Source: an optimization exercise on an open RTL-to-GDS flow (aim: small area). Production flows keep margins and buffers that such runs may drop. Where RTL was checked, it was by simulation tests only, not by an equivalence proof against the original. Not every run is shown, and edits may drop behaviour that the tests do not exercise. Only the layout flow was run in runs 3 and 4; the RTL was not checked for function there.

==> flow/design.v, too long to show whole: its modules and the start of the top module <==
// module rv_regf: 28 lines
// module rv_muldiv: 103 lines
// module rv_mul33: 1956 lines
// module rv_lzc32: 16 lines
// module rv_fpu: 315 lines
// module rv_add: 16 lines
// module rv_inc: 15 lines
// module rv_cneg: 13 lines
// module rv_pcadd: 10 lines
// module rv_alu: 88 lines
// module rv_core: 634 lines
module rv_core #(parameter Nregs = 16,
                 parameter debug = 0,
                 parameter fpuen = 1 ) (
  input  logic clk,
  input  logic xreset,
  output u32_t i_adr,	 
  input  u32_t i_dr,	 
  output logic i_re,	 
  input  logic i_rdy,	 
  output u32_t d_adr,	 
  input  u32_t d_dr,	 
  output logic d_re,	 
  output u32_t d_dw,	 
  output u4_t  d_we,	 
  input  logic d_rdy,	 
  input  logic d_be,	 
  input  logic irq   
  );
  // ...
==> flow/run.sh <==
#!/bin/bash
# synth_recipe.tcl (not shown) runs the flow's synth.tcl, then flattens the netlist and writes it again
# the make line also repeats each setting of config.mk as NAME=value (left out here)
make -C /OpenROAD-flow-scripts/flow DESIGN_CONFIG=/design/flow/config.mk WORK_HOME=/design/flow/orfs CLKGATE_MAP_FILE= SYNTH_SCRIPT=/design/flow/synth_recipe.tcl finish
==> flow/config.mk <==
export PLATFORM = sky130hd
export DESIGN_NAME = rv_core
export DESIGN_NICKNAME = rv_core
export VERILOG_FILES = /design/flow/design.v
export SDC_FILE = /design/flow/constraint.sdc
export NUM_CORES = 8
export LEC_CHECK = 0
export ABC_AREA = 1
export CAP_MARGIN = 20
export CORE_MARGIN = 2
export CORE_UTILIZATION = 45
export SLEW_MARGIN = 20
==> flow/constraint.sdc <==
create_clock -name core_clock -period 36.0 [get_ports {clk}]
set_input_delay 7.2000 -clock core_clock [delete_from_list [all_inputs] [get_ports {clk}]]
set_output_delay 7.2000 -clock core_clock [all_outputs]
set_load 0.01 [all_outputs]
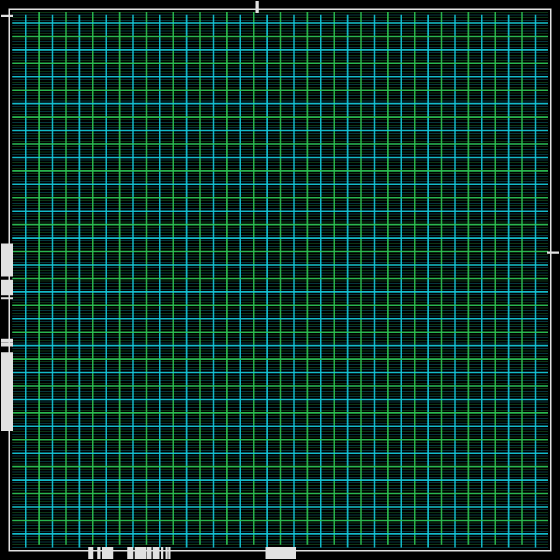
(run_1/power_grid.png)
Pins as bars on the die edge.
net	colour
VDD	green
VSS	cyan
met4 straps	39
signal pins	172
met5 straps	39
die height: 546 µm

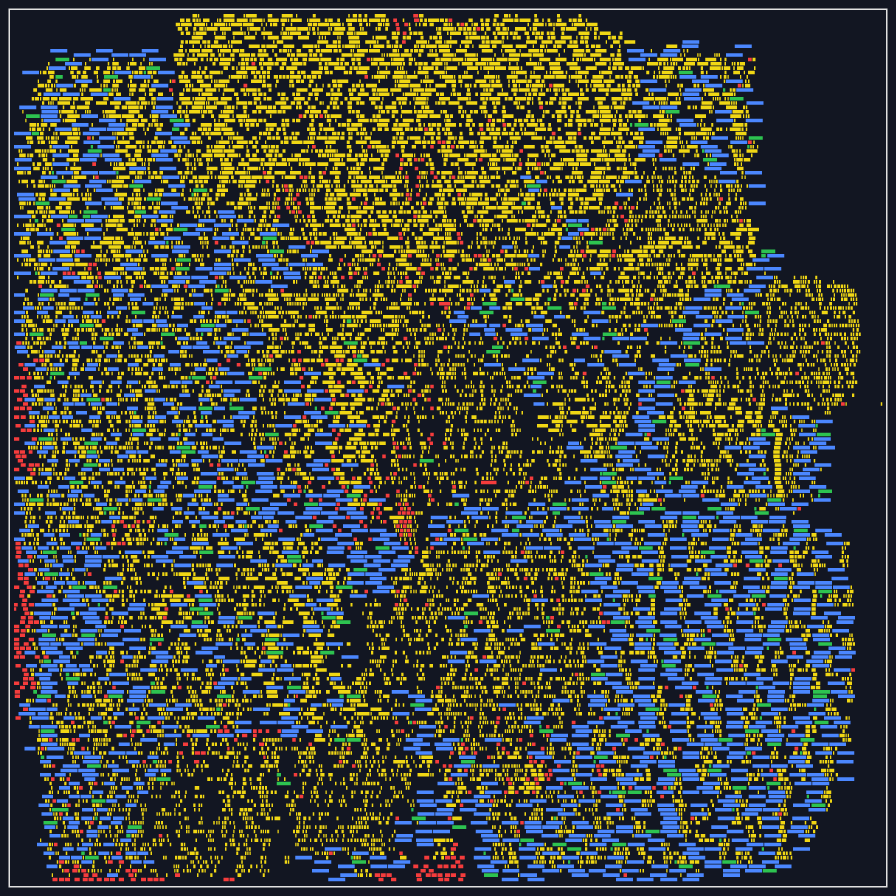
(run_1/placement_by_type.png)
class	colour	cells
sequential cells	blue	1582
remaining buffers and delay cells	red	712
clock drivers and dummy loads	green	337
combinational and other logic	yellow	13415

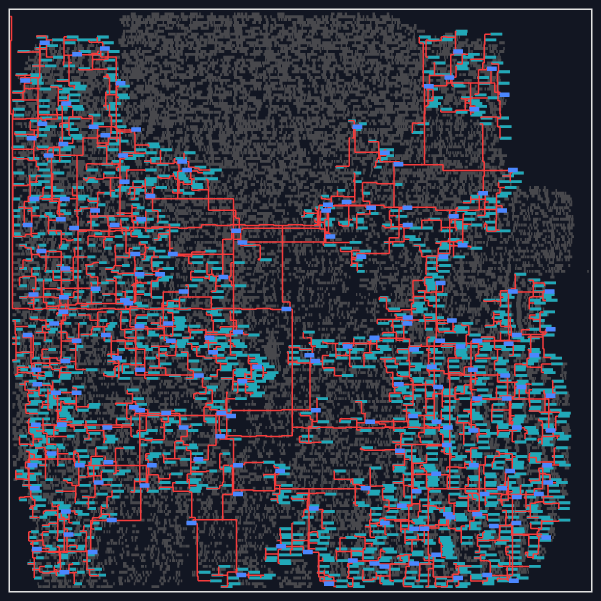
(run_1/clk_routes.png)
[clock drivers] blue | count: 186
[clock wires] red | length: 23.5 mm
[flip-flops] cyan | count: 1582
routed clock nets	187
worst skew pair latency: 0.92 ns
Fin Clk Skew: 0.0720 ns

==> results.py, run 1 <==
metrics = {
    "status": {
        "outcome": "no timing/DRC/antenna violations",
    },
    "timing": {
        "relSlewSlack_pct": 8.28,
        "slew_viol_final": 0,
        "min_period_ns": 35.32,
        "setup_tns_ns": 0,
        "worst_slew_pin_slew_ns": 1.36,
        "hold_violations": 0,
    },
    "setup_path": {
        "cp.depth": 93,
        "startpoint_type": "flop",
        "rr_worst_depth": 111,
        "reg2reg_slack_ns": 1.12,
        "crit_family": "adder cells",
    },
    "synth": {
        "ys_seq_area_share_pct": 33.1,
        "synth_warnings": 18,
        "syn-cell-area_um2": 132000,
        "ys_ff_latch": 1582,
        "async_flop_share_pct": 0,
        "synth.avg_cell_area_um2": 8.19,
    },
    "cells_and_area": {
        "largest_reg_flops": 480,
        "layout.cells.most_common": "nand2_1",
    },
    "die": {
        "rows": 199,
        "initial_core_util_pct": 45.1,
        "core_area_um2": 293000,
    },
    "global_routing": {
        "first_global_vias": 117000,
        "grt_pass1_wl_um": 889000,
        "grt_max_degree": 90,
        "grt-ovfl-total": 0,
    },
    "route": {
        "wl_per_cell_um": 31.9,
        "routed_wl_um": 639000,
        "drt_pass1_iterations": 9,
        "ant_nets": 0,
        "drt-initial-drc-count": 21300,
    },
    "place": {
        "routabilityCongestion": 1.07,
        "dp_hpwl_um": 454000,
    },
    "clock_tree": {
        "clock_sinks": 1582,
        "cts.clk_slew.worst_paths_ns": 0.06,
    },
    "hold_path": {
        "holdPathStages": 0,
        "hold_path.class": "reg -> reg",
    },
    "flow_run": {
        "max_cap_violations": 0,
    },
}
## run 1: metrics by stage
step | instance area, µm² | util (%) | std cells | setup WS (ns)
2_1_floorplan | 132000 | - | 16100 | 0.417
3_3_place_gp | 139000 | 47.4 | 19600 | -0.907
3_5_place_dp | 139000 | 47.4 | 19600 | -0.827
4_1_cts | 145000 | 49.4 | 20000 | 0.0150
5_1_grt | 145000 | 49.5 | 20000 | -0.0270
6_report | 145000 | 49.5 | 20000 | 0.685
## run 1: cell usage after synthesis (all sizes together) (145+ instances only)
| cell | number | area, µm² |
|---|---|---|
| a211oi | 145 | 1090 |
| a21oi | 902 | 4520 |
| a221oi | 265 | 2330 |
| buf | 277 | 1330 |
| clkbuf | 873 | 3280 |
| dfxtp | 375 | 7510 |
| edfxtp | 1207 | 36200 |
| fa | 810 | 16200 |
| ha | 494 | 6180 |
| inv | 1839 | 6900 |
| nand2 | 2932 | 11000 |
| nand3 | 659 | 3330 |
| nand4 | 157 | 1030 |
| nor2 | 1161 | 4470 |
| o21ai | 1481 | 7430 |
| o22ai | 694 | 4340 |
| xor2 | 668 | 5850 |
## run 1: layer usage
metal / wire [µm] / up-vias / GRT usage [%]
met2: 245000 / 9954 / 54.7
met5: 373 / - / 0.0641
met4: 46700 / 48 / 24.2
met1: 244000 / 62200 / 55.6
li1: - / 55200 / -
met3: 103000 / 2028 / 17.3
## run 1: repair_timing
item	in CTS	in global routing
setup buffers	1	2
pin swaps	4	7
gates resized for setup	35	39
setup endpoints to repair	9	10
hold endpoints to repair	0	0
cloned	0	0
## run 1: kinds of logic after synthesis
family | share of synthesized area [%]
buf+inv | 8.82
mux | 0.461
xor+xnor | 4.67
fa+ha+maj | 17.0
simple gates | 16.3
other cells | 0.00283
compound gates | 19.7
flops | 33.1
## run 1: layout make-up
cell class	count	area [µm²]	area share [%]
Multi-Input combinational cell	11500	77800	53.5
Sequential cell	1582	43800	30.1
Inverter	1882	7080	4.87
Timing Repair Buffer	712	5790	3.98
Clock buffer	243	5070	3.49
Tap cell	3919	4900	3.38
Clock inverter	94	782	0.538
Antenna cell	47	118	0.0810
==> run_1/congestion.png <==
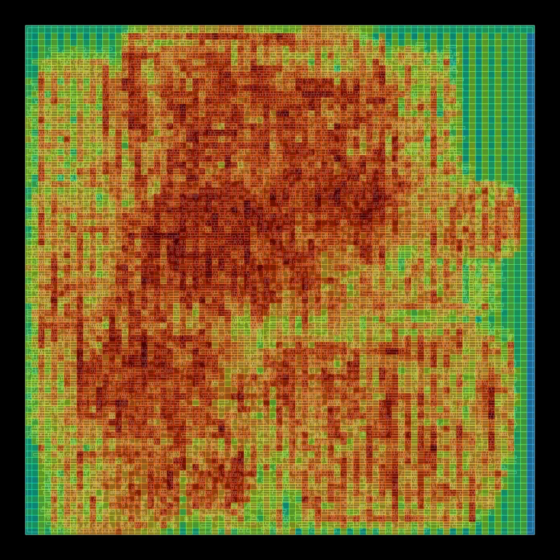

==> run 2, diff against run 1 <==
==> flow/flow/run.sh (new file) <==
#!/bin/bash
set -uo pipefail
W=$(pwd)
R=orfs/results/${FLOW_PLATFORM}/rv_core/base
M=orfs_mine/results/${FLOW_PLATFORM}/rv_core/base

echo "== reference synthesis"
bash standard.sh synth > log_synth_reference.txt 2>&1 || { echo "reference synthesis failed"; exit 1; }

echo "== area-oriented synthesis"
rm -rf myscripts orfs_mine
cp -r "$FLOW_HOME/scripts" myscripts
cp flow/abc.script myscripts/abc_area.script
sed -e "s#WORK_HOME=[^ ]*#WORK_HOME=$W/orfs_mine SCRIPTS_DIR=$W/myscripts ABC_AREA=1#" standard.sh > mine_synth.sh
use_mine=0
if bash mine_synth.sh synth > log_synth_area.txt 2>&1; then
  if python3 flow/regcheck.py "$R/1_2_yosys.v" "$M/1_2_yosys.v" > log_regcheck.txt 2>&1; then
    use_mine=1
  fi
fi
echo "use area-oriented netlist: $use_mine"
if [[ $use_mine == 1 ]]; then
  cp "$M/1_2_yosys.v" "$R/1_2_yosys.v"
fi

echo "== layout"
bash standard.sh finish > log_layout.txt 2>&1 || { echo "layout failed"; tail -20 log_layout.txt; exit 1; }
ls -la out/
==> flow/flow/abc.script (new file) <==
strash
dch -f
amap
strash
dch -f
amap
topo
stime -c
buffer -c
upsize -c
dnsize -c
==> flow/flow/regcheck.py (new file) <==
#!/usr/bin/env python3
"""Exit 0 if two flat netlists hold the same registers: same instance names, same cell family."""
import re, sys
SEQ = re.compile(r'^sky130_fd_sc_hd__(e?dfx|df[rsb]|sdf|sedf|dl[xrc]|sdl|lpflow_inputiso)')
def regs(fn):
    out = {}
    for m in re.finditer(r'^\s*(sky130_fd_sc_hd__\w+)\s+(\S+)\s*\(', open(fn).read(), re.M):
        if SEQ.match(m.group(1)):
            out[m.group(2).lstrip('\\')] = re.sub(r'_\d+$', '', m.group(1))
    return out
a, b = regs(sys.argv[1]), regs(sys.argv[2])
diff = sorted(k for k in set(a) | set(b) if a.get(k) != b.get(k))
print(f"reference {len(a)} registers, area netlist {len(b)}, differing {len(diff)}")
for k in diff[:20]:
    print(" ", k, a.get(k), b.get(k))
sys.exit(0 if a and not diff else 1)
==> flow/standard.sh (new file) <==
#!/bin/bash
# synth_recipe.tcl (not shown) runs the flow's synth.tcl, then flattens the netlist and writes it again
# the make line also repeats each setting of config.mk as NAME=value (left out here)
make -C /OpenROAD-flow-scripts/flow DESIGN_CONFIG=/design/flow/config.mk WORK_HOME=/design/flow/orfs CLKGATE_MAP_FILE= SYNTH_SCRIPT=/design/flow/synth_recipe.tcl "${@:-finish}"
removed: flow/run.sh
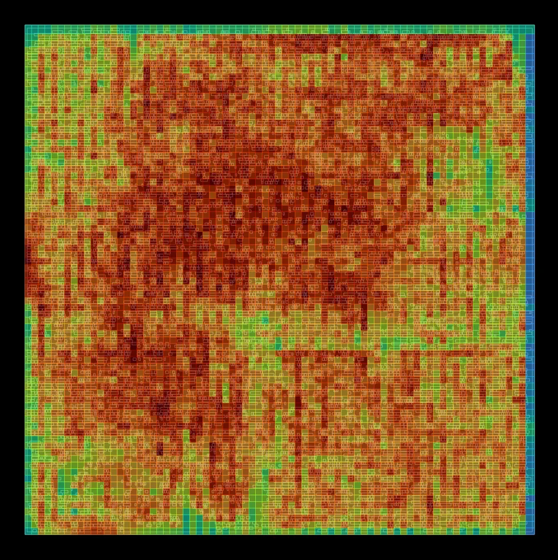
(run_2/congestion.png)
DR WL/cell: 38.6 µm
M3 GR Usage: 19.8%
GR Util met1: 61.5%
GR Util met2: 60.8%
busiest layer in global routing: met1

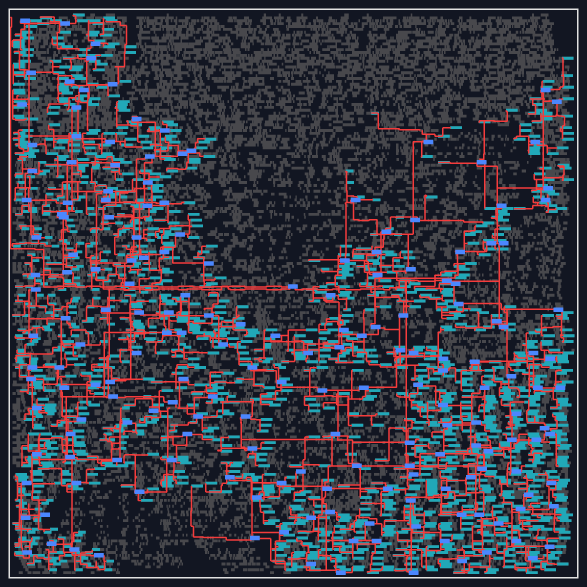
(run_2/clk_routes.png)
worst skew pair latency: 0.94 ns
Fin Clk Skew: 0.0866 ns

==> run 2 against run 1 <==
  * Count of clock-buffer cells in the layout unchanged
  * Routed wire length up 6.6%
==> results.py, run 2 <==
metrics = {
    "cells_and_area": {
        "largest_reg_flops": 480,
        "stdcell_count": 17600,
        "layout.cells.most_common": "nor2_1",
    },
    "setup_path": {
        "rr_worst_depth": 107,
        "cp-end-kind": "primary output",
        "startpoint_type": "flop",
    },
    "status": {
        "outcome": "no timing/DRC/antenna violations",
    },
    "die": {
        "die_h_um": 534,
        "rows": 194,
        "core_area_um2": 279000,
        "initial_core_util_pct": 45.2,
    },
    "route": {
        "drt-initial-drc-count": 24400,
        "drt_pass1_iterations": 13,
        "drc": 0,
        "routed_wl_um": 681000,
        "ant_nets": 0,
    },
    "synth": {
        "synth.avg_cell_area_um2": 9.07,
        "synth_warnings": 18,
    },
    "timing": {
        "relSlewSlack_pct": 7.39,
        "worst_slew_pin_slew_ns": 1.39,
        "setup_tns_ns": 0,
        "hold_violations": 0,
        "min_period_ns": 35.55,
        "slew_viol_final": 0,
    },
    "global_routing": {
        "grt_pass1_wl_um": 931000,
        "first_global_vias": 117000,
        "grt-ovfl-total": 0,
        "grt_max_degree": 174,
    },
    "place": {
        "routabilityCongestion": 1.08,
        "dp_cells": 17200,
        "dp_hpwl_um": 484000,
    },
    "clock_tree": {
        "cts.clk_slew.worst_paths_ns": 0.06,
        "clock_sinks": 1582,
    },
    "hold_path": {
        "holdPathStages": 0,
        "hold_path.class": "reg -> reg",
    },
}
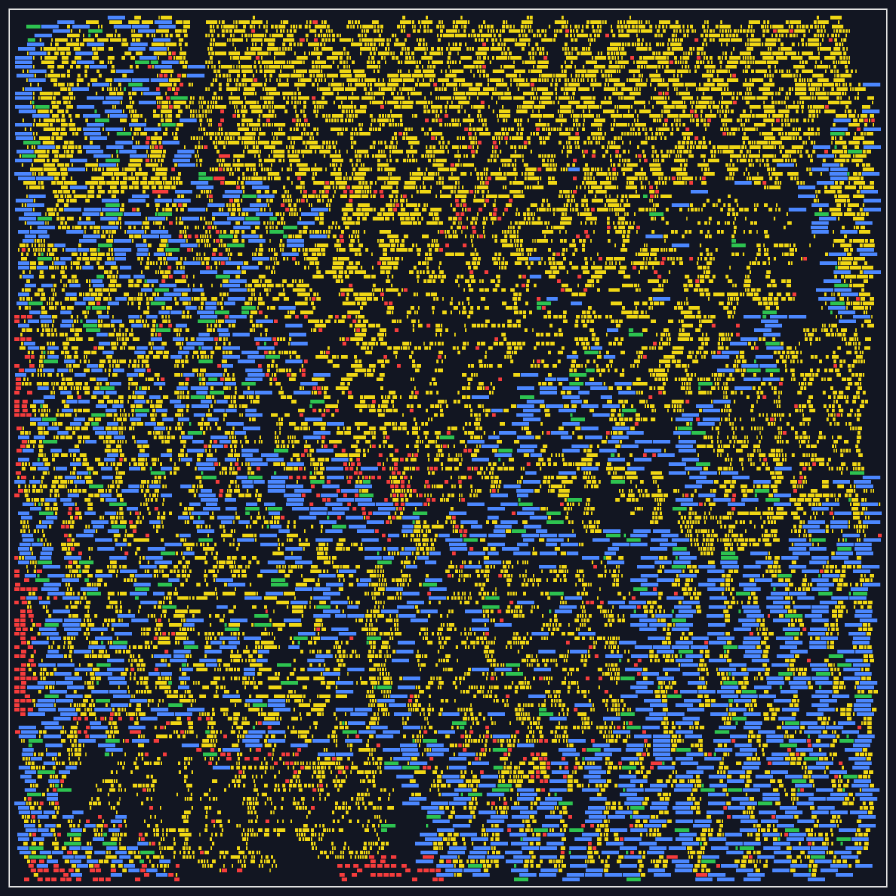
(run_2/placement_by_type.png)
final core occ: 50.2%
Design Area, Final: 140000 µm²
sequential share of cell area: 31.2%

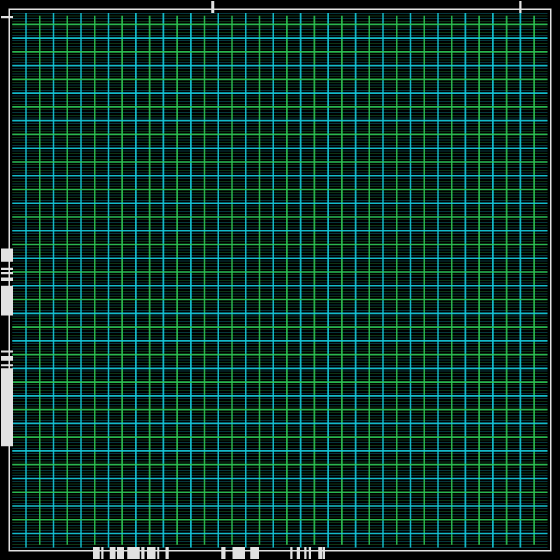
(run_2/power_grid.png)
Pins as bars on the die edge.
net	colour
VDD	green
VSS	cyan
signal pins	172
met4 straps	38

-- run 2: cell type report --
cell class	instances	area [µm²]
Timing Repair Buffer	806	6570
Fill cell	25900	139000
Multi-Input combinational cell	9688	73300
Inverter	1424	5370
Clock inverter	106	1160
Tap cell	3724	4660
Antenna cell	66	165
Sequential cell	1582	43800
Clock buffer	243	5110
-- run 2: critical path: cells and delay by family (launching register included) --
kind	cells	cell delay [ns]
simple gates	10	1.69
flops	1	0.37
compound gates	13	2.05
buf+inv	3	0.33
fa+ha+maj	62	22.93
-- run 2: timing repair --
| action | 4_1_cts | 5_1_grt |
|---|---|---|
| resized for setup | 49 | 51 |
| pin swaps | 9 | 10 |
| setup endpoints to repair | 12 | 12 |
| hold buffers | 0 | 0 |
| buffers inserted | 1 | 1 |
-- run 2: layer usage --
metal | vias to the layer above | track usage [%] | wire length, µm
met5 | - | 0.383 | 612
met4 | 56 | 27.2 | 50200
met3 | 2285 | 19.8 | 109000
met2 | 11300 | 60.8 | 263000
met1 | 62700 | 61.5 | 259000
li1 | 51500 | - | -
-- run 2: through the flow --
stage | worst slack [ns] | hold slack (ns) | util (%) | area, µm²
6_report | 0.448 | 0.419 | 50.2 | 140000
3_3_place_gp | -1.01 | 0.404 | 47.7 | 133000
2_1_floorplan | 0.231 | 0.400 | - | 126000
4_1_cts | -0.218 | 0.416 | 50.0 | 140000
5_1_grt | 0.0200 | 0.436 | 50.1 | 140000
3_5_place_dp | -0.912 | 0.405 | 47.8 | 133000
==> run_2/wires.png <==
The bar under the picture is 200 µm long.
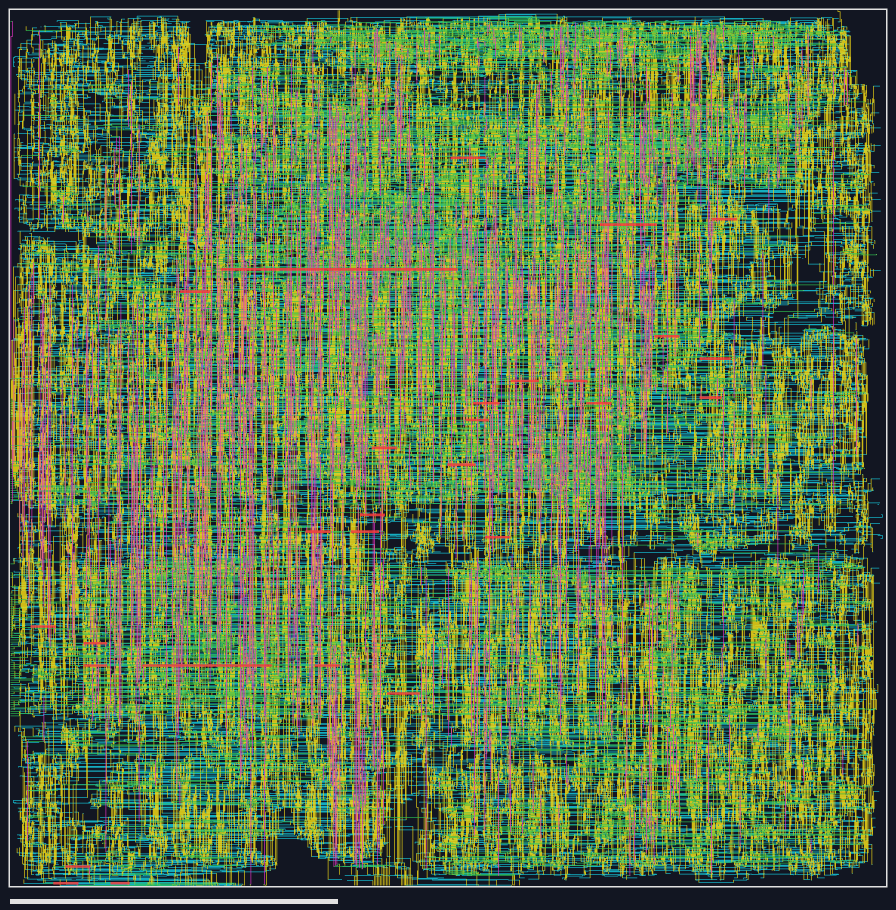

==> run 3, diff against run 2 <==
--- a/flow/design.v
+++ b/flow/design.v
@@ -274,16 +274,16 @@
   );
-  u32_t regf[1:Nregs-1];
+  u32_t regf[Nregs];	 
   always @(posedge clk) begin
-    if(awd[3:0] != 'd0 && we)
-      regf[awd[3:0]] <= wd;
+    if(awd > 0 && we)
+      regf[awd] <= wd;
   end
   always_comb begin
-    if(ars1[3:0] == 'd0)
-      rs1 = 32'd0;
+    if(ars1 == 5'd0)
+      rs1 <= 32'd0;
     else
-      rs1 = regf[ars1[3:0]];
-    if(ars2[3:0] == 'd0)
-      rs2 = 32'd0;
+      rs1 <= regf[ars1];
+    if(ars2 == 5'd0)
+      rs2 <= 32'd0;
     else
-      rs2 = regf[ars2[3:0]];
+      rs2 <= regf[ars2];
   end
@@ -2459,6 +2459,3 @@
   assign dneg = sub & ~dco;		 
-  logic [31:0] ngin, ngout;
-  logic        ngneg;
-  rv_cneg #(32) u_neg (.a(ngin), .neg(ngneg), .y(ngout));
-  assign vsums1 = ngout[27:0];
+  rv_cneg #(28) u_fneg (.a(dres), .neg(dneg), .y(vsums1));
   assign vsgns1 = sgn1 ^ (sub & ~gt & dco & (dsum != 27'd0));
@@ -2468,3 +2465,3 @@
   assign fsgn = (rrd2 == 'd0) & rrd1[31];
-  assign fneg = ngout;
+  rv_cneg #(32) u_fltneg (.a(rrd1), .neg(fsgn), .y(fneg));
   assign nin = isfloat ? fneg : {sums[26:0], 5'd0};
@@ -2504,5 +2501,3 @@
   assign fixu = gt ? 32'd0 : {8'd0, shr[25:2]};
-  assign fix_res = ngout;
-  assign ngin  = isfloat ? rrd1 : isfix ? fixu : {4'd0, dres};
-  assign ngneg = isfloat ? fsgn : isfix ? sgn1 : dneg;
+  rv_cneg #(32) u_fixneg (.a(fixu), .neg(sgn1), .y(fix_res));
   u32_t fmul_res;
@@ -2725,12 +2720,2 @@
 endmodule
-module rv_pcadd (
-  input  logic [31:0] a,
-  input  logic [1:0]  inc,
-  output logic [31:0] s
-  );
-  logic c;
-  rv_add #(2)  u_lo (.a(a[2:1]), .b(inc), .ci(1'b0), .s(s[2:1]), .co(c));
-  rv_inc #(29) u_hi (.a(a[31:3]), .ci(c), .s(s[31:3]), .co());
-  assign s[0] = a[0];
-endmodule
 module rv_alu #(parameter fpuen = 1) (
@@ -2784,25 +2769,8 @@
   assign rwdatx = rwdx | rwdatxf;
-  logic isub, aco, ltu, lts;
-  u32_t asum;
-  assign isub = (alu == SUB) || (alu == SLT) || (alu == SLTU);
-  rv_add #(32) u_add (.a(rrd1), .b(rrd2 ^ {32{isub}}), .ci(isub), .s(asum), .co(aco));
-  assign ltu = ~aco;
-  assign lts = ltu ^ rrd1[31] ^ rrd2[31];
-  logic sleft, sfill;
-  u32_t sin, sout, srev;
-  logic [32:0] sext;
-  always_comb begin
-    sleft = (alu == SLL);
-    sfill = (alu == SRA) & rrd1[31];
-    for (int i = 0; i < 32; i++) sin[i] = sleft ? rrd1[31-i] : rrd1[i];
-    sext = $signed({sfill, sin}) >>> rrd2[4:0];
-    srev = rrd2[5] ? {32{sfill}} : sext[31:0];
-    for (int i = 0; i < 32; i++) sout[i] = sleft ? srev[31-i] : srev[i];
-  end
   always_comb begin
   case(alu)	 
-  ADD:    rwdat = asum;
+  ADD:    rwdat = rrd1 + rrd2;
   S2:     rwdat = rrd2;
-  SLT:    rwdat = {31'd0, lts};
-  SLTU:   rwdat = {31'd0, ltu};
+  SLT:    rwdat = $signed(rrd1) < $signed(rrd2);
+  SLTU:   rwdat = rrd1 < rrd2;
   XOR:    rwdat = rrd1 ^ rrd2;
@@ -2810,6 +2778,6 @@
   AND:    rwdat = rrd1 & rrd2;
-  SLL:    rwdat = sout;
-  SRL:    rwdat = sout;
-  SRA:    rwdat = sout;
-  SUB:    rwdat = asum;
+  SLL:    rwdat = rrd1 << (rrd2 & 6'h3f);
+  SRL:    rwdat = rrd1 >> (rrd2 & 6'h3f);
+  SRA:    rwdat = $signed(rrd1) >>> (rrd2 & 6'h3f);
+  SUB:    rwdat = rrd1 - rrd2;
   CSR:    rwdat = csr_rd;
@@ -3004,3 +2972,3 @@
 function logic [32:0] bra_dest(logic bra_stall, f_insn_t f_dec, u3_t func3,
-                               logic beq, logic blt, logic bltu, u32_t jtgt, u32_t bdst, u32_t pc_inc,
+                               u32_t rs1, u32_t rs2, u32_t imm, u32_t bdst, u32_t pc, u4_t pcinc,
                                u32_t vec, u32_t epc);
@@ -3010,3 +2978,3 @@
   if(bra_stall) begin
-    pc_nxt = pc_inc;
+    pc_nxt = pc + pcinc;
     bra_dest = {bra,pc_nxt};
@@ -3014,8 +2982,8 @@
     case(func3)
-    3'd0: if(beq) bra = 1'b1;    
-    3'd1: if(!beq) bra = 1'b1;    
-    3'd4: if(blt) bra = 1'b1;   
-    3'd5: if(!blt) bra = 1'b1;  
-    3'd6: if(bltu)  bra = 1'b1;    
-    3'd7: if(!bltu) bra = 1'b1;    
+    3'd0: if(rs1 == rs2) bra = 1'b1;    
+    3'd1: if(rs1 != rs2) bra = 1'b1;    
+    3'd4: if($signed(rs1) < $signed(rs2)) bra = 1'b1;   
+    3'd5: if($signed(rs1) >= $signed(rs2)) bra = 1'b1;  
+    3'd6: if(rs1 < rs2)  bra = 1'b1;    
+    3'd7: if(rs1 >= rs2) bra = 1'b1;    
     endcase
@@ -3024,3 +2992,3 @@
     end else begin
-      pc_nxt = pc_inc;
+      pc_nxt = pc + pcinc;
     end
@@ -3032,3 +3000,3 @@
     end else begin
-      pc_nxt = f_dec.rrd1 == RS1 ? jtgt : bdst;
+      pc_nxt = f_dec.rrd1 == RS1 ? (rs1 + imm) : bdst;
     end
@@ -3036,3 +3004,3 @@
   end else begin
-    pc_nxt = pc_inc;
+    pc_nxt = pc + pcinc;
   end
@@ -3090,3 +3058,3 @@
   u32_t   pc,  pca, pc1, bdst;
-  u32_t   mar, mdr, mdr1;
+  u32_t   mar, mdr, mdr1, mdw;
   u2_t    mar1[2];
@@ -3112,4 +3080,4 @@
   u4_t    pcinc, pcinca;
-  u32_t   ira;
-  assign  ira = i_dr;
+  u32_t   ira, irah;
+  assign  ira = rdy1 ? i_dr : irah;
   assign  i_adr = pca;
@@ -3125,2 +3093,5 @@
     rdy1 <= rdy;
+    if(rdy1) begin
+      irah <= ira;
+    end
   end
@@ -3153,21 +3124,9 @@
                 (f_dec.rrd1 == SHAMT ? exir[19:15] : rs1f));
-  u32_t mara;
-  rv_add #(32) u_mara (.a(rs1f), .b(imm), .ci(1'b0), .s(mara), .co());
-  u32_t pc1inc, pcinc2, pc1imm, jtgt;
-  logic bcy, beq, blt, bltu;
-  rv_pcadd u_pc1inc (.a(pc1), .inc(d_stall ? 2'd0 : pcinc[2:1]), .s(pc1inc));
-  rv_pcadd u_pcinc2 (.a(pc), .inc(pcinca[2:1]), .s(pcinc2));
-  rv_add #(32) u_pc1imm (.a(pc1), .b(imm), .ci(1'b0), .s(pc1imm), .co());
-  assign jtgt = mara;	 
-  rv_add #(32) u_bcmp (.a(rs1f), .b(~rs2f), .ci(1'b1), .s(), .co(bcy));
-  assign beq  = (rs1f == rs2f);
-  assign bltu = ~bcy;
-  assign blt  = bltu ^ rs1f[31] ^ rs2f[31];
   assign rrd2a = f_dec.rrd2 == IMM ? imm :
-                (f_dec.rrd2 == INC ? pc1inc :   
+                (f_dec.rrd2 == INC ? pc1 + (d_stall ? 'd0 : pcinc) :   
                 (f_dec.rrd2 == SHAMT ? exir[24:20] : rs2f));
-  assign bdsta = d_stall ? bdst : pc1imm;
+  assign bdsta = d_stall ? bdst : pc1 + imm;
   assign {bstall,pca} = xreset ? 
           (ds1|ds2|(ex_stall&!cmpl) ? {1'b0,pc} : 
-                  bra_dest(bra_stall, f_dec, func3, beq, blt, bltu, jtgt, bdsta, pcinc2, mtvec, mepc)) : 'd0;
+                  bra_dest(bra_stall, f_dec, func3, rs1f, rs2f, imm, bdsta, pc, pcinca, mtvec, mepc)) : 'd0;
   u32_t csr_rd;
@@ -3189,6 +3148,2 @@
   u64_t   mtime, mtimecmp;
-  u64_t mtime_p1;
-  rv_inc #(64) u_mtinc (.a(mtime), .ci(1'b1), .s(mtime_p1), .co());
-  u32_t tdiff;
-  rv_add #(32) u_tdiff (.a(mtimecmp[31:0]), .b(~mtime[31:0]), .ci(1'b1), .s(tdiff), .co());
   logic   mtirq;
@@ -3249,3 +3204,2 @@
       mcause<= 'd0;
-      csrmd <= NOP;	 
     end else if(rdy) begin
@@ -3254,3 +3208,3 @@
       csr_rd  <= csr_rd_sel(csr_mode(csren, func3), IR[31:20]);
-      mtirq <= tdiff[31];   
+      mtirq <= $signed(32'(mtimecmp - mtime)) < 0;   
       irq_s <= {irq_s[0], irq};
@@ -3295,3 +3249,3 @@
         MTIME+'d4:    mtime[63:32]  <= d_dw;
-        default:      mtime <= mtime_p1;
+        default:      mtime <= mtime + 'd1;
         endcase
@@ -3302,3 +3256,3 @@
       end else begin
-        mtime <= mtime_p1;
+        mtime <= mtime + 'd1;
       end
@@ -3372,3 +3326,3 @@
   assign d_adr = mar;
-  assign d_dw = mem_wdata(rrd2, mwe, mmd, mar[1:0], d_be);
+  assign d_dw = mem_wdata(mdw, mwe, mmd, mar[1:0], d_be);
   assign mdr  = mem_rdata(mdr1, mwe1[1], mmd1[1], mar1[1], d_be1[1]);
@@ -3394,2 +3348,3 @@
   assign rwdx_s0 = mulop;
+  u32_t marp, mdwp, immp;
   always_ff @ (posedge clk) begin
@@ -3432,3 +3387,5 @@
         bdst <= bdsta;
-        mar    <= mara;
+        mdw    <= (f_dec.mwe == WE ? rs2f : 'd0);
+        marp   <= rs1f;
+        immp   <= imm;
         rwa[0] <= ds1 | ds2 ? R_NA : (f_dec.rwa == RD ? awd : 'd0);
@@ -3441,2 +3398,3 @@
   end
+  assign mar = marp + immp;
   function void debug_print(u32_t pc, u32_t ir, u32_t mar, u32_t mdr, u32_t rrd1, u32_t rrd2, u32_t rwdat);
==> flow/run.sh (new file) <==
#!/bin/bash
# synth_recipe.tcl (not shown) runs the flow's synth.tcl, then flattens the netlist and writes it again
# the make line also repeats each setting of config.mk as NAME=value (left out here)
make -C /OpenROAD-flow-scripts/flow DESIGN_CONFIG=/design/flow/config.mk WORK_HOME=/design/flow/orfs CLKGATE_MAP_FILE= SYNTH_SCRIPT=/design/flow/synth_recipe.tcl finish
--- a/flow/config.mk
+++ b/flow/config.mk
@@ -10,3 +10,3 @@
 export CORE_MARGIN = 2
-export CORE_UTILIZATION = 45
+export CORE_UTILIZATION = 40
 export SLEW_MARGIN = 20
removed: flow/flow/run.sh
removed: flow/flow/abc.script
removed: flow/flow/regcheck.py
removed: flow/standard.sh
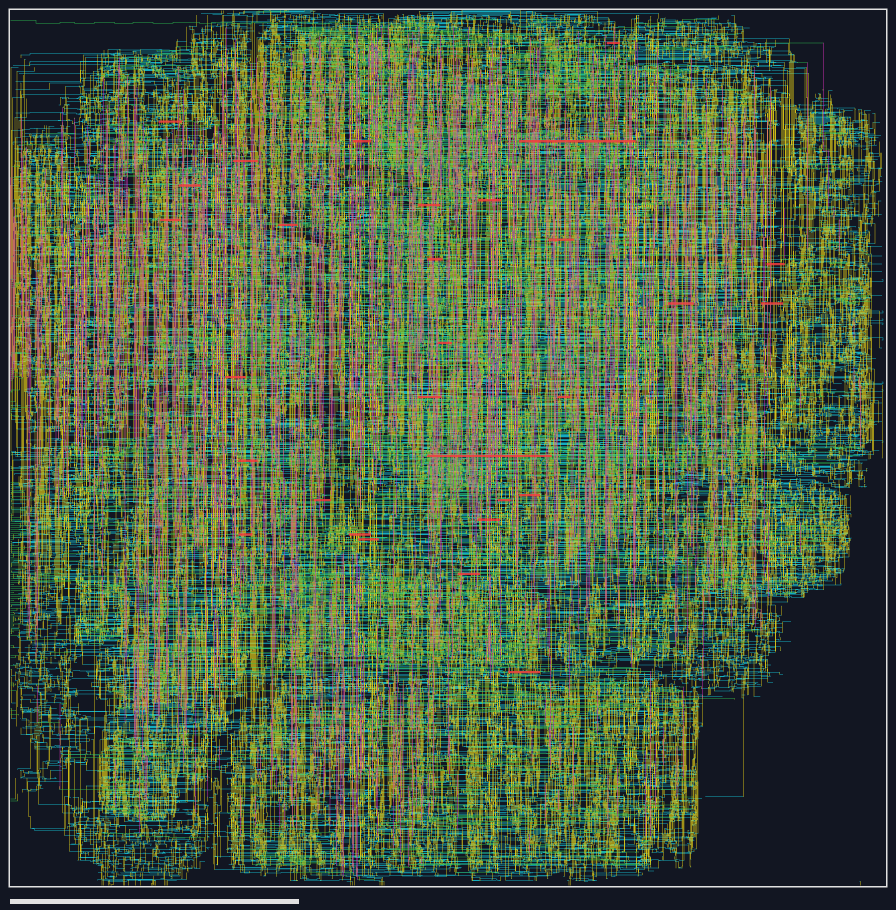
(run_3/wires.png)
The bar under the picture is 200 µm long.
layer	colour	wire length
metal 4	magenta	75.8 mm
metal 3	green	102 mm
metal 1	cyan	289 mm
metal 5	red	515 µm
metal 2	yellow	321 mm
DR WL/cell: 33.9 µm
DR vias: 146000
gr usage total: 41.7%

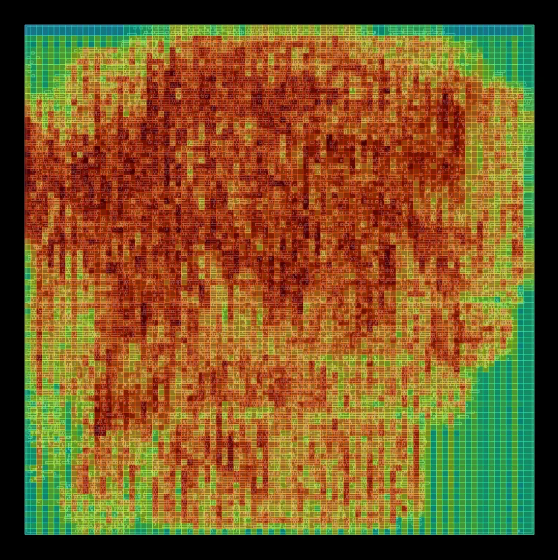
(run_3/congestion.png)
GR Util met2: 59.4%
final core occ: 44.3%
busiest layer in global routing: met2
M3 GR Usage: 13.4%

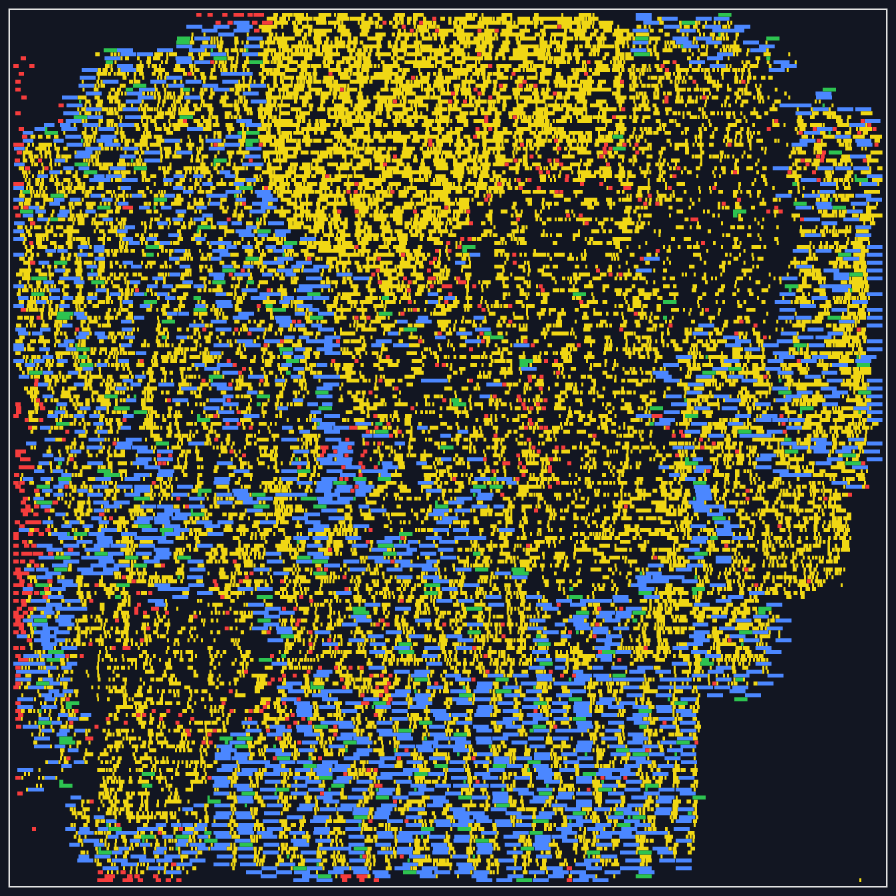
(run_3/placement_by_type.png)
class	colour	cells
combinational and other logic	yellow	15574
clock drivers and dummy loads	green	388
sequential cells	blue	1710
remaining buffers and delay cells	red	745
sequential share of cell area: 29.7%
Core Area: 361000 µm²
Rows: 221
Design Area, Final: 160000 µm²

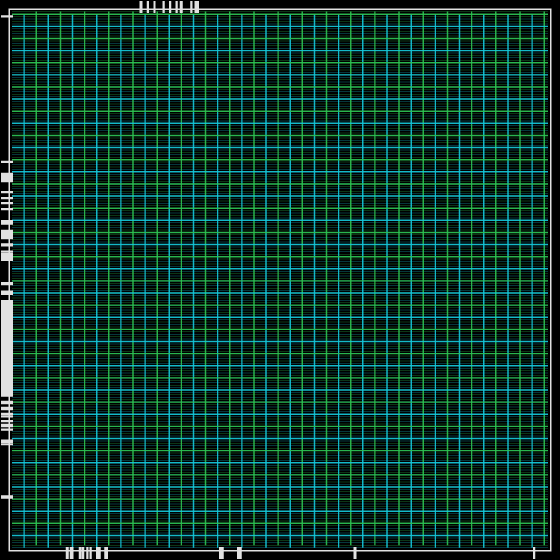
(run_3/power_grid.png)
Pins as bars on the die edge.
width of the die: 606 µm
die height: 606 µm

==> run 3 against run 2 <==
  * Global-route usage decreased by 4.2 points
  * Critical endpoint is now u_rv_alu.u_rv_muldiv.rwdat[31]
  * Setup slack better by 0.45 ns
  * Clock skew is 0.025 ns higher
  * Sequential cell count rose by 128
  * Synthesized cell count increased by 33%
  * Count of clock-buffer cells in the layout grew 31
  * Largest cell class unchanged
  * Critical path type is now reg -> reg
==> results.py, run 3 <==
metrics = {
    "status": {
        "outcome": "no timing/DRC/antenna violations",
    },
    "flow_run": {
        "max_cap_violations": 0,
    },
    "cells_and_area": {
        "layout.cells.most_common": "nand2_1",
        "fillers": 36400,
        "largest_reg_flops": 512,
    },
    "synth": {
        "synth_warnings": 18,
        "synth_compound_area_share_pct": 18.7,
        "synthAdderAreaFrac_pct": 14.6,
        "synth.avg_cell_area_um2": 7.85,
        "synth_most_common_cell": "nand2_1",
        "async_flop_share_pct": 0,
        "synth_top_family_by_area": "simple AND/OR/NAND/NOR gates",
        "ys_types": 90,
        "synth_xor_area_share_pct": 4.98,
        "ys_ff_latch": 1710,
        "muxShareOfSynthArea_pct": 0.283,
        "synth_edf_count": 1337,
        "synthTopCellsByCount": "nand2_1, inv_1, o21ai_0, edfxtp_1, nor2_1",
        "syn-cell-area_um2": 145000,
        "yosysTopAreaCell": "edfxtp_1",
    },
    "setup_path": {
        "startpoint_type": "flop",
        "cp-end-kind": "flop",
        "rr_worst_depth": 107,
        "cp.depth": 107,
        "crit_buf_inv": 2,
        "reg2reg_slack_ns": 0.90,
        "crit_family": "adder cells",
    },
    "place": {
        "dp_hpwl_um": 574000,
        "routabilityCongestion": 1.08,
        "placed_area_um2": 153000,
    },
    "timing": {
        "setup_tns_ns": 0,
        "hold_violations": 0,
        "slew_viol_final": 0,
        "worst_slew_pin_slew_ns": 1.32,
        "worst_clock_skew_ns": 0.112,
        "relSlewSlack_pct": 10.9,
    },
    "clock_tree": {
        "cts.clk_slew.worst_paths_ns": 0.06,
        "hold_buffers": 0,
        "postCtsSetupRepairBufs": 0,
        "clk_latency_ns": 0.99,
        "clock_sinks": 1710,
    },
    "route": {
        "ant_nets": 0,
        "drc": 0,
        "routed_wl_um": 788000,
        "drt-initial-drc-count": 21800,
    },
    "global_routing": {
        "grt_max_degree": 92,
        "first_global_vias": 133000,
        "grt-ovfl-total": 0,
        "grt_pass1_wl_um": 1070000,
    },
    "hold_path": {
        "holdPathStages": 0,
        "hold_path.class": "reg -> reg",
    },
    "die": {
        "initial_core_util_pct": 40.1,
    },
}
[run 3: logic make-up after synthesis]
kind of cell / count (synthesis)
AND/OR/NAND/NOR: 6658
AO/OA/AOI/OAI: 4550
buffers and inverters: 3419
flip-flops: 1710
adder cells (fa/ha/maj): 1259
XOR/XNOR: 824
multiplexers: 41
other: 2
[run 3: cell type report]
class | count | area [µm²] | area share (%)
clock buffers | 274 | 5720 | 3.57
multi-input cells | 13400 | 85000 | 53.0
inverters | 2209 | 8310 | 5.19
well taps | 4794 | 6000 | 3.75
clock inverters | 114 | 1380 | 0.859
repair buffers | 745 | 6060 | 3.78
diodes | 45 | 113 | 0.0703
flip-flops and latches | 1710 | 47600 | 29.7
[run 3: metrics by stage]
step / setup slack, ns / std cells / hold slack, ns / util, %
floorplan: 0.171 / 18500 / 0.400 / -
global placement: -1.63 / 22800 / 0.402 / 42.3
detailed placement: -1.64 / 22800 / 0.405 / 42.3
CTS: 0.0251 / 23200 / 0.420 / 44.2
global route: 0.0312 / 23200 / 0.428 / 44.3
finish: 0.903 / 23300 / 0.419 / 44.3
[run 3: repair_timing]
action                                  4_1_cts  5_1_grt
gates resized for setup                      29       12
endpoints found under the setup margin        9        4
pin swaps                                     1        0
[run 3: layer usage]
layer | vias to the layer above | share of wire (%) | global-route usage, %
li1 | 62500 | - | -
met1 | 70400 | 37 | 51.9
met2 | 10300 | 41 | 59.4
met3 | 2511 | 13 | 13.4
met4 | 60 | 9.6 | 32.9
met5 | - | 0.065 | 0.144
==> run_3/clk_routes.png <==
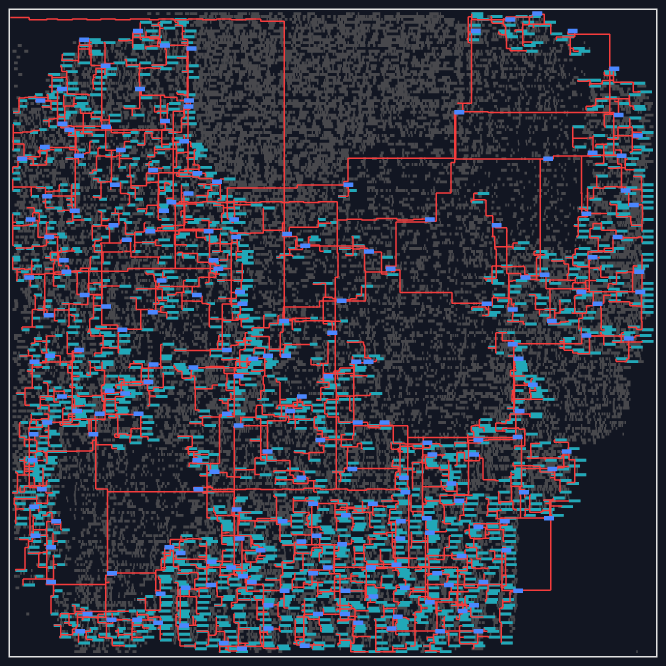

## Run 4: large edit since run 3, in outline
flow/design.v: 3416 -> 1483 lines; modules unchanged: 2
  rv_muldiv: edited, 103 -> 108 lines
  rv_fpu: edited, 310 -> 389 lines
  rv_alu: edited, 71 -> 70 lines
  removed: rv_mul33, rv_lzc32, rv_add, rv_inc, rv_cneg
==> module rv_alu as of run 4 <==
module rv_alu #(parameter fpuen = 1) (
  input  logic clk,
  input  logic xreset,
  input  logic rdy,
  input  alu_t alu,
  input  u32_t rrd1,
  input  u32_t rrd2,
  input  u32_t csr_rd,
  output u32_t rwdat,
  output u32_t rwdatx,
  output logic cmpl,
  output logic mulop
  );
  u32_t rwd, rwdx;
  logic cmplm, mulopm;
  rv_muldiv u_rv_muldiv(	 
    .clk(clk),   .xreset(xreset), .rdy(rdy),
    .alu(alu),
    .rrd1(rrd1), .rrd2(rrd2),
    .rwdat(rwd), .rwdatx(rwdx),
    .cmpl(cmplm), .mulop(mulopm)
  );
  u32_t rwdatf, rwdatxf;
  logic cmplf, mulopf;
  generate
    if(fpuen) begin
      rv_fpu #(.divfen(1)) u_rv_fpu (
        .clk    (clk),     
        .xreset (xreset),  
        .rdy    (rdy),     
        .alu    (alu),     
        .rrd1   (rrd1),    
        .rrd2   (rrd2),    
        .rwdat  (rwdatf),  
        .rwdatx (rwdatxf),  
        .cmpl   (cmplf),   
        .mulop  (mulopf)   
        );
    end else begin
      assign rwdatf  = 'd0;
      assign rwdatxf = 'd0;
      assign cmplf  = 1'b0;
      assign mulopf = 1'b0;
    end
  endgenerate
  assign mulop = mulopm | mulopf;
  assign cmpl = cmplm | cmplf;
  assign rwdatx = rwdx | rwdatxf;
  always_comb begin
  case(alu)	 
  ADD:    rwdat = rrd1 + rrd2;  
  S2:     rwdat = rrd2;	
  SLT:    rwdat = $signed(rrd1) < $signed(rrd2);	
  SLTU:   rwdat = rrd1 < rrd2;	
  XOR:    rwdat = rrd1 ^ rrd2;	
  OR:     rwdat = rrd1 | rrd2;	
  AND:    rwdat = rrd1 & rrd2;	
  SLL:    rwdat = rrd1 << (rrd2 & 6'h3f);	
  SRL:    rwdat = rrd1 >> (rrd2 & 6'h3f);	
  SRA:    rwdat = $signed(rrd1) >>> (rrd2 & 6'h3f);	
  SUB:    rwdat = rrd1 - rrd2;	
  CSR:    rwdat = csr_rd;
  DIV:    rwdat = rwd;
  DIVU:   rwdat = rwd;
  REM:    rwdat = rwd;
  REMU:   rwdat = rwd;
  default: rwdat = rwdatf;
  endcase
  end
endmodule
==> module rv_muldiv as of run 4 <==
module rv_muldiv (
  input  logic clk,
  input  logic xreset,
  input  logic rdy,
  input  alu_t alu,
  input  u32_t rrd1,
  input  u32_t rrd2,
  output u32_t rwdat,    
  output u32_t rwdatx,   
  output logic cmpl,
  output logic mulop   
  );
  typedef struct packed {
    u32_t A, B;
    u64_t R;
  } div_t;
  logic sgn, msgn;
  div_t Q;
  alu_t alu1;
  u64_t umul;
  s32_t smul, sumul;
  always_ff@(posedge clk) begin
    alu1 <= alu;
    umul[31:0]  <= 32'(rrd1 * rrd2);
    umul[63:32] <= 64'(rrd1 * rrd2) >>> 32;
    smul        <= 64'(signed'(rrd1) * signed'(rrd2)) >>> 32;         
    sumul       <= 64'(signed'(rrd1) * signed'({1'b0,rrd2})) >>> 32;  
  end
  always_comb begin
    case(alu)	 
    MUL,MULH,MULHSU,MULHU: mulop = 1'b1;
    default: mulop = 1'b0;
    endcase
    case(alu1)	 
    MUL:    rwdatx = umul[31:0];   
    MULH:   rwdatx = smul;         
    MULHSU: rwdatx = sumul;        
    MULHU:  rwdatx = umul[63:32];  
    default: rwdatx = 'd0;
    endcase
  end
  function div_t div_sub(div_t Q);
    div_t q;
    q = Q;
    for(int i = 0; i < 2; i++) begin
      q.R = {1'b0, q.R[63:1]};
      if((q.R[63:32] == 'd0) && (q.B >= q.R[31:0])) begin
        q.B = q.B - q.R[31:0];
        q.A = {q.A[30:0], 1'b1};
      end else begin
        q.A = {q.A[30:0], 1'b0};
      end
    end
    div_sub = q;
  endfunction
  typedef enum logic {Idle, Calc} state_t;
  state_t st;
  u5_t exc;
  div_t vQ;
  assign vQ = div_sub(Q);
  always_ff@(posedge clk) begin
    if(!xreset) begin
      st <= Idle;
      exc <= 'd0;
      cmpl <= 1'b0;
    end else begin
      if(rdy && st == Idle) begin
        exc <= 'd16;
        cmpl <= 1'b0;
        case (alu)
        DIV,REM : begin
            sgn <= rrd1[31] ^ rrd2[31];
            msgn <= rrd1[31];
            Q.R <= {32'((rrd2[31] ? (32'd0 - rrd2) : rrd2)), 32'd0};
            Q.B <= rrd1[31] ? (32'd0 - rrd1) : rrd1;
            Q.A <= 'd0;
            st <= Calc;
          end
        DIVU,REMU : begin
            sgn <= 1'b0;
            msgn <= 1'b0;
            Q.R <= {rrd2, 32'd0};
            Q.B <= rrd1;
            Q.A <= 'd0;
            st <= Calc;
          end
        default: begin
            st <= Idle;
          end
        endcase
      end else if(st == Calc) begin
        Q <= vQ;
        case(alu)	 
        DIV:    rwdat <= sgn ? 32'd0 - vQ.A : vQ.A;	 
        DIVU:   rwdat <= vQ.A;
        REM:    rwdat <= msgn ? 2'd0 - vQ.B : vQ.B;	 
        REMU:   rwdat <= vQ.B;
        default: rwdat <= 'd0;
        endcase
        exc <= exc - 'd1;
        if(exc == 0) begin
          st <= Idle;
        end
        cmpl <= exc == 2 ? 1'b1 : 1'b0;
      end
    end
  end
endmodule
==> module rv_fpu as of run 4 <==
module rv_fpu #(parameter divfen = 1) (
    input logic clk,   
    input logic xreset,   
    input logic rdy,   
    input alu_t alu,   
    input u32_t rrd1,   
    input u32_t rrd2,   
    output u32_t rwdat,   
    output u32_t rwdatx,   
    output logic cmpl,
    output logic mulop   
    );
  logic sgns;  
  u9_t  exps;  
  u26_t sigs;  
  logic nan, inf, rfz;  
  u26_t R, A, B;  
  function logic is_nan(u32_t flt);
      is_nan = (flt[30:23] == 'd255) && (flt[22:0] != 'd0);
  endfunction
  function logic is_fzero(u32_t flt);
      is_fzero = (flt[30:23] == 'd0) && (flt[22:0] == 0);
  endfunction
  function logic is_inf(u32_t flt);
      is_inf = (flt[30:23] == 'd255) && (flt[22:0] == 'd0);
  endfunction
  function u8_t leadingzero(u32_t ud, int nb);
      u8_t zr;
      logic fnd;
      zr = 'd0;
      fnd = 1'b0;
      for(int i = 31;  i >= 0; i--) begin
          if(i < nb) begin
              if(ud[i]) fnd = 1'b1;
              if(!fnd) zr = zr + 'd1;
          end
      end
      leadingzero = zr;
  endfunction
  function u33_t sgned(u32_t rd);
  u33_t rv;
      rv = {rd[31], rd};
      if(rd[30:0] == 'd0) begin
          rv = 'd0;
      end else if(rd[31]) begin
          rv[30:0] = ~rv[30:0];
      end
      sgned = rv;
  endfunction
  function u3_t grsg(u26_t sig, int d);
    u3_t rv;
    rv = '0;
    if(d-1 >= 0) rv[2] = sig[d-1]; 
    if(d-2 >= 0) rv[1] = sig[d-2]; 
    if(d-3 >= 0) rv[0] = (sig & ((1'b1 << d-2) - 'd1)) != 'd0;
    grsg = rv;
  endfunction
  function u4_t rndup(u4_t d);
    logic ulp, g, r, s;
    {ulp,g,r,s} = d;
    rndup = g & (ulp|r|s) ? 4'b1000 : 4'b0000;
  endfunction
  typedef enum logic {Idle, Calc} state_t;
  state_t st;
  u5_t exc;
  logic nan1r, nan2r, inf1r, inf2r, fz1r, fz2r;    
  bit nan1, nan2, inf1, inf2, fz1, fz2;
  logic sgn1, sgn2, vsgns;
  u3_t grs1, grs2;
  u8_t exp1, exp2;  
  u8_t d	;  
  u9_t vexps ;  
  u26_t sig1, sig2 ;  
  u26_t vsigs;  
  u29_t sums, vsums;
  u32_t fsigs;  
  u48_t msigs;  
  u33_t rd	;  
  u32_t cc	; 
  u26_t vR, vA, vB;  
  always_comb begin
    case (alu)
    FLOAT,FMUL,FIX,FEQ,FLT,FLE,FMIN,FMAX,FSGNJ,FSGNJN,FSGNJX: mulop <= 1'b1;
    default:  mulop <= 1'b0;
    endcase
  end
  always_ff@(posedge clk) begin
    sgn1 = rrd1[31];
    sgn2 = rrd2[31];
    exp1 = rrd1[30:23];
    exp2 = rrd2[30:23];
    sig1 = {3'b001, rrd1[22:0]};
    sig2 = {3'b001, rrd2[22:0]};
    nan1 = is_nan(rrd1);
    fz1  = is_fzero(rrd1);
    inf1 = is_inf(rrd1);
    nan2 = is_nan(rrd2);
    fz2  = is_fzero(rrd2);
    inf2 = is_inf(rrd2);
    cc  = '0;
    if(!xreset) begin
    end else begin
      if(rdy) begin
        case (alu)
        FADD,FSUB : begin  
                nan <= nan1 | nan2 | inf1 | inf2;
                inf <= inf1 | inf2;
                if(alu == FSUB) begin  
                    sgn2 = ~sgn2;
                end
                grs1 = '0;
                grs2 = '0;
                if(exp1 > exp2) begin
                    d = exp1 - exp2;
                    vexps = {1'b0, exp1};
                    if(fz2 || d > 'd24) begin
                        sig2 = 'd0;
                    end else begin
                        grs2 = grsg(sig2, d);
                        sig2 = sig2 >> d;
                    end
                end else begin
                    d = exp2 - exp1;
                    vexps = {1'b0, exp2};
                    if(fz1 || d > 'd24) begin
                        sig1 = '0;
                    end else begin
                        if(d > 0) begin
                            grs1 = grsg(sig1, d);
                        end
                        sig1 = sig1 >> d;
                    end
                end
                if(sgn1 != sgn2) begin   
                    vsums = {sig1,grs1} - {sig2,grs2};
                end else begin   
                    vsums = {sig1,grs1} + {sig2,grs2};
                end
                if(vsums[28]) begin  
                    vsums = 'd0 - vsums;
                    vsgns = ~sgn1;
                end else begin
                    vsgns = sgn1;
                end
                sgns <= vsgns;
                exps <= vexps;
                sums <= vsums;
                vsgns = sgns;
                vexps = exps;
                vsums = sums;
                if(!vsums) begin
                    vexps = '0;
                end else if(vsums[27]) begin	 
                    vsums = {1'b0, vsums[28:1]};   
                    vexps = vexps + 'd1;
                end else begin
                    d = leadingzero(vsums, 29) - 'd2;
                    vexps = vexps - d;
                    vsums = vsums << d;
                    if(vexps[8]) begin	 
                        vexps = '0;
                        vsums = '0;
                    end
                end
                vsigs = (vsums + rndup(vsums[3:0])) >> 3;    
                if(nan) begin
                    vexps = 8'hff;
                end
                if(inf) begin
                    vsigs[22:0] = '0;
                end
                rwdat[31] <= vsgns;
                rwdat[30:23] <= vexps[7:0];
                rwdat[22:0] <= vsigs[22:0];
        end
        FDIV : begin	 
            if(divfen) begin
                vB = B;
                vA = A;
                vR = R;
                if(st == Idle) begin
                  vR = sig2;
                  vB = sig1;
                  vA = '0;
                  exps <= 'd254 + exp1 - exp2;
                  sgns <= sgn1 ^ sgn2;
                  nan1r <= nan1;
                  nan2r <= nan2;
                  inf1r <= inf1;
                  inf2r <= inf2;
                  fz1r <= fz1;
                  fz2r <= fz2; 
                end else if(exc > 'd3) begin
                    for(int i = 0; i < 2; i++) begin
                        if(vB >= vR) begin
                                vB = vB - vR;
                                vA = {vA[24:0], 1'b1};
                        end else begin
                                vA = {vA[24:0], 1'b0};
                        end
                        vB = {vB[24:0], 1'b0};
                    end
                end
                B <= vB;
                A <= vA;	 
                R <= vR;
                if(exc == 'd1) begin
                    if(A[25]) begin	 
                        vsigs = A[25:2] + A[1];
                        vexps = exps;
                    end else begin			 
                        vsigs = A[25:1] + A[0];
                        vexps = exps - 'd1;
                    end
                    if(vexps < 'd128) begin	 
                        vexps = '0;
                        vsigs[22:0] = 'd0;
                    end else if(vexps > 'd254+'d127) begin	 
                        vexps = 8'hff;
                        vsigs[22:0] = 'd0;
                    end else begin
                        vexps = vexps - 'd127;
                    end
                    if((fz2r && fz1r) || (inf1r && inf2r)) begin
                        vexps = 8'hff;	 
                        vsigs[22:0] = {1'b1, 22'd0};
                    end else if(fz1r || inf2r) begin
                        vexps = '0;	 
                        vsigs[22:0] = '0;
                    end else if(fz2r || inf1r) begin
                        vexps = 8'hff;	 
                        vsigs[22:0] = '0;
                    end
                    if(nan1r || nan2r) begin
                        vexps = 8'hff;
                        vsigs[22:0] = {1'b1, 22'd0};
                    end
                    rwdat[31] <= sgns;
                    rwdat[30:23] <= vexps[7:0];
                    rwdat[22:0] <= vsigs[22:0];
                end
            end
        end
        FLOAT : begin  
            fsigs = rrd1;
            vsgns = '0;
            if(rrd2 == '0) begin     
                if(rrd1[31]) begin
                    fsigs = 'd0 - rrd1;
                    vsgns = 1'b1;
                end
            end
            d = leadingzero(fsigs, 32);
            vexps = 9'('d127+'d31) - d;
            if(d < 9) begin
                d = 'd8 - d;	
                fsigs = (fsigs >> d);
            end else begin
                d = d - 'd8;
                fsigs = (fsigs << d);
            end
            if(fz1) begin
                vexps = '0;
            end
            rwdatx[31] <= vsgns;
            rwdatx[30:23] <= vexps[7:0];
            rwdatx[22:0] <= fsigs[22:0];
        end
        FMUL : begin   
            msigs = sig1[23:0] * sig2[23:0];
            if(msigs[47]) begin
                vsigs[22:0] = msigs[46:24] + msigs[23];
                vexps = {1'b0, exp1} + exp2 + 1;
            end else if(msigs[45:22] == 24'hffffff) begin	 
                vsigs[22:0] = '0;
                vexps = {1'b0, exp1} + exp2 + 'd1;
            end else begin
                vsigs[22:0] = msigs[45:23] + msigs[22];
                vexps = {1'b0, exp1} + exp2;
            end
            if(vexps < 128) begin	 
                vexps = '0;
            end else if(vexps > 'd254+'d127) begin	 
                vexps = 8'hff;
            end else begin
                vexps = vexps - 'd127;
            end
            vsgns = sgn1 ^ sgn2;
            if(fz1 || fz2) begin
                vexps = '0;
                vsigs[22:0] ='0;
            end
            if(inf1 || inf2) begin
                vsigs[22:0] = '0;
            end
            if(nan1 || nan2 || inf1 || inf2) begin
                vexps = 8'hff;
            end 
            rwdatx[31] <= vsgns;
            rwdatx[30:23] <= vexps[7:0];
            rwdatx[22:0] <= vsigs[22:0];
        end
        FIX : begin  
            fsigs = sig1;
            d = ('d23 + 'd127) - exp1;
            if(!d[7]) begin	 
                fsigs = (fsigs >> d);
            end else begin
                fsigs = fsigs << (0-d);
            end
            if(sgn1) begin
                    fsigs = 'd0 - fsigs;
            end
            rwdatx <= fsigs;
        end
        FEQ,FLT,FLE,FMIN,FMAX : begin  
            rd = sgned(rrd1) - sgned(rrd2);
            case(alu) 
            FEQ : cc = rd[31:0] == '0;   
            FLT : cc = rd[32];   
            FLE : cc = rd[32] || (rd[31:0] == '0);   
            FMIN: cc = rd[32] ? rrd1 : rrd2;
            FMAX: cc = rd[32] ? rrd2 : rrd1;
            default : cc = '0;
            endcase
            rwdatx <= cc;
        end
        FSGNJ,FSGNJN,FSGNJX: begin    
            cc = rrd1;
            case(alu)
            FSGNJ:  cc[31] = rrd2[31];
            FSGNJN: cc[31] = ~rrd2[31];
            FSGNJX: cc[31] = rrd1[31] ^ rrd2[31];
            default: ;
            endcase
            rwdatx <= cc;
        end
        default : begin
            rwdatx <= '0;
            rwdat <= '0;
        end
        endcase
      end
    end
    if(!xreset) begin
      st <= Idle;
      cmpl <= 1'b0;
      exc <= 'd0;
    end else if(rdy) begin
        if(st == Idle) begin
          case(alu)
          FADD,FSUB: begin
            st <= Calc;
            exc <= 'd1;
            cmpl <= 1'b1;
          end
          FDIV: begin
            st <= Calc;
            exc <= 'd16;
          end
          default: begin
            exc <= 'd0;
          end
          endcase
        end else begin   
          case(alu)
          FADD,FSUB: begin
            cmpl <= 1'b0;
          end
          FDIV: begin
            if(exc == 'd2) begin
              cmpl <= 1'b1;
            end else begin
              cmpl <= 1'b0;
            end
          end
          default: begin
            cmpl <= 1'b0;
          end
          endcase
          if(exc > 'd0) begin
            exc <= exc - 'd1;
          end else if(exc == '0) begin
            st <= Idle;
          end
        end
    end
  end
endmodule
--- a/flow/config.mk
+++ b/flow/config.mk
@@ -6,7 +6,6 @@
 export NUM_CORES = 8
 export LEC_CHECK = 0
-export ABC_AREA = 1
 export CAP_MARGIN = 20
 export CORE_MARGIN = 2
-export CORE_UTILIZATION = 40
+export CORE_UTILIZATION = 30
 export SLEW_MARGIN = 20
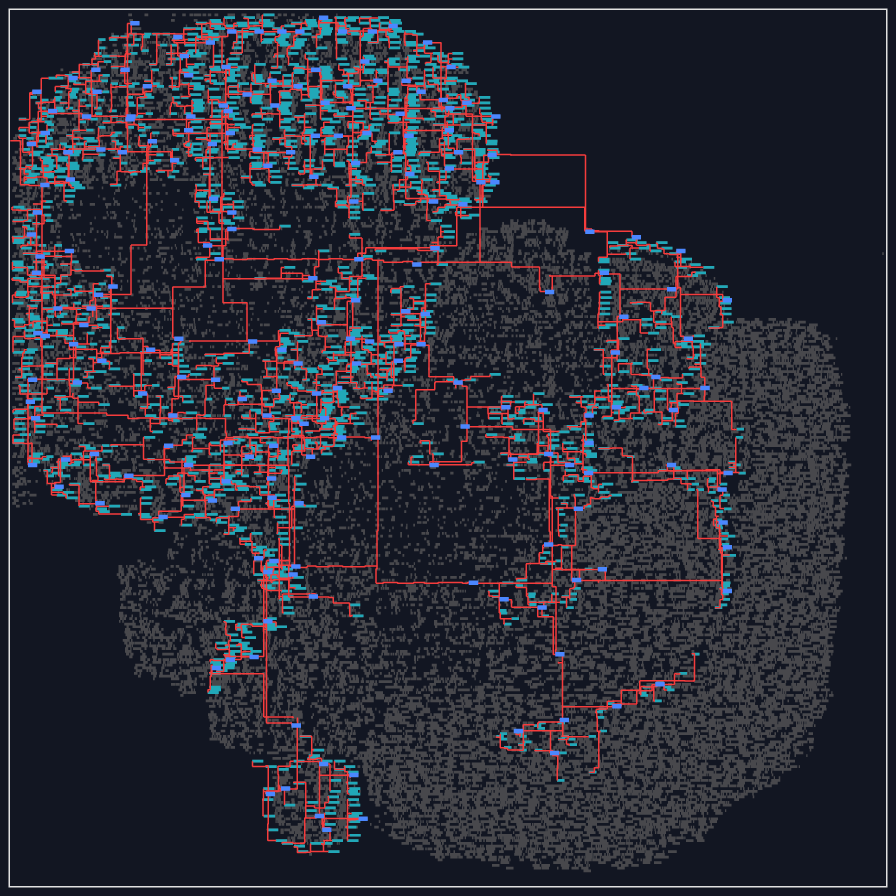
(run_4/clk_routes.png)
[flip-flops] cyan | count: 1813
[clock wires] red | length: 30.8 mm
[clock drivers] blue | count: 218
routed clock nets	219

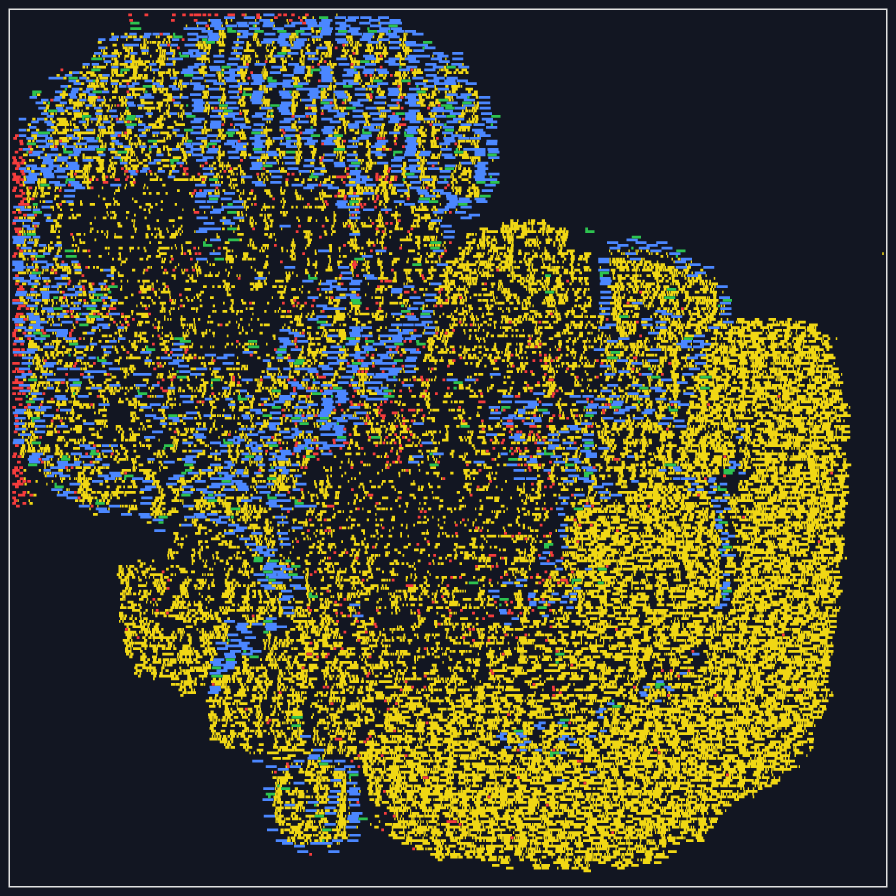
(run_4/placement_by_type.png)
Design Area, Final: 249000 µm²
final core occ: 33.4%
sequential share of cell area: 20.0%

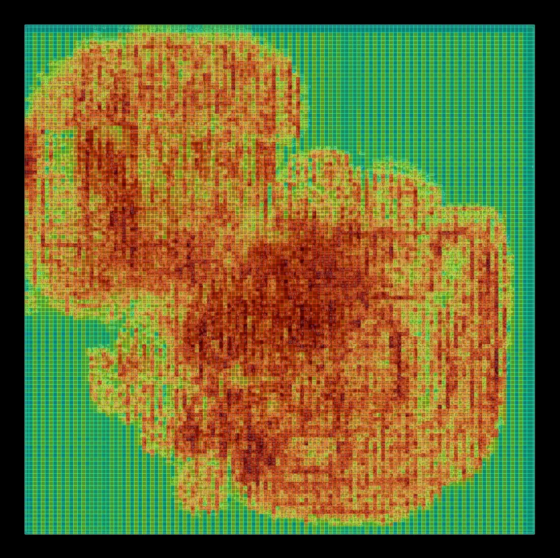
(run_4/congestion.png)
GR Util met2: 44.6%
GR Util met1: 38.8%

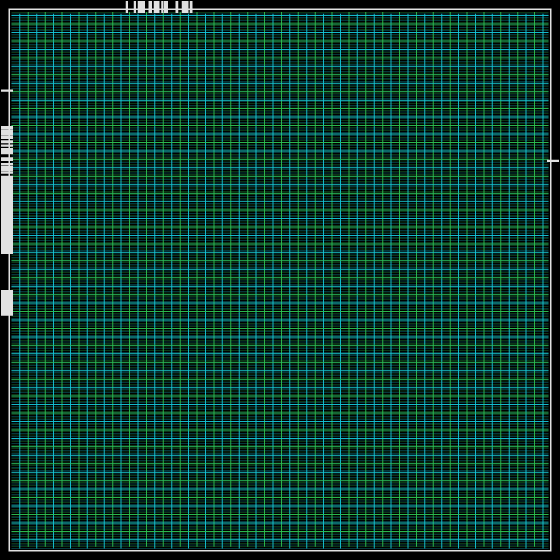
(run_4/power_grid.png)
Pins as bars on the die edge.
net	colour
VDD	green
VSS	cyan
rows	317
signal pins	172
met5 straps	63
met4 straps	63

==> run 4 against run 3 <==
  * Still clean on timing, DRC and antenna
  * Global-route usage down 11 points
  * Setup slack better by 8.0 ns
  * Critical path depth down 47
  * Via count up 41%
  * Count of clock-buffer cells in the layout up 19
  * Utilization down 11 points
  * Final cell count up 52%
  * Highest routed layer unchanged
==> results.py, run 4 <==
metrics = {
    "setup_path": {
        "cp-end-kind": "primary output",
        "crit_buf_inv": 9,
        "crit_family": "compound AO/OA/AOI/OAI gates",
        "cp.depth": 60,
        "rr_worst_depth": 113,
    },
    "hold_path": {
        "holdPathStages": 0,
        "hold_path.class": "reg -> reg",
    },
    "clock_tree": {
        "clock_sinks": 1813,
        "post_cts_resized": 0,
        "hold_buffers": 0,
        "cts.clk_slew.worst_paths_ns": 0.07,
        "postCtsSetupRepairBufs": 0,
        "clk_latency_ns": 1.06,
    },
    "cells_and_area": {
        "multiInputGateArea_um2": 156000,
        "layout.cells.most_common": "inv_1",
        "register_area_um2": 49700,
    },
    "synth": {
        "async_flop_share_pct": 0,
        "synth_edf_count": 1338,
        "synth_area_leaders": "fa_1, edfxtp_1, ha_1",
        "syn-cell-area_um2": 224000,
        "yosysTopAreaCell": "fa_1",
        "synth_most_common_cell": "inv_1",
        "synth.top_cell.area_share_pct": 24.4,
        "synth.avg_cell_area_um2": 8.88,
        "synth_warnings": 17,
    },
    "timing": {
        "setup_tns_ns": 0,
        "fin_ws_ns": 8.92,
        "relSlewSlack_pct": 7.09,
        "min_period_ns": 27.08,
        "worst_clock_skew_ns": 0.158,
        "timing.hold.ws_ns": 0.421,
        "slew_viol_final": 0,
    },
    "place": {
        "routabilityCongestion": 1.09,
        "dp_hpwl_um": 923000,
    },
    "die": {
        "rows": 317,
        "core_area_um2": 745000,
        "dieWidth_um": 869,
    },
    "route": {
        "drt_pass1_iterations": 14,
        "wl_per_cell_um": 33.6,
        "drt-initial-drc-count": 28500,
        "ant_nets": 0,
    },
    "global_routing": {
        "grt_usage_pct": 30.7,
        "grt_max_degree": 107,
    },
    "status": {
        "outcome": "no timing/DRC/antenna violations",
    },
    "flow_run": {
        "max_cap_violations": 0,
    },
}
[run 4: cell types whose count changed after synthesis, moves of 399 or more]
cell / change
o22ai_1: -399
ha_1: +848
xnor2_1: +612
nand3_1: -464
xor2_1: -434
nand2_1: -1268
nor2_1: +1136
fa_1: +2005
inv_1: +1782
[run 4: kinds of logic (layout without fill, tap and decap cells)]
family	after synthesis	count (layout)	share of synthesized area, %
compound gates	5331	5331	15.3
xor+xnor	1035	1035	4.23
fa+ha+maj	4116	4116	32.1
buf+inv	5273	5386	8.85
flops	1813	1813	22.2
mux	611	611	3.33
other cells	2	211	0.00335
simple gates	7065	7065	14.0
[run 4: per-layer routing]
layer  GRT usage, %  vias to the layer above  part of all wire [%]
li1               -                    85200                     -
met1           38.8                   103000                    38
met2           44.6                    14000                    42
met3           10.8                     3100                    13
met4           19.3                       80                   7.6
met5          0.260                        -                 0.058
[run 4: worst register-to-register path, delay by kind of cell (launching register included)]
kind                     cells  cell delay [ns]
adder cells (fa/ha/maj)     28             8.63
AND/OR/NAND/NOR             39             5.17
AO/OA/AOI/OAI               23             4.62
multiplexers                15             2.24
buffers and inverters        5             1.42
XOR/XNOR                     3             0.56
flip-flops                   1             0.46
[run 4: cell type report]
class | count | share of cell area (%)
flip-flops and latches | 1813 | 20.0
diodes | 178 | 0.179
well taps | 9889 | 4.97
multi-input cells | 18200 | 62.6
inverters | 3927 | 5.93
clock inverters | 112 | 0.483
repair buffers | 1054 | 3.42
clock buffers | 293 | 2.47
[run 4: stage by stage]
| stage | instance area [µm²] | instances |
|---|---|---|
| detailed placement | 241000 | 34900 |
| global placement | 241000 | 34900 |
| global route | 249000 | 35300 |
| finish | 249000 | 35500 |
| floorplan | 224000 | 25300 |
| CTS | 248000 | 35300 |
==> run_4/wires.png <==
The bar under the picture is 200 µm long.
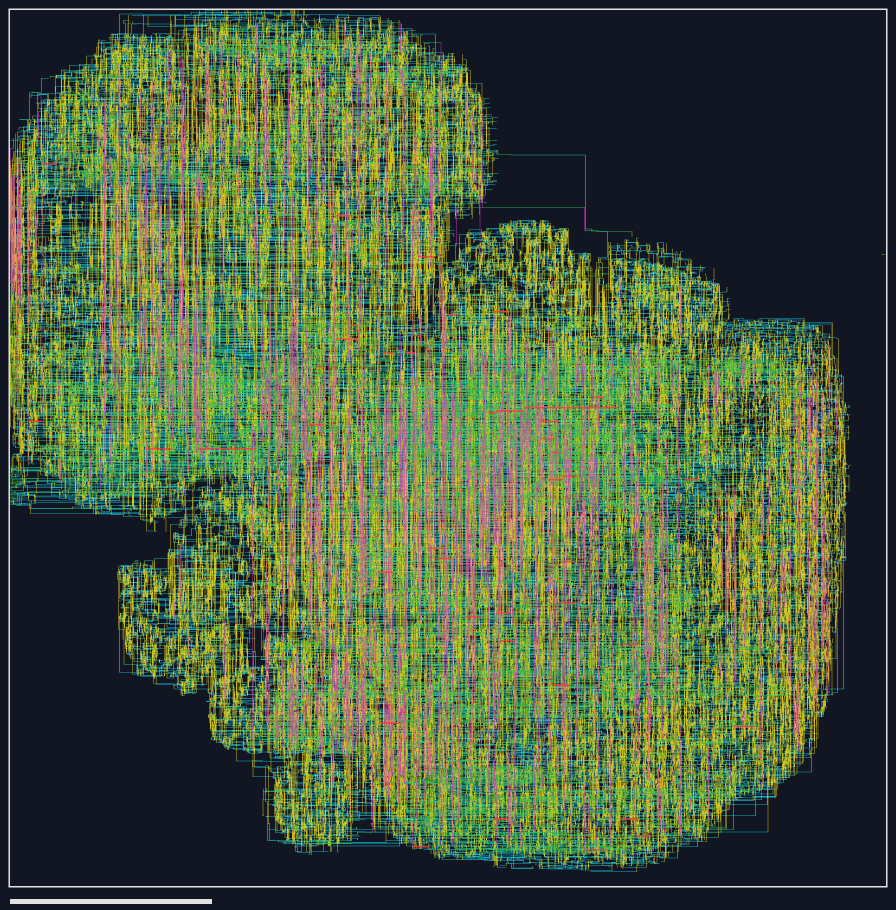

==> run 5: too many edits to list; what changed since run 4 <==
flow/design.v: 1483 -> 2996 lines; modules unchanged: 0
  rv_regf: edited, 28 -> 28 lines
  rv_muldiv: edited, 108 -> 109 lines
  rv_mul33: new, 1451 lines
  rv_lzc32: new, 16 lines
  rv_fpu: edited, 389 -> 335 lines
  rv_add: new, 16 lines
  rv_addcs: new, 15 lines
  rv_inc: new, 15 lines
  rv_cneg: new, 13 lines
  rv_pcadd: new, 10 lines
  rv_alu: edited, 70 -> 88 lines
  rv_core: edited, 624 -> 636 lines
==> module rv_add as of run 5 <==
module rv_add #(parameter W = 32) (
  input  logic [W-1:0] a,
  input  logic [W-1:0] b,
  input  logic         ci,
  output logic [W-1:0] s,
  output logic         co
  );
  logic [W:0] c;
  assign c[0] = ci;
  genvar i;
  generate for (i = 0; i < W; i++) begin : g
    assign s[i]   = a[i] ^ b[i] ^ c[i];
    assign c[i+1] = (a[i] & b[i]) | (a[i] & c[i]) | (b[i] & c[i]);
  end endgenerate
  assign co = c[W];
endmodule
==> module rv_cneg as of run 5 <==
module rv_cneg #(parameter W = 32) (
  input  logic [W-1:0] a,
  input  logic         neg,
  output logic [W-1:0] y
  );
  logic [W:0] o;	 
  assign o[0] = 1'b0;
  genvar i;
  generate for (i = 0; i < W; i++) begin : g
    assign y[i]   = a[i] ^ (neg & o[i]);
    assign o[i+1] = o[i] | a[i];
  end endgenerate
endmodule
==> module rv_inc as of run 5 <==
module rv_inc #(parameter W = 32) (
  input  logic [W-1:0] a,
  input  logic         ci,
  output logic [W-1:0] s,
  output logic         co
  );
  logic [W:0] c;
  assign c[0] = ci;
  genvar i;
  generate for (i = 0; i < W; i++) begin : g
    assign s[i]   = a[i] ^ c[i];
    assign c[i+1] = a[i] & c[i];
  end endgenerate
  assign co = c[W];
endmodule
==> module rv_regf as of run 5 <==
module rv_regf 
  # (parameter Nregs = 16)
  (
  input  logic clk,
  input  u5_t  ars1,	 
  input  u5_t  ars2,	 
  output u32_t rs1,	 
  output u32_t rs2,	 
  input  u5_t  awd,	 
  input  logic we,	 
  input  u32_t wd	 
  );
  u32_t regf[1:Nregs-1];
  always @(posedge clk) begin
    if(awd[3:0] != 'd0 && we)
      regf[awd[3:0]] <= wd;
  end
  always_comb begin
    if(ars1[3:0] == 'd0)
      rs1 = 32'd0;
    else
      rs1 = regf[ars1[3:0]];
    if(ars2[3:0] == 'd0)
      rs2 = 32'd0;
    else
      rs2 = regf[ars2[3:0]];
  end
endmodule
==> module rv_lzc32 as of run 5 <==
module rv_lzc32 (
  input  logic [31:0] a,
  output logic [5:0]  n
  );
  always_comb begin
    logic found;
    n = 6'd32;
    found = 1'b0;
    for (int i = 31; i >= 0; i--) begin
      if (!found && a[i]) begin
        n = 6'(31 - i);
        found = 1'b1;
      end
    end
  end
endmodule
==> module rv_alu as of run 5 <==
module rv_alu #(parameter fpuen = 1) (
  input  logic clk,
  input  logic xreset,
  input  logic rdy,
  input  alu_t alu,
  input  u32_t rrd1,
  input  u32_t rrd2,
  input  u32_t csr_rd,
  output u32_t rwdat,
  output u32_t rwdatx,
  output logic cmpl,
  output logic mulop
  );
  logic fm, sa, sb;
  logic [32:0] ma, mb;
  logic [63:0] prod;
  assign fm = (alu == FMUL);
  assign sa = rrd1[31] & (alu == MULH || alu == MULHSU);
  assign sb = rrd2[31] & (alu == MULH);
  assign ma = {sa, rrd1[31:24] & {8{~fm}}, rrd1[23] | fm, rrd1[22:0]};
  assign mb = {sb, rrd2[31:24] & {8{~fm}}, rrd2[23] | fm, rrd2[22:0]};
  rv_mul33 u_rv_mul33 (.a(ma), .b(mb), .p(prod));
  u32_t rwd, rwdx;
  logic cmplm, mulopm;
  rv_muldiv u_rv_muldiv(	 
    .clk(clk),   .xreset(xreset), .rdy(rdy),
    .alu(alu),
    .rrd1(rrd1), .rrd2(rrd2), .prod(prod),
    .rwdat(rwd), .rwdatx(rwdx),
    .cmpl(cmplm), .mulop(mulopm)
  );
  u32_t rwdatf, rwdatxf;
  logic cmplf, mulopf;
  rv_fpu u_rv_fpu (
    .clk    (clk),
    .xreset (xreset),
    .rdy    (rdy),
    .alu    (alu),
    .rrd1   (rrd1),
    .rrd2   (rrd2),
    .mprod  (prod[47:0]),
    .rwdat  (rwdatf),
    .rwdatx (rwdatxf),
    .cmpl   (cmplf),
    .mulop  (mulopf)
    );
  assign mulop = mulopm | mulopf;
  assign cmpl = cmplm | cmplf;
  assign rwdatx = rwdx | rwdatxf;
  logic isub, aco, ltu, lts;
  u32_t asum;
  assign isub = (alu == SUB) || (alu == SLT) || (alu == SLTU);
  rv_addcs #(32, 16) u_add (.a(rrd1), .b(rrd2 ^ {32{isub}}), .ci(isub), .s(asum), .co(aco));
  assign ltu = ~aco;
  assign lts = ltu ^ rrd1[31] ^ rrd2[31];
  logic sleft, sfill;
  u32_t sin, sout, srev;
  logic [32:0] sext;
  always_comb begin
    sleft = (alu == SLL);
    sfill = (alu == SRA) & rrd1[31];
    for (int i = 0; i < 32; i++) sin[i] = sleft ? rrd1[31-i] : rrd1[i];
    sext = $signed({sfill, sin}) >>> rrd2[4:0];
    srev = rrd2[5] ? {32{sfill}} : sext[31:0];
    for (int i = 0; i < 32; i++) sout[i] = sleft ? srev[31-i] : srev[i];
  end
  always_comb begin
  case(alu)	 
  ADD:    rwdat = asum;
  S2:     rwdat = rrd2;
  SLT:    rwdat = {31'd0, lts};
  SLTU:   rwdat = {31'd0, ltu};
  XOR:    rwdat = rrd1 ^ rrd2;
  OR:     rwdat = rrd1 | rrd2;
  AND:    rwdat = rrd1 & rrd2;
  SLL:    rwdat = sout;
  SRL:    rwdat = sout;
  SRA:    rwdat = sout;
  SUB:    rwdat = asum;
  CSR:    rwdat = csr_rd;
  DIV:    rwdat = rwd;
  DIVU:   rwdat = rwd;
  REM:    rwdat = rwd;
  REMU:   rwdat = rwd;
  default: rwdat = rwdatf;
  endcase
  end
endmodule
==> module rv_pcadd as of run 5 <==
module rv_pcadd (
  input  logic [31:0] a,
  input  logic [1:0]  inc,
  output logic [31:0] s
  );
  logic c;
  rv_add #(2)  u_lo (.a(a[2:1]), .b(inc), .ci(1'b0), .s(s[2:1]), .co(c));
  rv_inc #(29) u_hi (.a(a[31:3]), .ci(c), .s(s[31:3]), .co());
  assign s[0] = a[0];
endmodule
==> module rv_muldiv as of run 5 <==
module rv_muldiv (
  input  logic clk,
  input  logic xreset,
  input  logic rdy,
  input  alu_t alu,
  input  u32_t rrd1,
  input  u32_t rrd2,
  input  u64_t prod,     
  output u32_t rwdat,    
  output u32_t rwdatx,   
  output logic cmpl,
  output logic mulop   
  );
  u32_t mres;
  always_ff@(posedge clk) begin
    case(alu)
    MUL:                 mres <= prod[31:0];
    MULH, MULHSU, MULHU: mres <= prod[63:32];
    default:             mres <= 'd0;
    endcase
  end
  assign rwdatx = mres;
  always_comb begin
    case(alu)	 
    MUL,MULH,MULHSU,MULHU: mulop = 1'b1;
    default: mulop = 1'b0;
    endcase
  end
  logic sgn, msgn;
  u32_t QA, QB;
  logic [63:1] QR;	 
  u32_t r1, r2, d1, d2, b1, b2;
  logic c1, c2, t1, t2;
  assign r1 = QR[32:1];
  rv_add #(32) u_sub1 (.a(QB), .b(~r1), .ci(1'b1), .s(d1), .co(c1));
  assign t1 = (QR[63:33] == 'd0) && c1;
  assign b1 = t1 ? d1 : QB;
  assign r2 = QR[33:2];
  rv_add #(32) u_sub2 (.a(b1), .b(~r2), .ci(1'b1), .s(d2), .co(c2));
  assign t2 = (QR[63:34] == 'd0) && c2;
  assign b2 = t2 ? d2 : b1;
  u32_t va, vb, nqa, nqb, nd2, nb1, ra, rb, xa, xb;
  assign va = {QA[29:0], t1, t2};
  assign vb = b2;
  logic [29:0] nqh;
  rv_cneg #(30) u_nqa (.a(QA[29:0]), .neg(1'b1), .y(nqh));
  assign nqa[0] = t2;
  assign nqa[1] = t1 ^ t2;
  generate for (genvar i = 2; i < 32; i++) begin : g_nqa
    assign nqa[i] = (t1 | t2) ? ~QA[i-2] : nqh[i-2];
  end endgenerate
  rv_cneg #(32) u_nd2 (.a(d2), .neg(1'b1), .y(nd2));
  rv_cneg #(32) u_nb1 (.a(b1), .neg(1'b1), .y(nb1));
  assign nqb = t2 ? nd2 : nb1;
  rv_cneg #(32) u_xa (.a(rrd1), .neg(rrd1[31]), .y(xa));
  rv_cneg #(32) u_xb (.a(rrd2), .neg(rrd2[31]), .y(xb));
  typedef enum logic {Idle, Calc} state_t;
  state_t st;
  u5_t exc;
  always_ff@(posedge clk) begin
    if(!xreset) begin
      st <= Idle;
      exc <= 'd0;
      cmpl <= 1'b0;
    end else begin
      if(rdy && st == Idle) begin
        exc <= 'd16;
        cmpl <= 1'b0;
        case (alu)
        DIV,REM : begin
            sgn <= rrd1[31] ^ rrd2[31];
            msgn <= rrd1[31];
            QR <= {xb, 31'd0};
            QB <= xa;
            QA <= 'd0;
            st <= Calc;
          end
        DIVU,REMU : begin
            sgn <= 1'b0;
            msgn <= 1'b0;
            QR <= {rrd2, 31'd0};
            QB <= rrd1;
            QA <= 'd0;
            st <= Calc;
          end
        default: begin
            st <= Idle;
          end
        endcase
      end else if(st == Calc) begin
        QA <= va;
        QB <= vb;
        QR <= {2'b00, QR[63:3]};
        case(alu)	 
        DIV:    rwdat <= sgn ? nqa : va;	 
        DIVU:   rwdat <= va;
        REM:    rwdat <= msgn ? nqb : vb;	 
        REMU:   rwdat <= vb;
        default: rwdat <= 'd0;
        endcase
        exc <= exc - 'd1;
        if(exc == 0) begin
          st <= Idle;
        end
        cmpl <= exc == 2 ? 1'b1 : 1'b0;
      end
    end
  end
endmodule
==> module rv_addcs as of run 5 <==
module rv_addcs #(parameter W = 32, parameter L = 16) (
  input  logic [W-1:0] a,
  input  logic [W-1:0] b,
  input  logic         ci,
  output logic [W-1:0] s,
  output logic         co
  );
  logic cl, c0, c1;
  logic [W-L-1:0] s0, s1;
  rv_add #(L)   u_lo (.a(a[L-1:0]), .b(b[L-1:0]), .ci(ci),   .s(s[L-1:0]), .co(cl));
  rv_add #(W-L) u_h0 (.a(a[W-1:L]), .b(b[W-1:L]), .ci(1'b0), .s(s0), .co(c0));
  rv_add #(W-L) u_h1 (.a(a[W-1:L]), .b(b[W-1:L]), .ci(1'b1), .s(s1), .co(c1));
  assign s[W-1:L] = cl ? s1 : s0;
  assign co = cl ? c1 : c0;
endmodule
new, not shown: flow/flow/run.sh
new, not shown: flow/flow/abc.script
new, not shown: flow/flow/cec.sh
new, not shown: flow/flow/cutflops.py
new, not shown: flow/flow/extra.txt
new, not shown: flow/flow/fapol.py
new, not shown: flow/flow/regcheck.py
new, not shown: flow/standard.sh
removed: flow/run.sh
--- a/flow/config.mk
+++ b/flow/config.mk
@@ -6,6 +6,10 @@
 export NUM_CORES = 8
 export LEC_CHECK = 0
-export CAP_MARGIN = 20
+export ABC_AREA = 1
+export CAP_MARGIN = 30
 export CORE_MARGIN = 2
-export CORE_UTILIZATION = 30
+export CORE_UTILIZATION = 40
+export CTS_CLUSTER_DIAMETER = 100
+export CTS_CLUSTER_SIZE = 15
+export SETUP_SLACK_MARGIN = 0.1
 export SLEW_MARGIN = 20
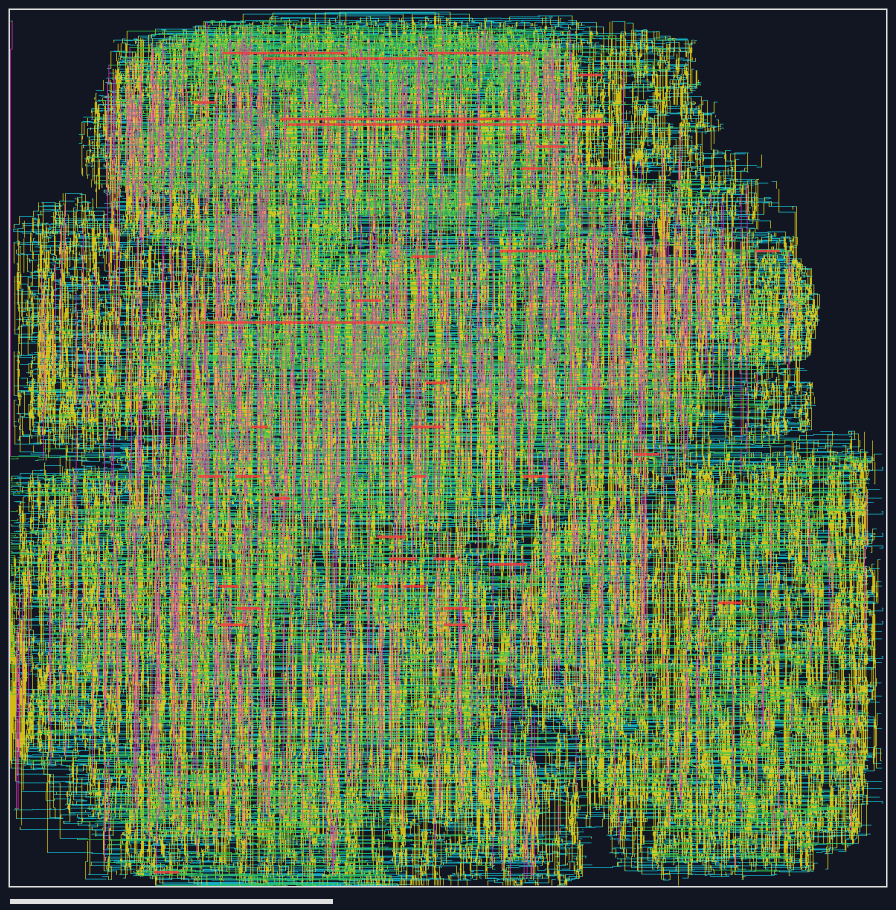
(run_5/wires.png)
The bar under the picture is 200 µm long.
layer	colour	wire length
metal 2	yellow	262 mm
metal 5	red	1190 µm
metal 1	cyan	256 mm
metal 3	green	119 mm
metal 4	magenta	56.8 mm

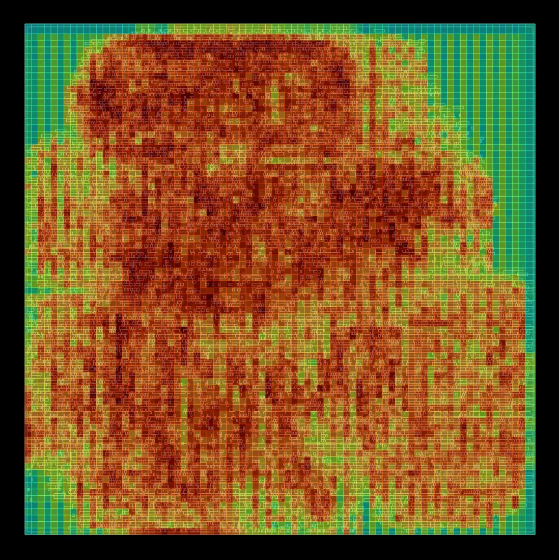
(run_5/congestion.png)
final core occ: 45.3%
GR Util met1: 58.9%
M3 GR Usage: 21.9%
gr usage total: 45.6%

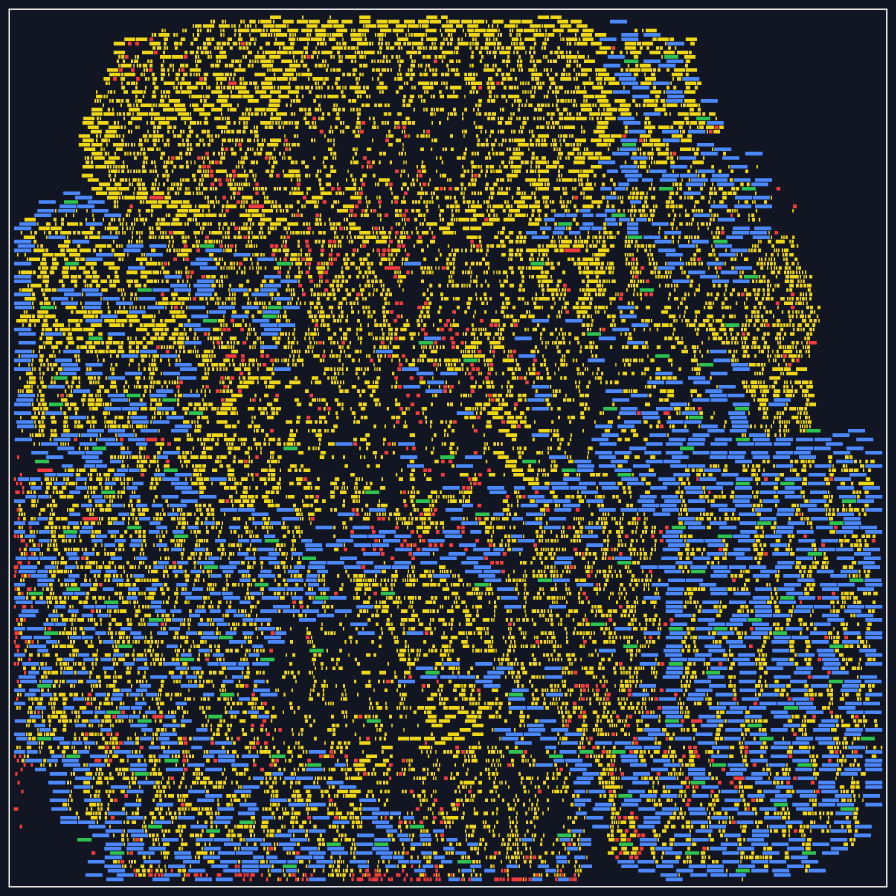
(run_5/placement_by_type.png)
class	colour	cells
remaining buffers and delay cells	red	841
combinational and other logic	yellow	11063
clock drivers	green	139
sequential cells	blue	1574
Core Area: 288000 µm²
Rows: 197

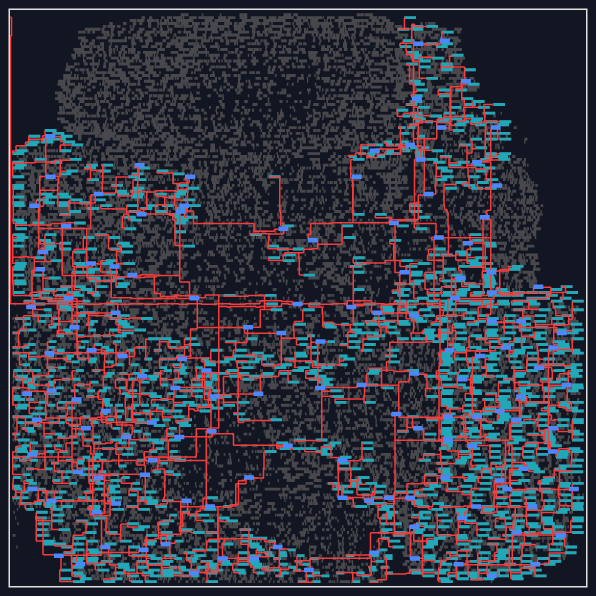
(run_5/clk_routes.png)
[clock drivers] blue | count: 139
[clock wires] red | length: 22.8 mm
[flip-flops] cyan | count: 1574
routed clock nets	140
Fin Clk Skew: 0.127 ns
worst skew pair latency: 0.90 ns

==> run 5 against run 4 <==
  * Count of clock-buffer cells in the layout is 154 lower
  * Utilization up 12 points
  * Sequential share of layout area rose by 13 points
  * Synthesized area fell by 48%
  * Via count decreased by 38%
==> results.py, run 5 <==
metrics = {
    "synth": {
        "synth.avg_cell_area_um2": 9.13,
        "synth_warnings": 18,
    },
    "timing": {
        "worst_slew_pin_slew_ns": 1.24,
        "hold_violations": 0,
        "slew_viol_final": 0,
        "setup_tns_ns": 0,
        "min_period_ns": 34.79,
    },
    "route": {
        "wl_per_cell_um": 39.8,
        "drc": 0,
        "drt-initial-drc-count": 25100,
        "drt_pass1_iterations": 10,
        "dr_total_vias": 127000,
        "ant_nets": 0,
        "routed_wl_um": 695000,
    },
    "setup_path": {
        "cp-end-kind": "primary output",
        "reg2reg_slack_ns": 2.12,
        "rr_worst_depth": 177,
        "startpoint_type": "flop",
    },
    "global_routing": {
        "grt_max_degree": 104,
        "grt-ovfl-total": 0,
        "grt_pass1_wl_um": 942000,
        "first_global_vias": 114000,
    },
    "place": {
        "dp_hpwl_um": 497000,
        "routabilityCongestion": 1.14,
    },
    "status": {
        "outcome": "no timing/DRC/antenna violations",
    },
    "hold_path": {
        "hold_path.class": "reg -> reg",
    },
    "flow_run": {
        "max_cap_violations": 0,
    },
    "die": {
        "die_h_um": 542,
        "dieWidth_um": 542,
    },
    "cells_and_area": {
        "largest_reg_flops": 480,
    },
}
==> run 5: final cells by class <==
cell class | instances | area [µm²] | area share, %
Antenna cell | 39 | 97.6 | 0.0748
Clock buffer | 139 | 3480 | 2.67
Inverter | 1243 | 4690 | 3.60
Multi-Input combinational cell | 9820 | 68100 | 52.2
Sequential cell | 1574 | 43500 | 33.4
Tap cell | 3781 | 4730 | 3.63
Timing Repair Buffer | 841 | 5820 | 4.46
==> run 5: metrics by stage <==
step           util (%)  cell area (µm²)  setup WS [ns]  cells  hold WS [ns]
2_1_floorplan         -           116000          0.222  12700         0.400
3_3_place_gp       43.8           126000          0.801  17200         0.402
3_5_place_dp       43.9           126000          0.906  17200         0.408
4_1_cts            45.1           130000          0.855  17400         0.360
5_1_grt            45.3           130000          0.157  17400         0.364
6_report           45.3           130000           1.21  17400         0.388
==> run 5: routing by layer <==
layer / vias up / share of wire, % / wire length, µm / GRT usage (%)
li1: 51300 / - / - / -
met1: 61300 / 37 / 256000 / 58.9
met2: 11400 / 38 / 262000 / 59.9
met3: 2720 / 17 / 119000 / 21.9
met4: 83 / 8.2 / 56800 / 29.0
met5: - / 0.17 / 1190 / 1.86
==> run 5: worst max-delay path: cells and delay by family, from the launching register on <==
kind                     cells  cell delay, ns
AND/OR/NAND/NOR             28            4.41
flip-flops                   1            0.50
adder cells (fa/ha/maj)     45           17.47
AO/OA/AOI/OAI               17            3.58
buffers and inverters        3            0.72
==> run 5: repair_timing <==
action	in CTS	in global routing
endpoints found under the setup margin	0	28
gates resized for setup	0	20
hold buffers	0	0
setup buffers	0	5
==> run_5/power_grid.png <==
Pins as bars on the die edge.
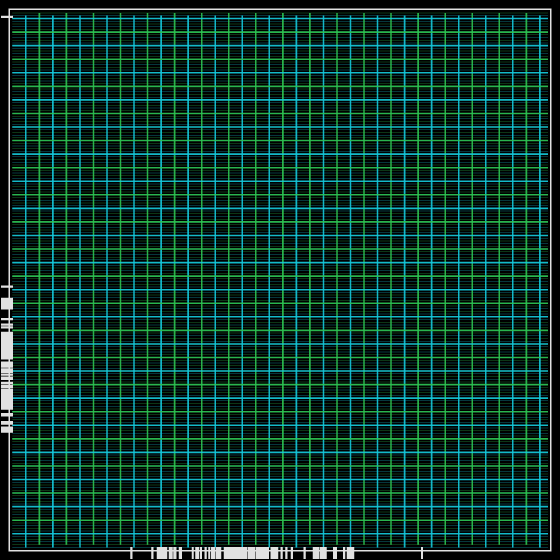

==> run 6, diff against run 5 <==
--- a/flow/flow/run.sh
+++ b/flow/flow/run.sh
@@ -7,3 +7,3 @@
 #  5. the standard layout flow (bash standard.sh finish) on the chosen netlist, with the make
-#     settings listed in flow/extra.txt (clock tree options, port buffer cell)
+#     settings listed in flow/extra.txt (clock tree options, port buffer cell, buf_4 left out of timing repair)
 # Each tool writes its full output to a log file of its own in this folder (log_*.txt).
--- a/flow/flow/extra.txt
+++ b/flow/flow/extra.txt
@@ -2 +2,2 @@
 BUFFER_PORTS_ARGS=-buffer_cell sky130_fd_sc_hd__buf_1
+DONT_USE_CELLS=sky130_fd_sc_hd__probe_p_8 sky130_fd_sc_hd__probec_p_8 sky130_fd_sc_hd__lpflow_bleeder_1 sky130_fd_sc_hd__lpflow_clkbufkapwr_1 sky130_fd_sc_hd__lpflow_clkbufkapwr_16 sky130_fd_sc_hd__lpflow_clkbufkapwr_2 sky130_fd_sc_hd__lpflow_clkbufkapwr_4 sky130_fd_sc_hd__lpflow_clkbufkapwr_8 sky130_fd_sc_hd__lpflow_clkinvkapwr_1 sky130_fd_sc_hd__lpflow_clkinvkapwr_16 sky130_fd_sc_hd__lpflow_clkinvkapwr_2 sky130_fd_sc_hd__lpflow_clkinvkapwr_4 sky130_fd_sc_hd__lpflow_clkinvkapwr_8 sky130_fd_sc_hd__lpflow_decapkapwr_12 sky130_fd_sc_hd__lpflow_decapkapwr_3 sky130_fd_sc_hd__lpflow_decapkapwr_4 sky130_fd_sc_hd__lpflow_decapkapwr_6 sky130_fd_sc_hd__lpflow_decapkapwr_8 sky130_fd_sc_hd__lpflow_inputiso0n_1 sky130_fd_sc_hd__lpflow_inputiso0p_1 sky130_fd_sc_hd__lpflow_inputiso1n_1 sky130_fd_sc_hd__lpflow_inputiso1p_1 sky130_fd_sc_hd__lpflow_inputisolatch_1 sky130_fd_sc_hd__lpflow_isobufsrc_1 sky130_fd_sc_hd__lpflow_isobufsrc_16 sky130_fd_sc_hd__lpflow_isobufsrc_2 sky130_fd_sc_hd__lpflow_isobufsrc_4 sky130_fd_sc_hd__lpflow_isobufsrc_8 sky130_fd_sc_hd__lpflow_isobufsrckapwr_16 sky130_fd_sc_hd__lpflow_lsbuf_lh_hl_isowell_tap_1 sky130_fd_sc_hd__lpflow_lsbuf_lh_hl_isowell_tap_2 sky130_fd_sc_hd__lpflow_lsbuf_lh_hl_isowell_tap_4 sky130_fd_sc_hd__lpflow_lsbuf_lh_isowell_4 sky130_fd_sc_hd__lpflow_lsbuf_lh_isowell_tap_1 sky130_fd_sc_hd__lpflow_lsbuf_lh_isowell_tap_2 sky130_fd_sc_hd__lpflow_lsbuf_lh_isowell_tap_4 sky130_fd_sc_hd__buf_4
--- a/flow/config.mk
+++ b/flow/config.mk
@@ -10,6 +10,5 @@
 export CORE_MARGIN = 2
-export CORE_UTILIZATION = 40
+export CORE_UTILIZATION = 45
 export CTS_CLUSTER_DIAMETER = 100
 export CTS_CLUSTER_SIZE = 15
-export SETUP_SLACK_MARGIN = 0.1
 export SLEW_MARGIN = 20
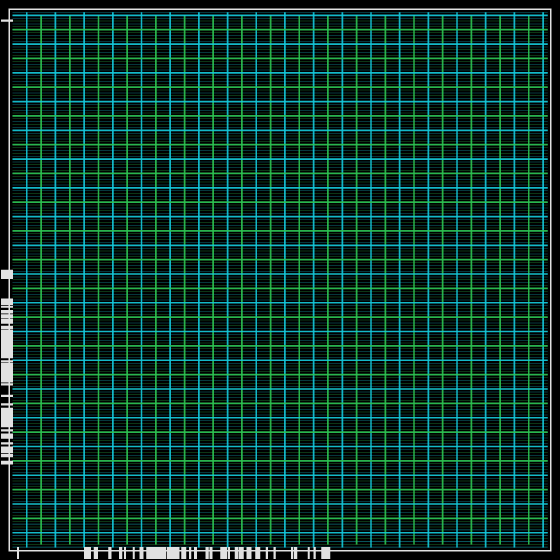
(run_6/power_grid.png)
Pins as bars on the die edge.
net	colour
VDD	green
VSS	cyan
met5 straps	37
signal pins	172
met1 rails	187

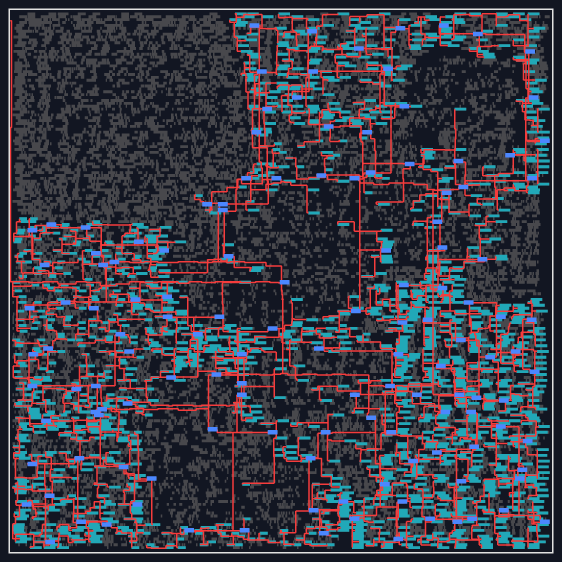
(run_6/clk_routes.png)
Fin Clk Skew: 0.162 ns

==> run 6 against run 5 <==
  * Global-route usage is 7.4 points higher
  * Clock skew is 0.036 ns higher
  * Maximum frequency is 0.76% lower
  * First-iteration DRC count is 21% higher
  * Die area is 11% lower
  * Critical path type unchanged
  * Highest routed layer unchanged
==> results.py, run 6 <==
metrics = {
    "die": {
        "dieWidth_um": 511,
        "rows": 186,
    },
    "timing": {
        "fin_ws_ns": 0.946,
        "slew_viol_final": 0,
        "setup_tns_ns": 0,
        "worst_slew_pin_slew_ns": 1.24,
    },
    "route": {
        "routed_wl_um": 721000,
        "dr_total_vias": 133000,
        "drt-initial-drc-count": 30500,
    },
    "synth": {
        "synth.avg_cell_area_um2": 9.13,
        "syn-cell-area_um2": 116000,
    },
    "setup_path": {
        "crit_buf_inv": 5,
        "crit_family": "adder cells",
        "rr_worst_depth": 80,
        "cp.depth": 95,
        "reg2reg_slack_ns": 2.29,
    },
    "clock_tree": {
        "clk_latency_ns": 0.90,
        "clock_sinks": 1574,
        "cts.clk_slew.worst_paths_ns": 0.07,
    },
    "place": {
        "dp_hpwl_um": 533000,
        "place_ws_ns": 1.55,
        "routabilityCongestion": 1.22,
    },
    "hold_path": {
        "hold_path.class": "reg -> reg",
        "holdPathStages": 0,
    },
    "global_routing": {
        "grt-ovfl-total": 0,
        "grt_pass1_wl_um": 972000,
        "grt_max_degree": 120,
        "first_global_vias": 118000,
    },
    "cells_and_area": {
        "largest_reg_flops": 480,
        "layout.cells.most_common": "nor2_1",
        "multiInputGateArea_um2": 68100,
        "fillers": 24100,
    },
    "flow_run": {
        "max_cap_violations": 0,
    },
    "status": {
        "outcome": "no timing/DRC/antenna violations",
    },
}
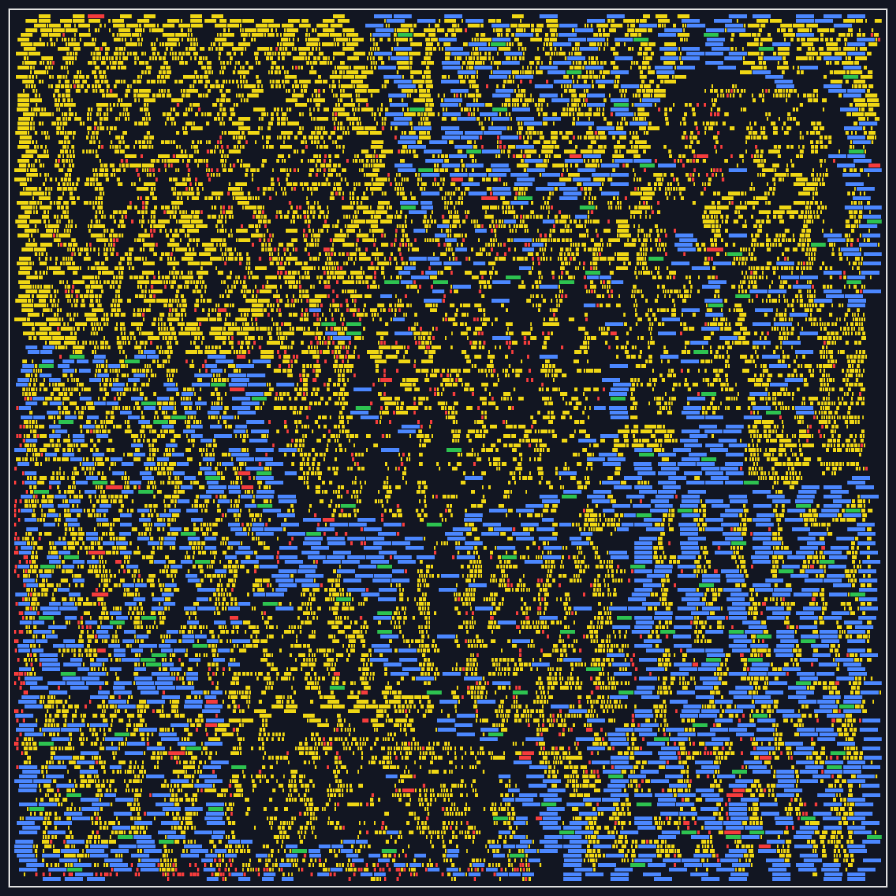
(run_6/placement_by_type.png)
sequential share of cell area: 33.6%
Core Area: 256000 µm²
Design Area, Final: 130000 µm²

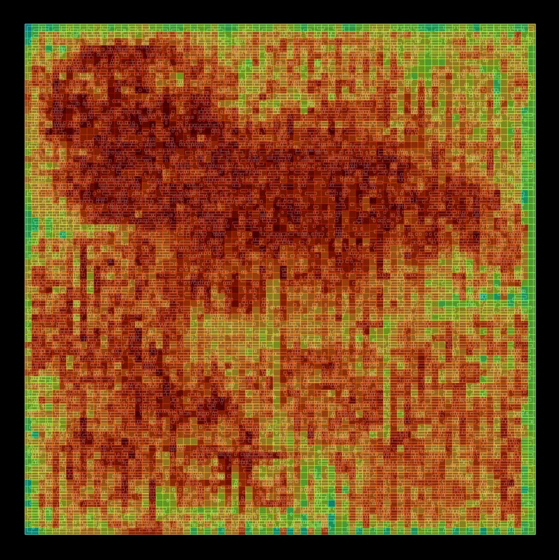
(run_6/congestion.png)
gr usage total: 53.0%
M3 GR Usage: 29.0%
final core occ: 50.6%

-- run 6: timing repair --
item,in CTS,in global routing
hold buffers,0,0
endpoints found under the setup margin,0,3
resized for setup,0,8
setup buffers,0,9
-- run 6: cell type report --
class,count,share of cell area [%]
diodes,103,0.199
clock buffers,134,2.59
inverters,1243,3.62
multi-input cells,9820,52.5
flip-flops and latches,1574,33.6
well taps,3384,3.27
repair buffers,1009,4.20
-- run 6: through the flow --
| step | std cells | hold WS (ns) | area, µm² |
|---|---|---|---|
| 2_1_floorplan | 12700 | 0.400 | 116000 |
| 4_1_cts | 17100 | 0.365 | 129000 |
| 5_1_grt | 17200 | 0.397 | 129000 |
| 6_report | 17300 | 0.372 | 130000 |
| 3_5_place_dp | 17000 | 0.407 | 125000 |
| 3_3_place_gp | 16900 | 0.406 | 125000 |
-- run 6: metal layers --
| metal | global-route usage [%] | wire length, µm | up-vias |
|---|---|---|---|
| met3 | 29.0 | 132000 | 3684 |
| met2 | 67.8 | 265000 | 13900 |
| met1 | 66.4 | 254000 | 63200 |
| li1 | - | - | 51700 |
| met5 | 5.24 | 1980 | - |
| met4 | 36.3 | 67700 | 86 |
==> run_6/wires.png <==
The bar under the picture is 200 µm long.
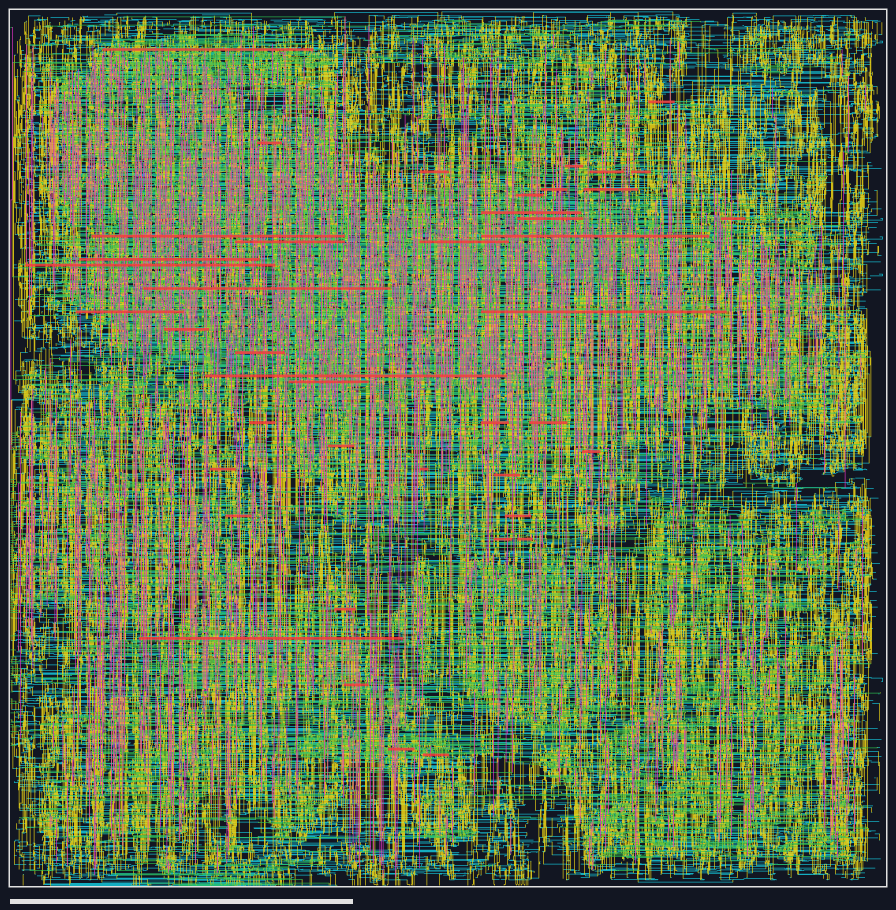

==> run 7, diff against run 6 <==
--- a/flow/config.mk
+++ b/flow/config.mk
@@ -10,5 +10,6 @@
 export CORE_MARGIN = 2
-export CORE_UTILIZATION = 45
+export CORE_UTILIZATION = 40
 export CTS_CLUSTER_DIAMETER = 100
 export CTS_CLUSTER_SIZE = 15
+export SETUP_SLACK_MARGIN = 0.1
 export SLEW_MARGIN = 20
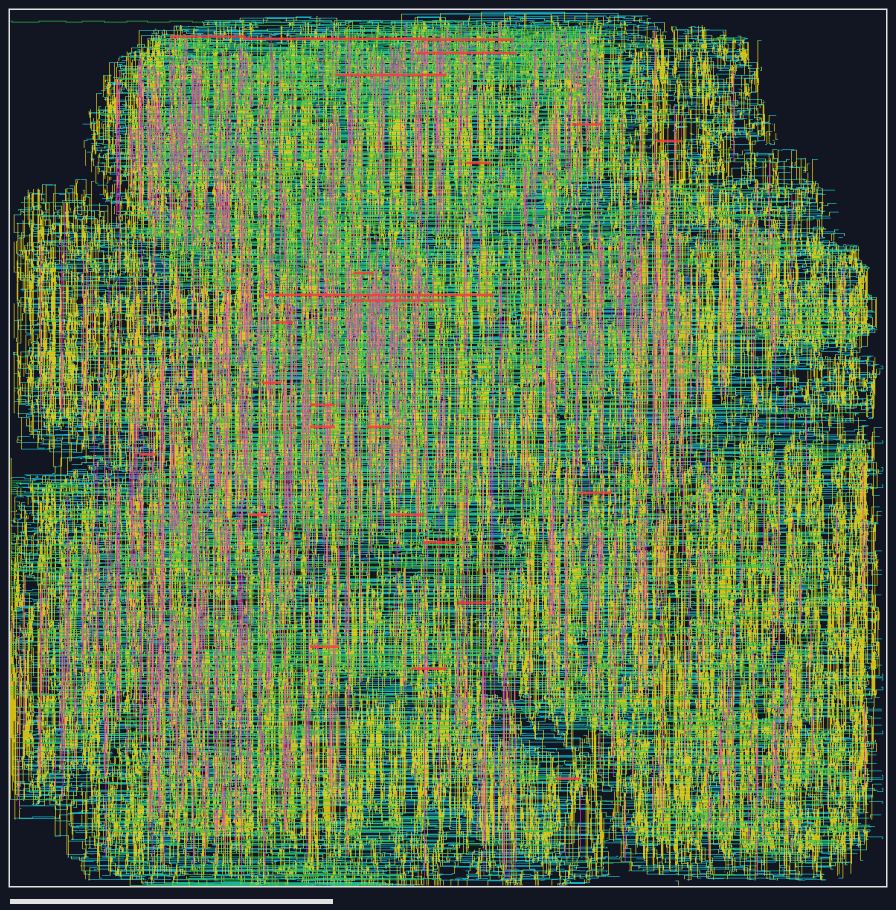
(run_7/wires.png)
The bar under the picture is 200 µm long.
final WL: 721000 µm
DR WL/cell: 40.9 µm
gr usage total: 47.3%
DR vias: 129000

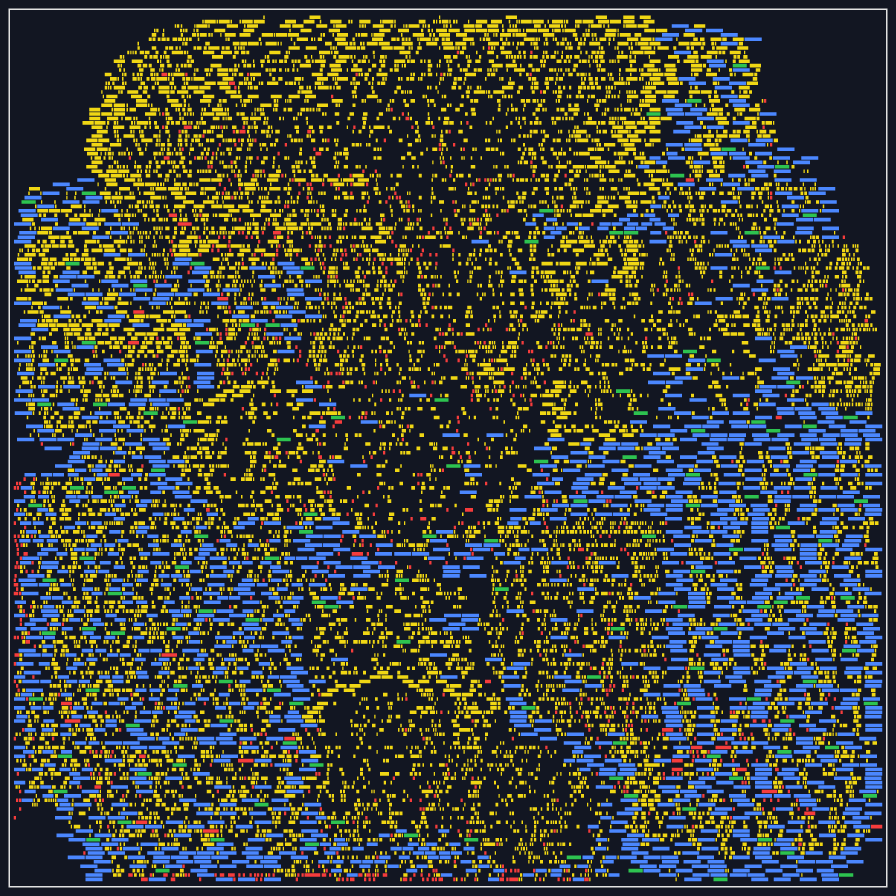
(run_7/placement_by_type.png)
class	colour	cells
remaining buffers and delay cells	red	990
sequential cells	blue	1574
clock drivers	green	135
combinational and other logic	yellow	11063

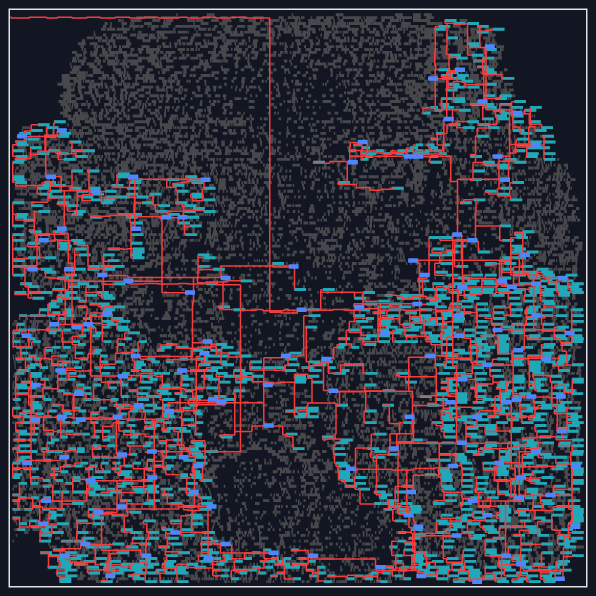
(run_7/clk_routes.png)
worst skew pair latency: 0.91 ns
Fin Clk Skew: 0.119 ns

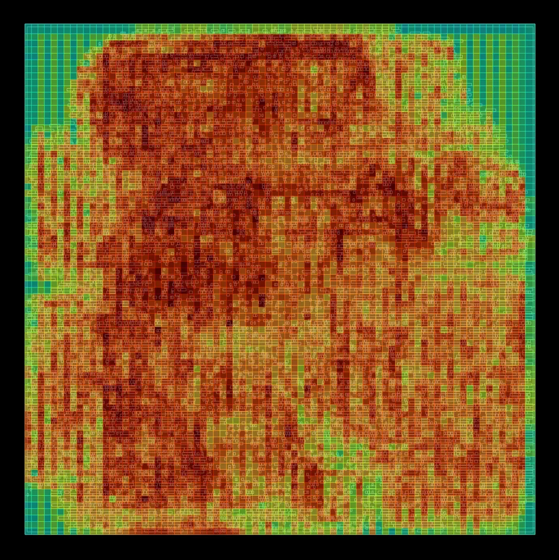
(run_7/congestion.png)
busiest layer in global routing: met1
M3 GR Usage: 22.2%
GR Util met1: 62.4%
GR Util met2: 62.0%

==> run 7 against run 6 <==
  * Global-route usage is 5.7 points lower
  * Final cell count is 2.0% higher
  * Non-clock buffer count is 19 lower
  * Synthesized area stayed put
==> results.py, run 7 <==
metrics = {
    "status": {
        "outcome": "no timing/DRC/antenna violations",
    },
    "hold_path": {
        "hold_path.class": "reg -> reg",
        "holdPathStages": 0,
    },
    "route": {
        "drt_pass1_iterations": 12,
        "drc": 0,
        "ant_nets": 0,
    },
    "synth": {
        "synth.avg_cell_area_um2": 9.13,
        "synth_warnings": 18,
        "syn-cell-area_um2": 116000,
    },
    "setup_path": {
        "reg2reg_slack_ns": 2.25,
        "startpoint_type": "flop",
        "rr_worst_depth": 168,
    },
    "die": {
        "die_h_um": 542,
        "rows": 197,
        "dieWidth_um": 542,
    },
    "flow_run": {
        "max_cap_violations": 0,
    },
    "cells_and_area": {
        "fillers": 28600,
        "layout.cells.most_common": "nor2_1",
        "final_util_pct": 45.1,
        "largest_reg_flops": 480,
    },
    "clock_tree": {
        "cts.clk_slew.worst_paths_ns": 0.09,
        "hold_buffers": 0,
    },
    "global_routing": {
        "grt-ovfl-total": 0,
        "first_global_vias": 115000,
    },
    "timing": {
        "hold_violations": 0,
        "fin_ws_ns": 1.36,
    },
    "place": {
        "place_ws_ns": 1.76,
    },
}
==> run 7: area by class of cell <==
type	instances	area [µm²]	share of cell area, %
Antenna cell	69	173	0.133
Clock buffer	135	3380	2.60
Inverter	1243	4690	3.61
Multi-Input combinational cell	9820	68100	52.4
Sequential cell	1574	43500	33.5
Tap cell	3781	4730	3.64
Timing Repair Buffer	990	5290	4.07
==> run 7: critical path: cells and delay by family, from the launching register on <==
kind	cells	cell delay, ns
fa+ha+maj	46	17.99
simple gates	29	4.41
compound gates	15	3.18
buf+inv	4	0.49
flops	1	0.48
==> run 7: what timing repair did <==
action                     CTS  global route
setup endpoints to repair    0            15
setup buffers                0             1
resized for setup            0            11
==> run 7: per-stage QoR <==
step                      instances  hold WS (ns)  instance area [µm²]
after floorplan               12700         0.400               116000
after global placement        17300         0.401               125000
after detailed placement      17400         0.405               126000
after CTS                     17500         0.413               129000
after global routing          17600         0.427               130000
final                         17600         0.410               130000
==> run 7: per-layer routing <==
layer / up-vias / wire (µm) / global-route usage, %
li1: 51600 / - / -
met5: - / 802 / 0.904
met2: 11600 / 273000 / 62.0
met1: 62800 / 273000 / 62.4
met4: 47 / 53700 / 27.8
met3: 2549 / 120000 / 22.2

-- static timing again, ports no longer ideal --
The flow's constraints put no driver on any port. The routed layouts listed below were extracted and timed again, unchanged, in two steps.
Step 1: set_driving_cell puts a clkbuf_16 on clk and a buf_2 on each other input, an assumption about the parent block.
Step 2, shift: input delay + t, output delay - t, t = (earliest + latest rising clock arrival at the registers) / 2. This alone moves slack from input paths to output paths.
Slacks: ideal ports / drivers / drivers and shift; pairs: ideal ports / drivers.
run | shift t [ns] | slack for setup (ns) | worst setup path after step 2 | clock arrival spread, ns | cell pins on the clock port's net
run 1 | 0.993 | 0.685 / 0.572 / 1.121 | register to register | 0.075 / 0.075 | 1
run 2 | 1.002 | 0.448 / 0.342 / 1.250 | register to register | 0.107 / 0.107 | 1
run 3 | 1.054 | 0.903 / 0.903 / 0.903 | register to register | 0.115 / 0.115 | 1
run 4 | 1.113 | 8.919 / 8.784 / 9.897 | register to output | 0.158 / 0.158 | 1
run 5 | 0.945 | 1.214 / 1.106 / 2.050 | register to output | 0.135 / 0.135 | 1
run 6 | 0.926 | 0.946 / 0.835 / 1.761 | register to output | 0.166 / 0.166 | 1
run 7 | 0.967 | 1.363 / 1.246 / 2.213 | register to output | 0.142 / 0.142 | 1
After both steps every run listed still meets setup and hold.
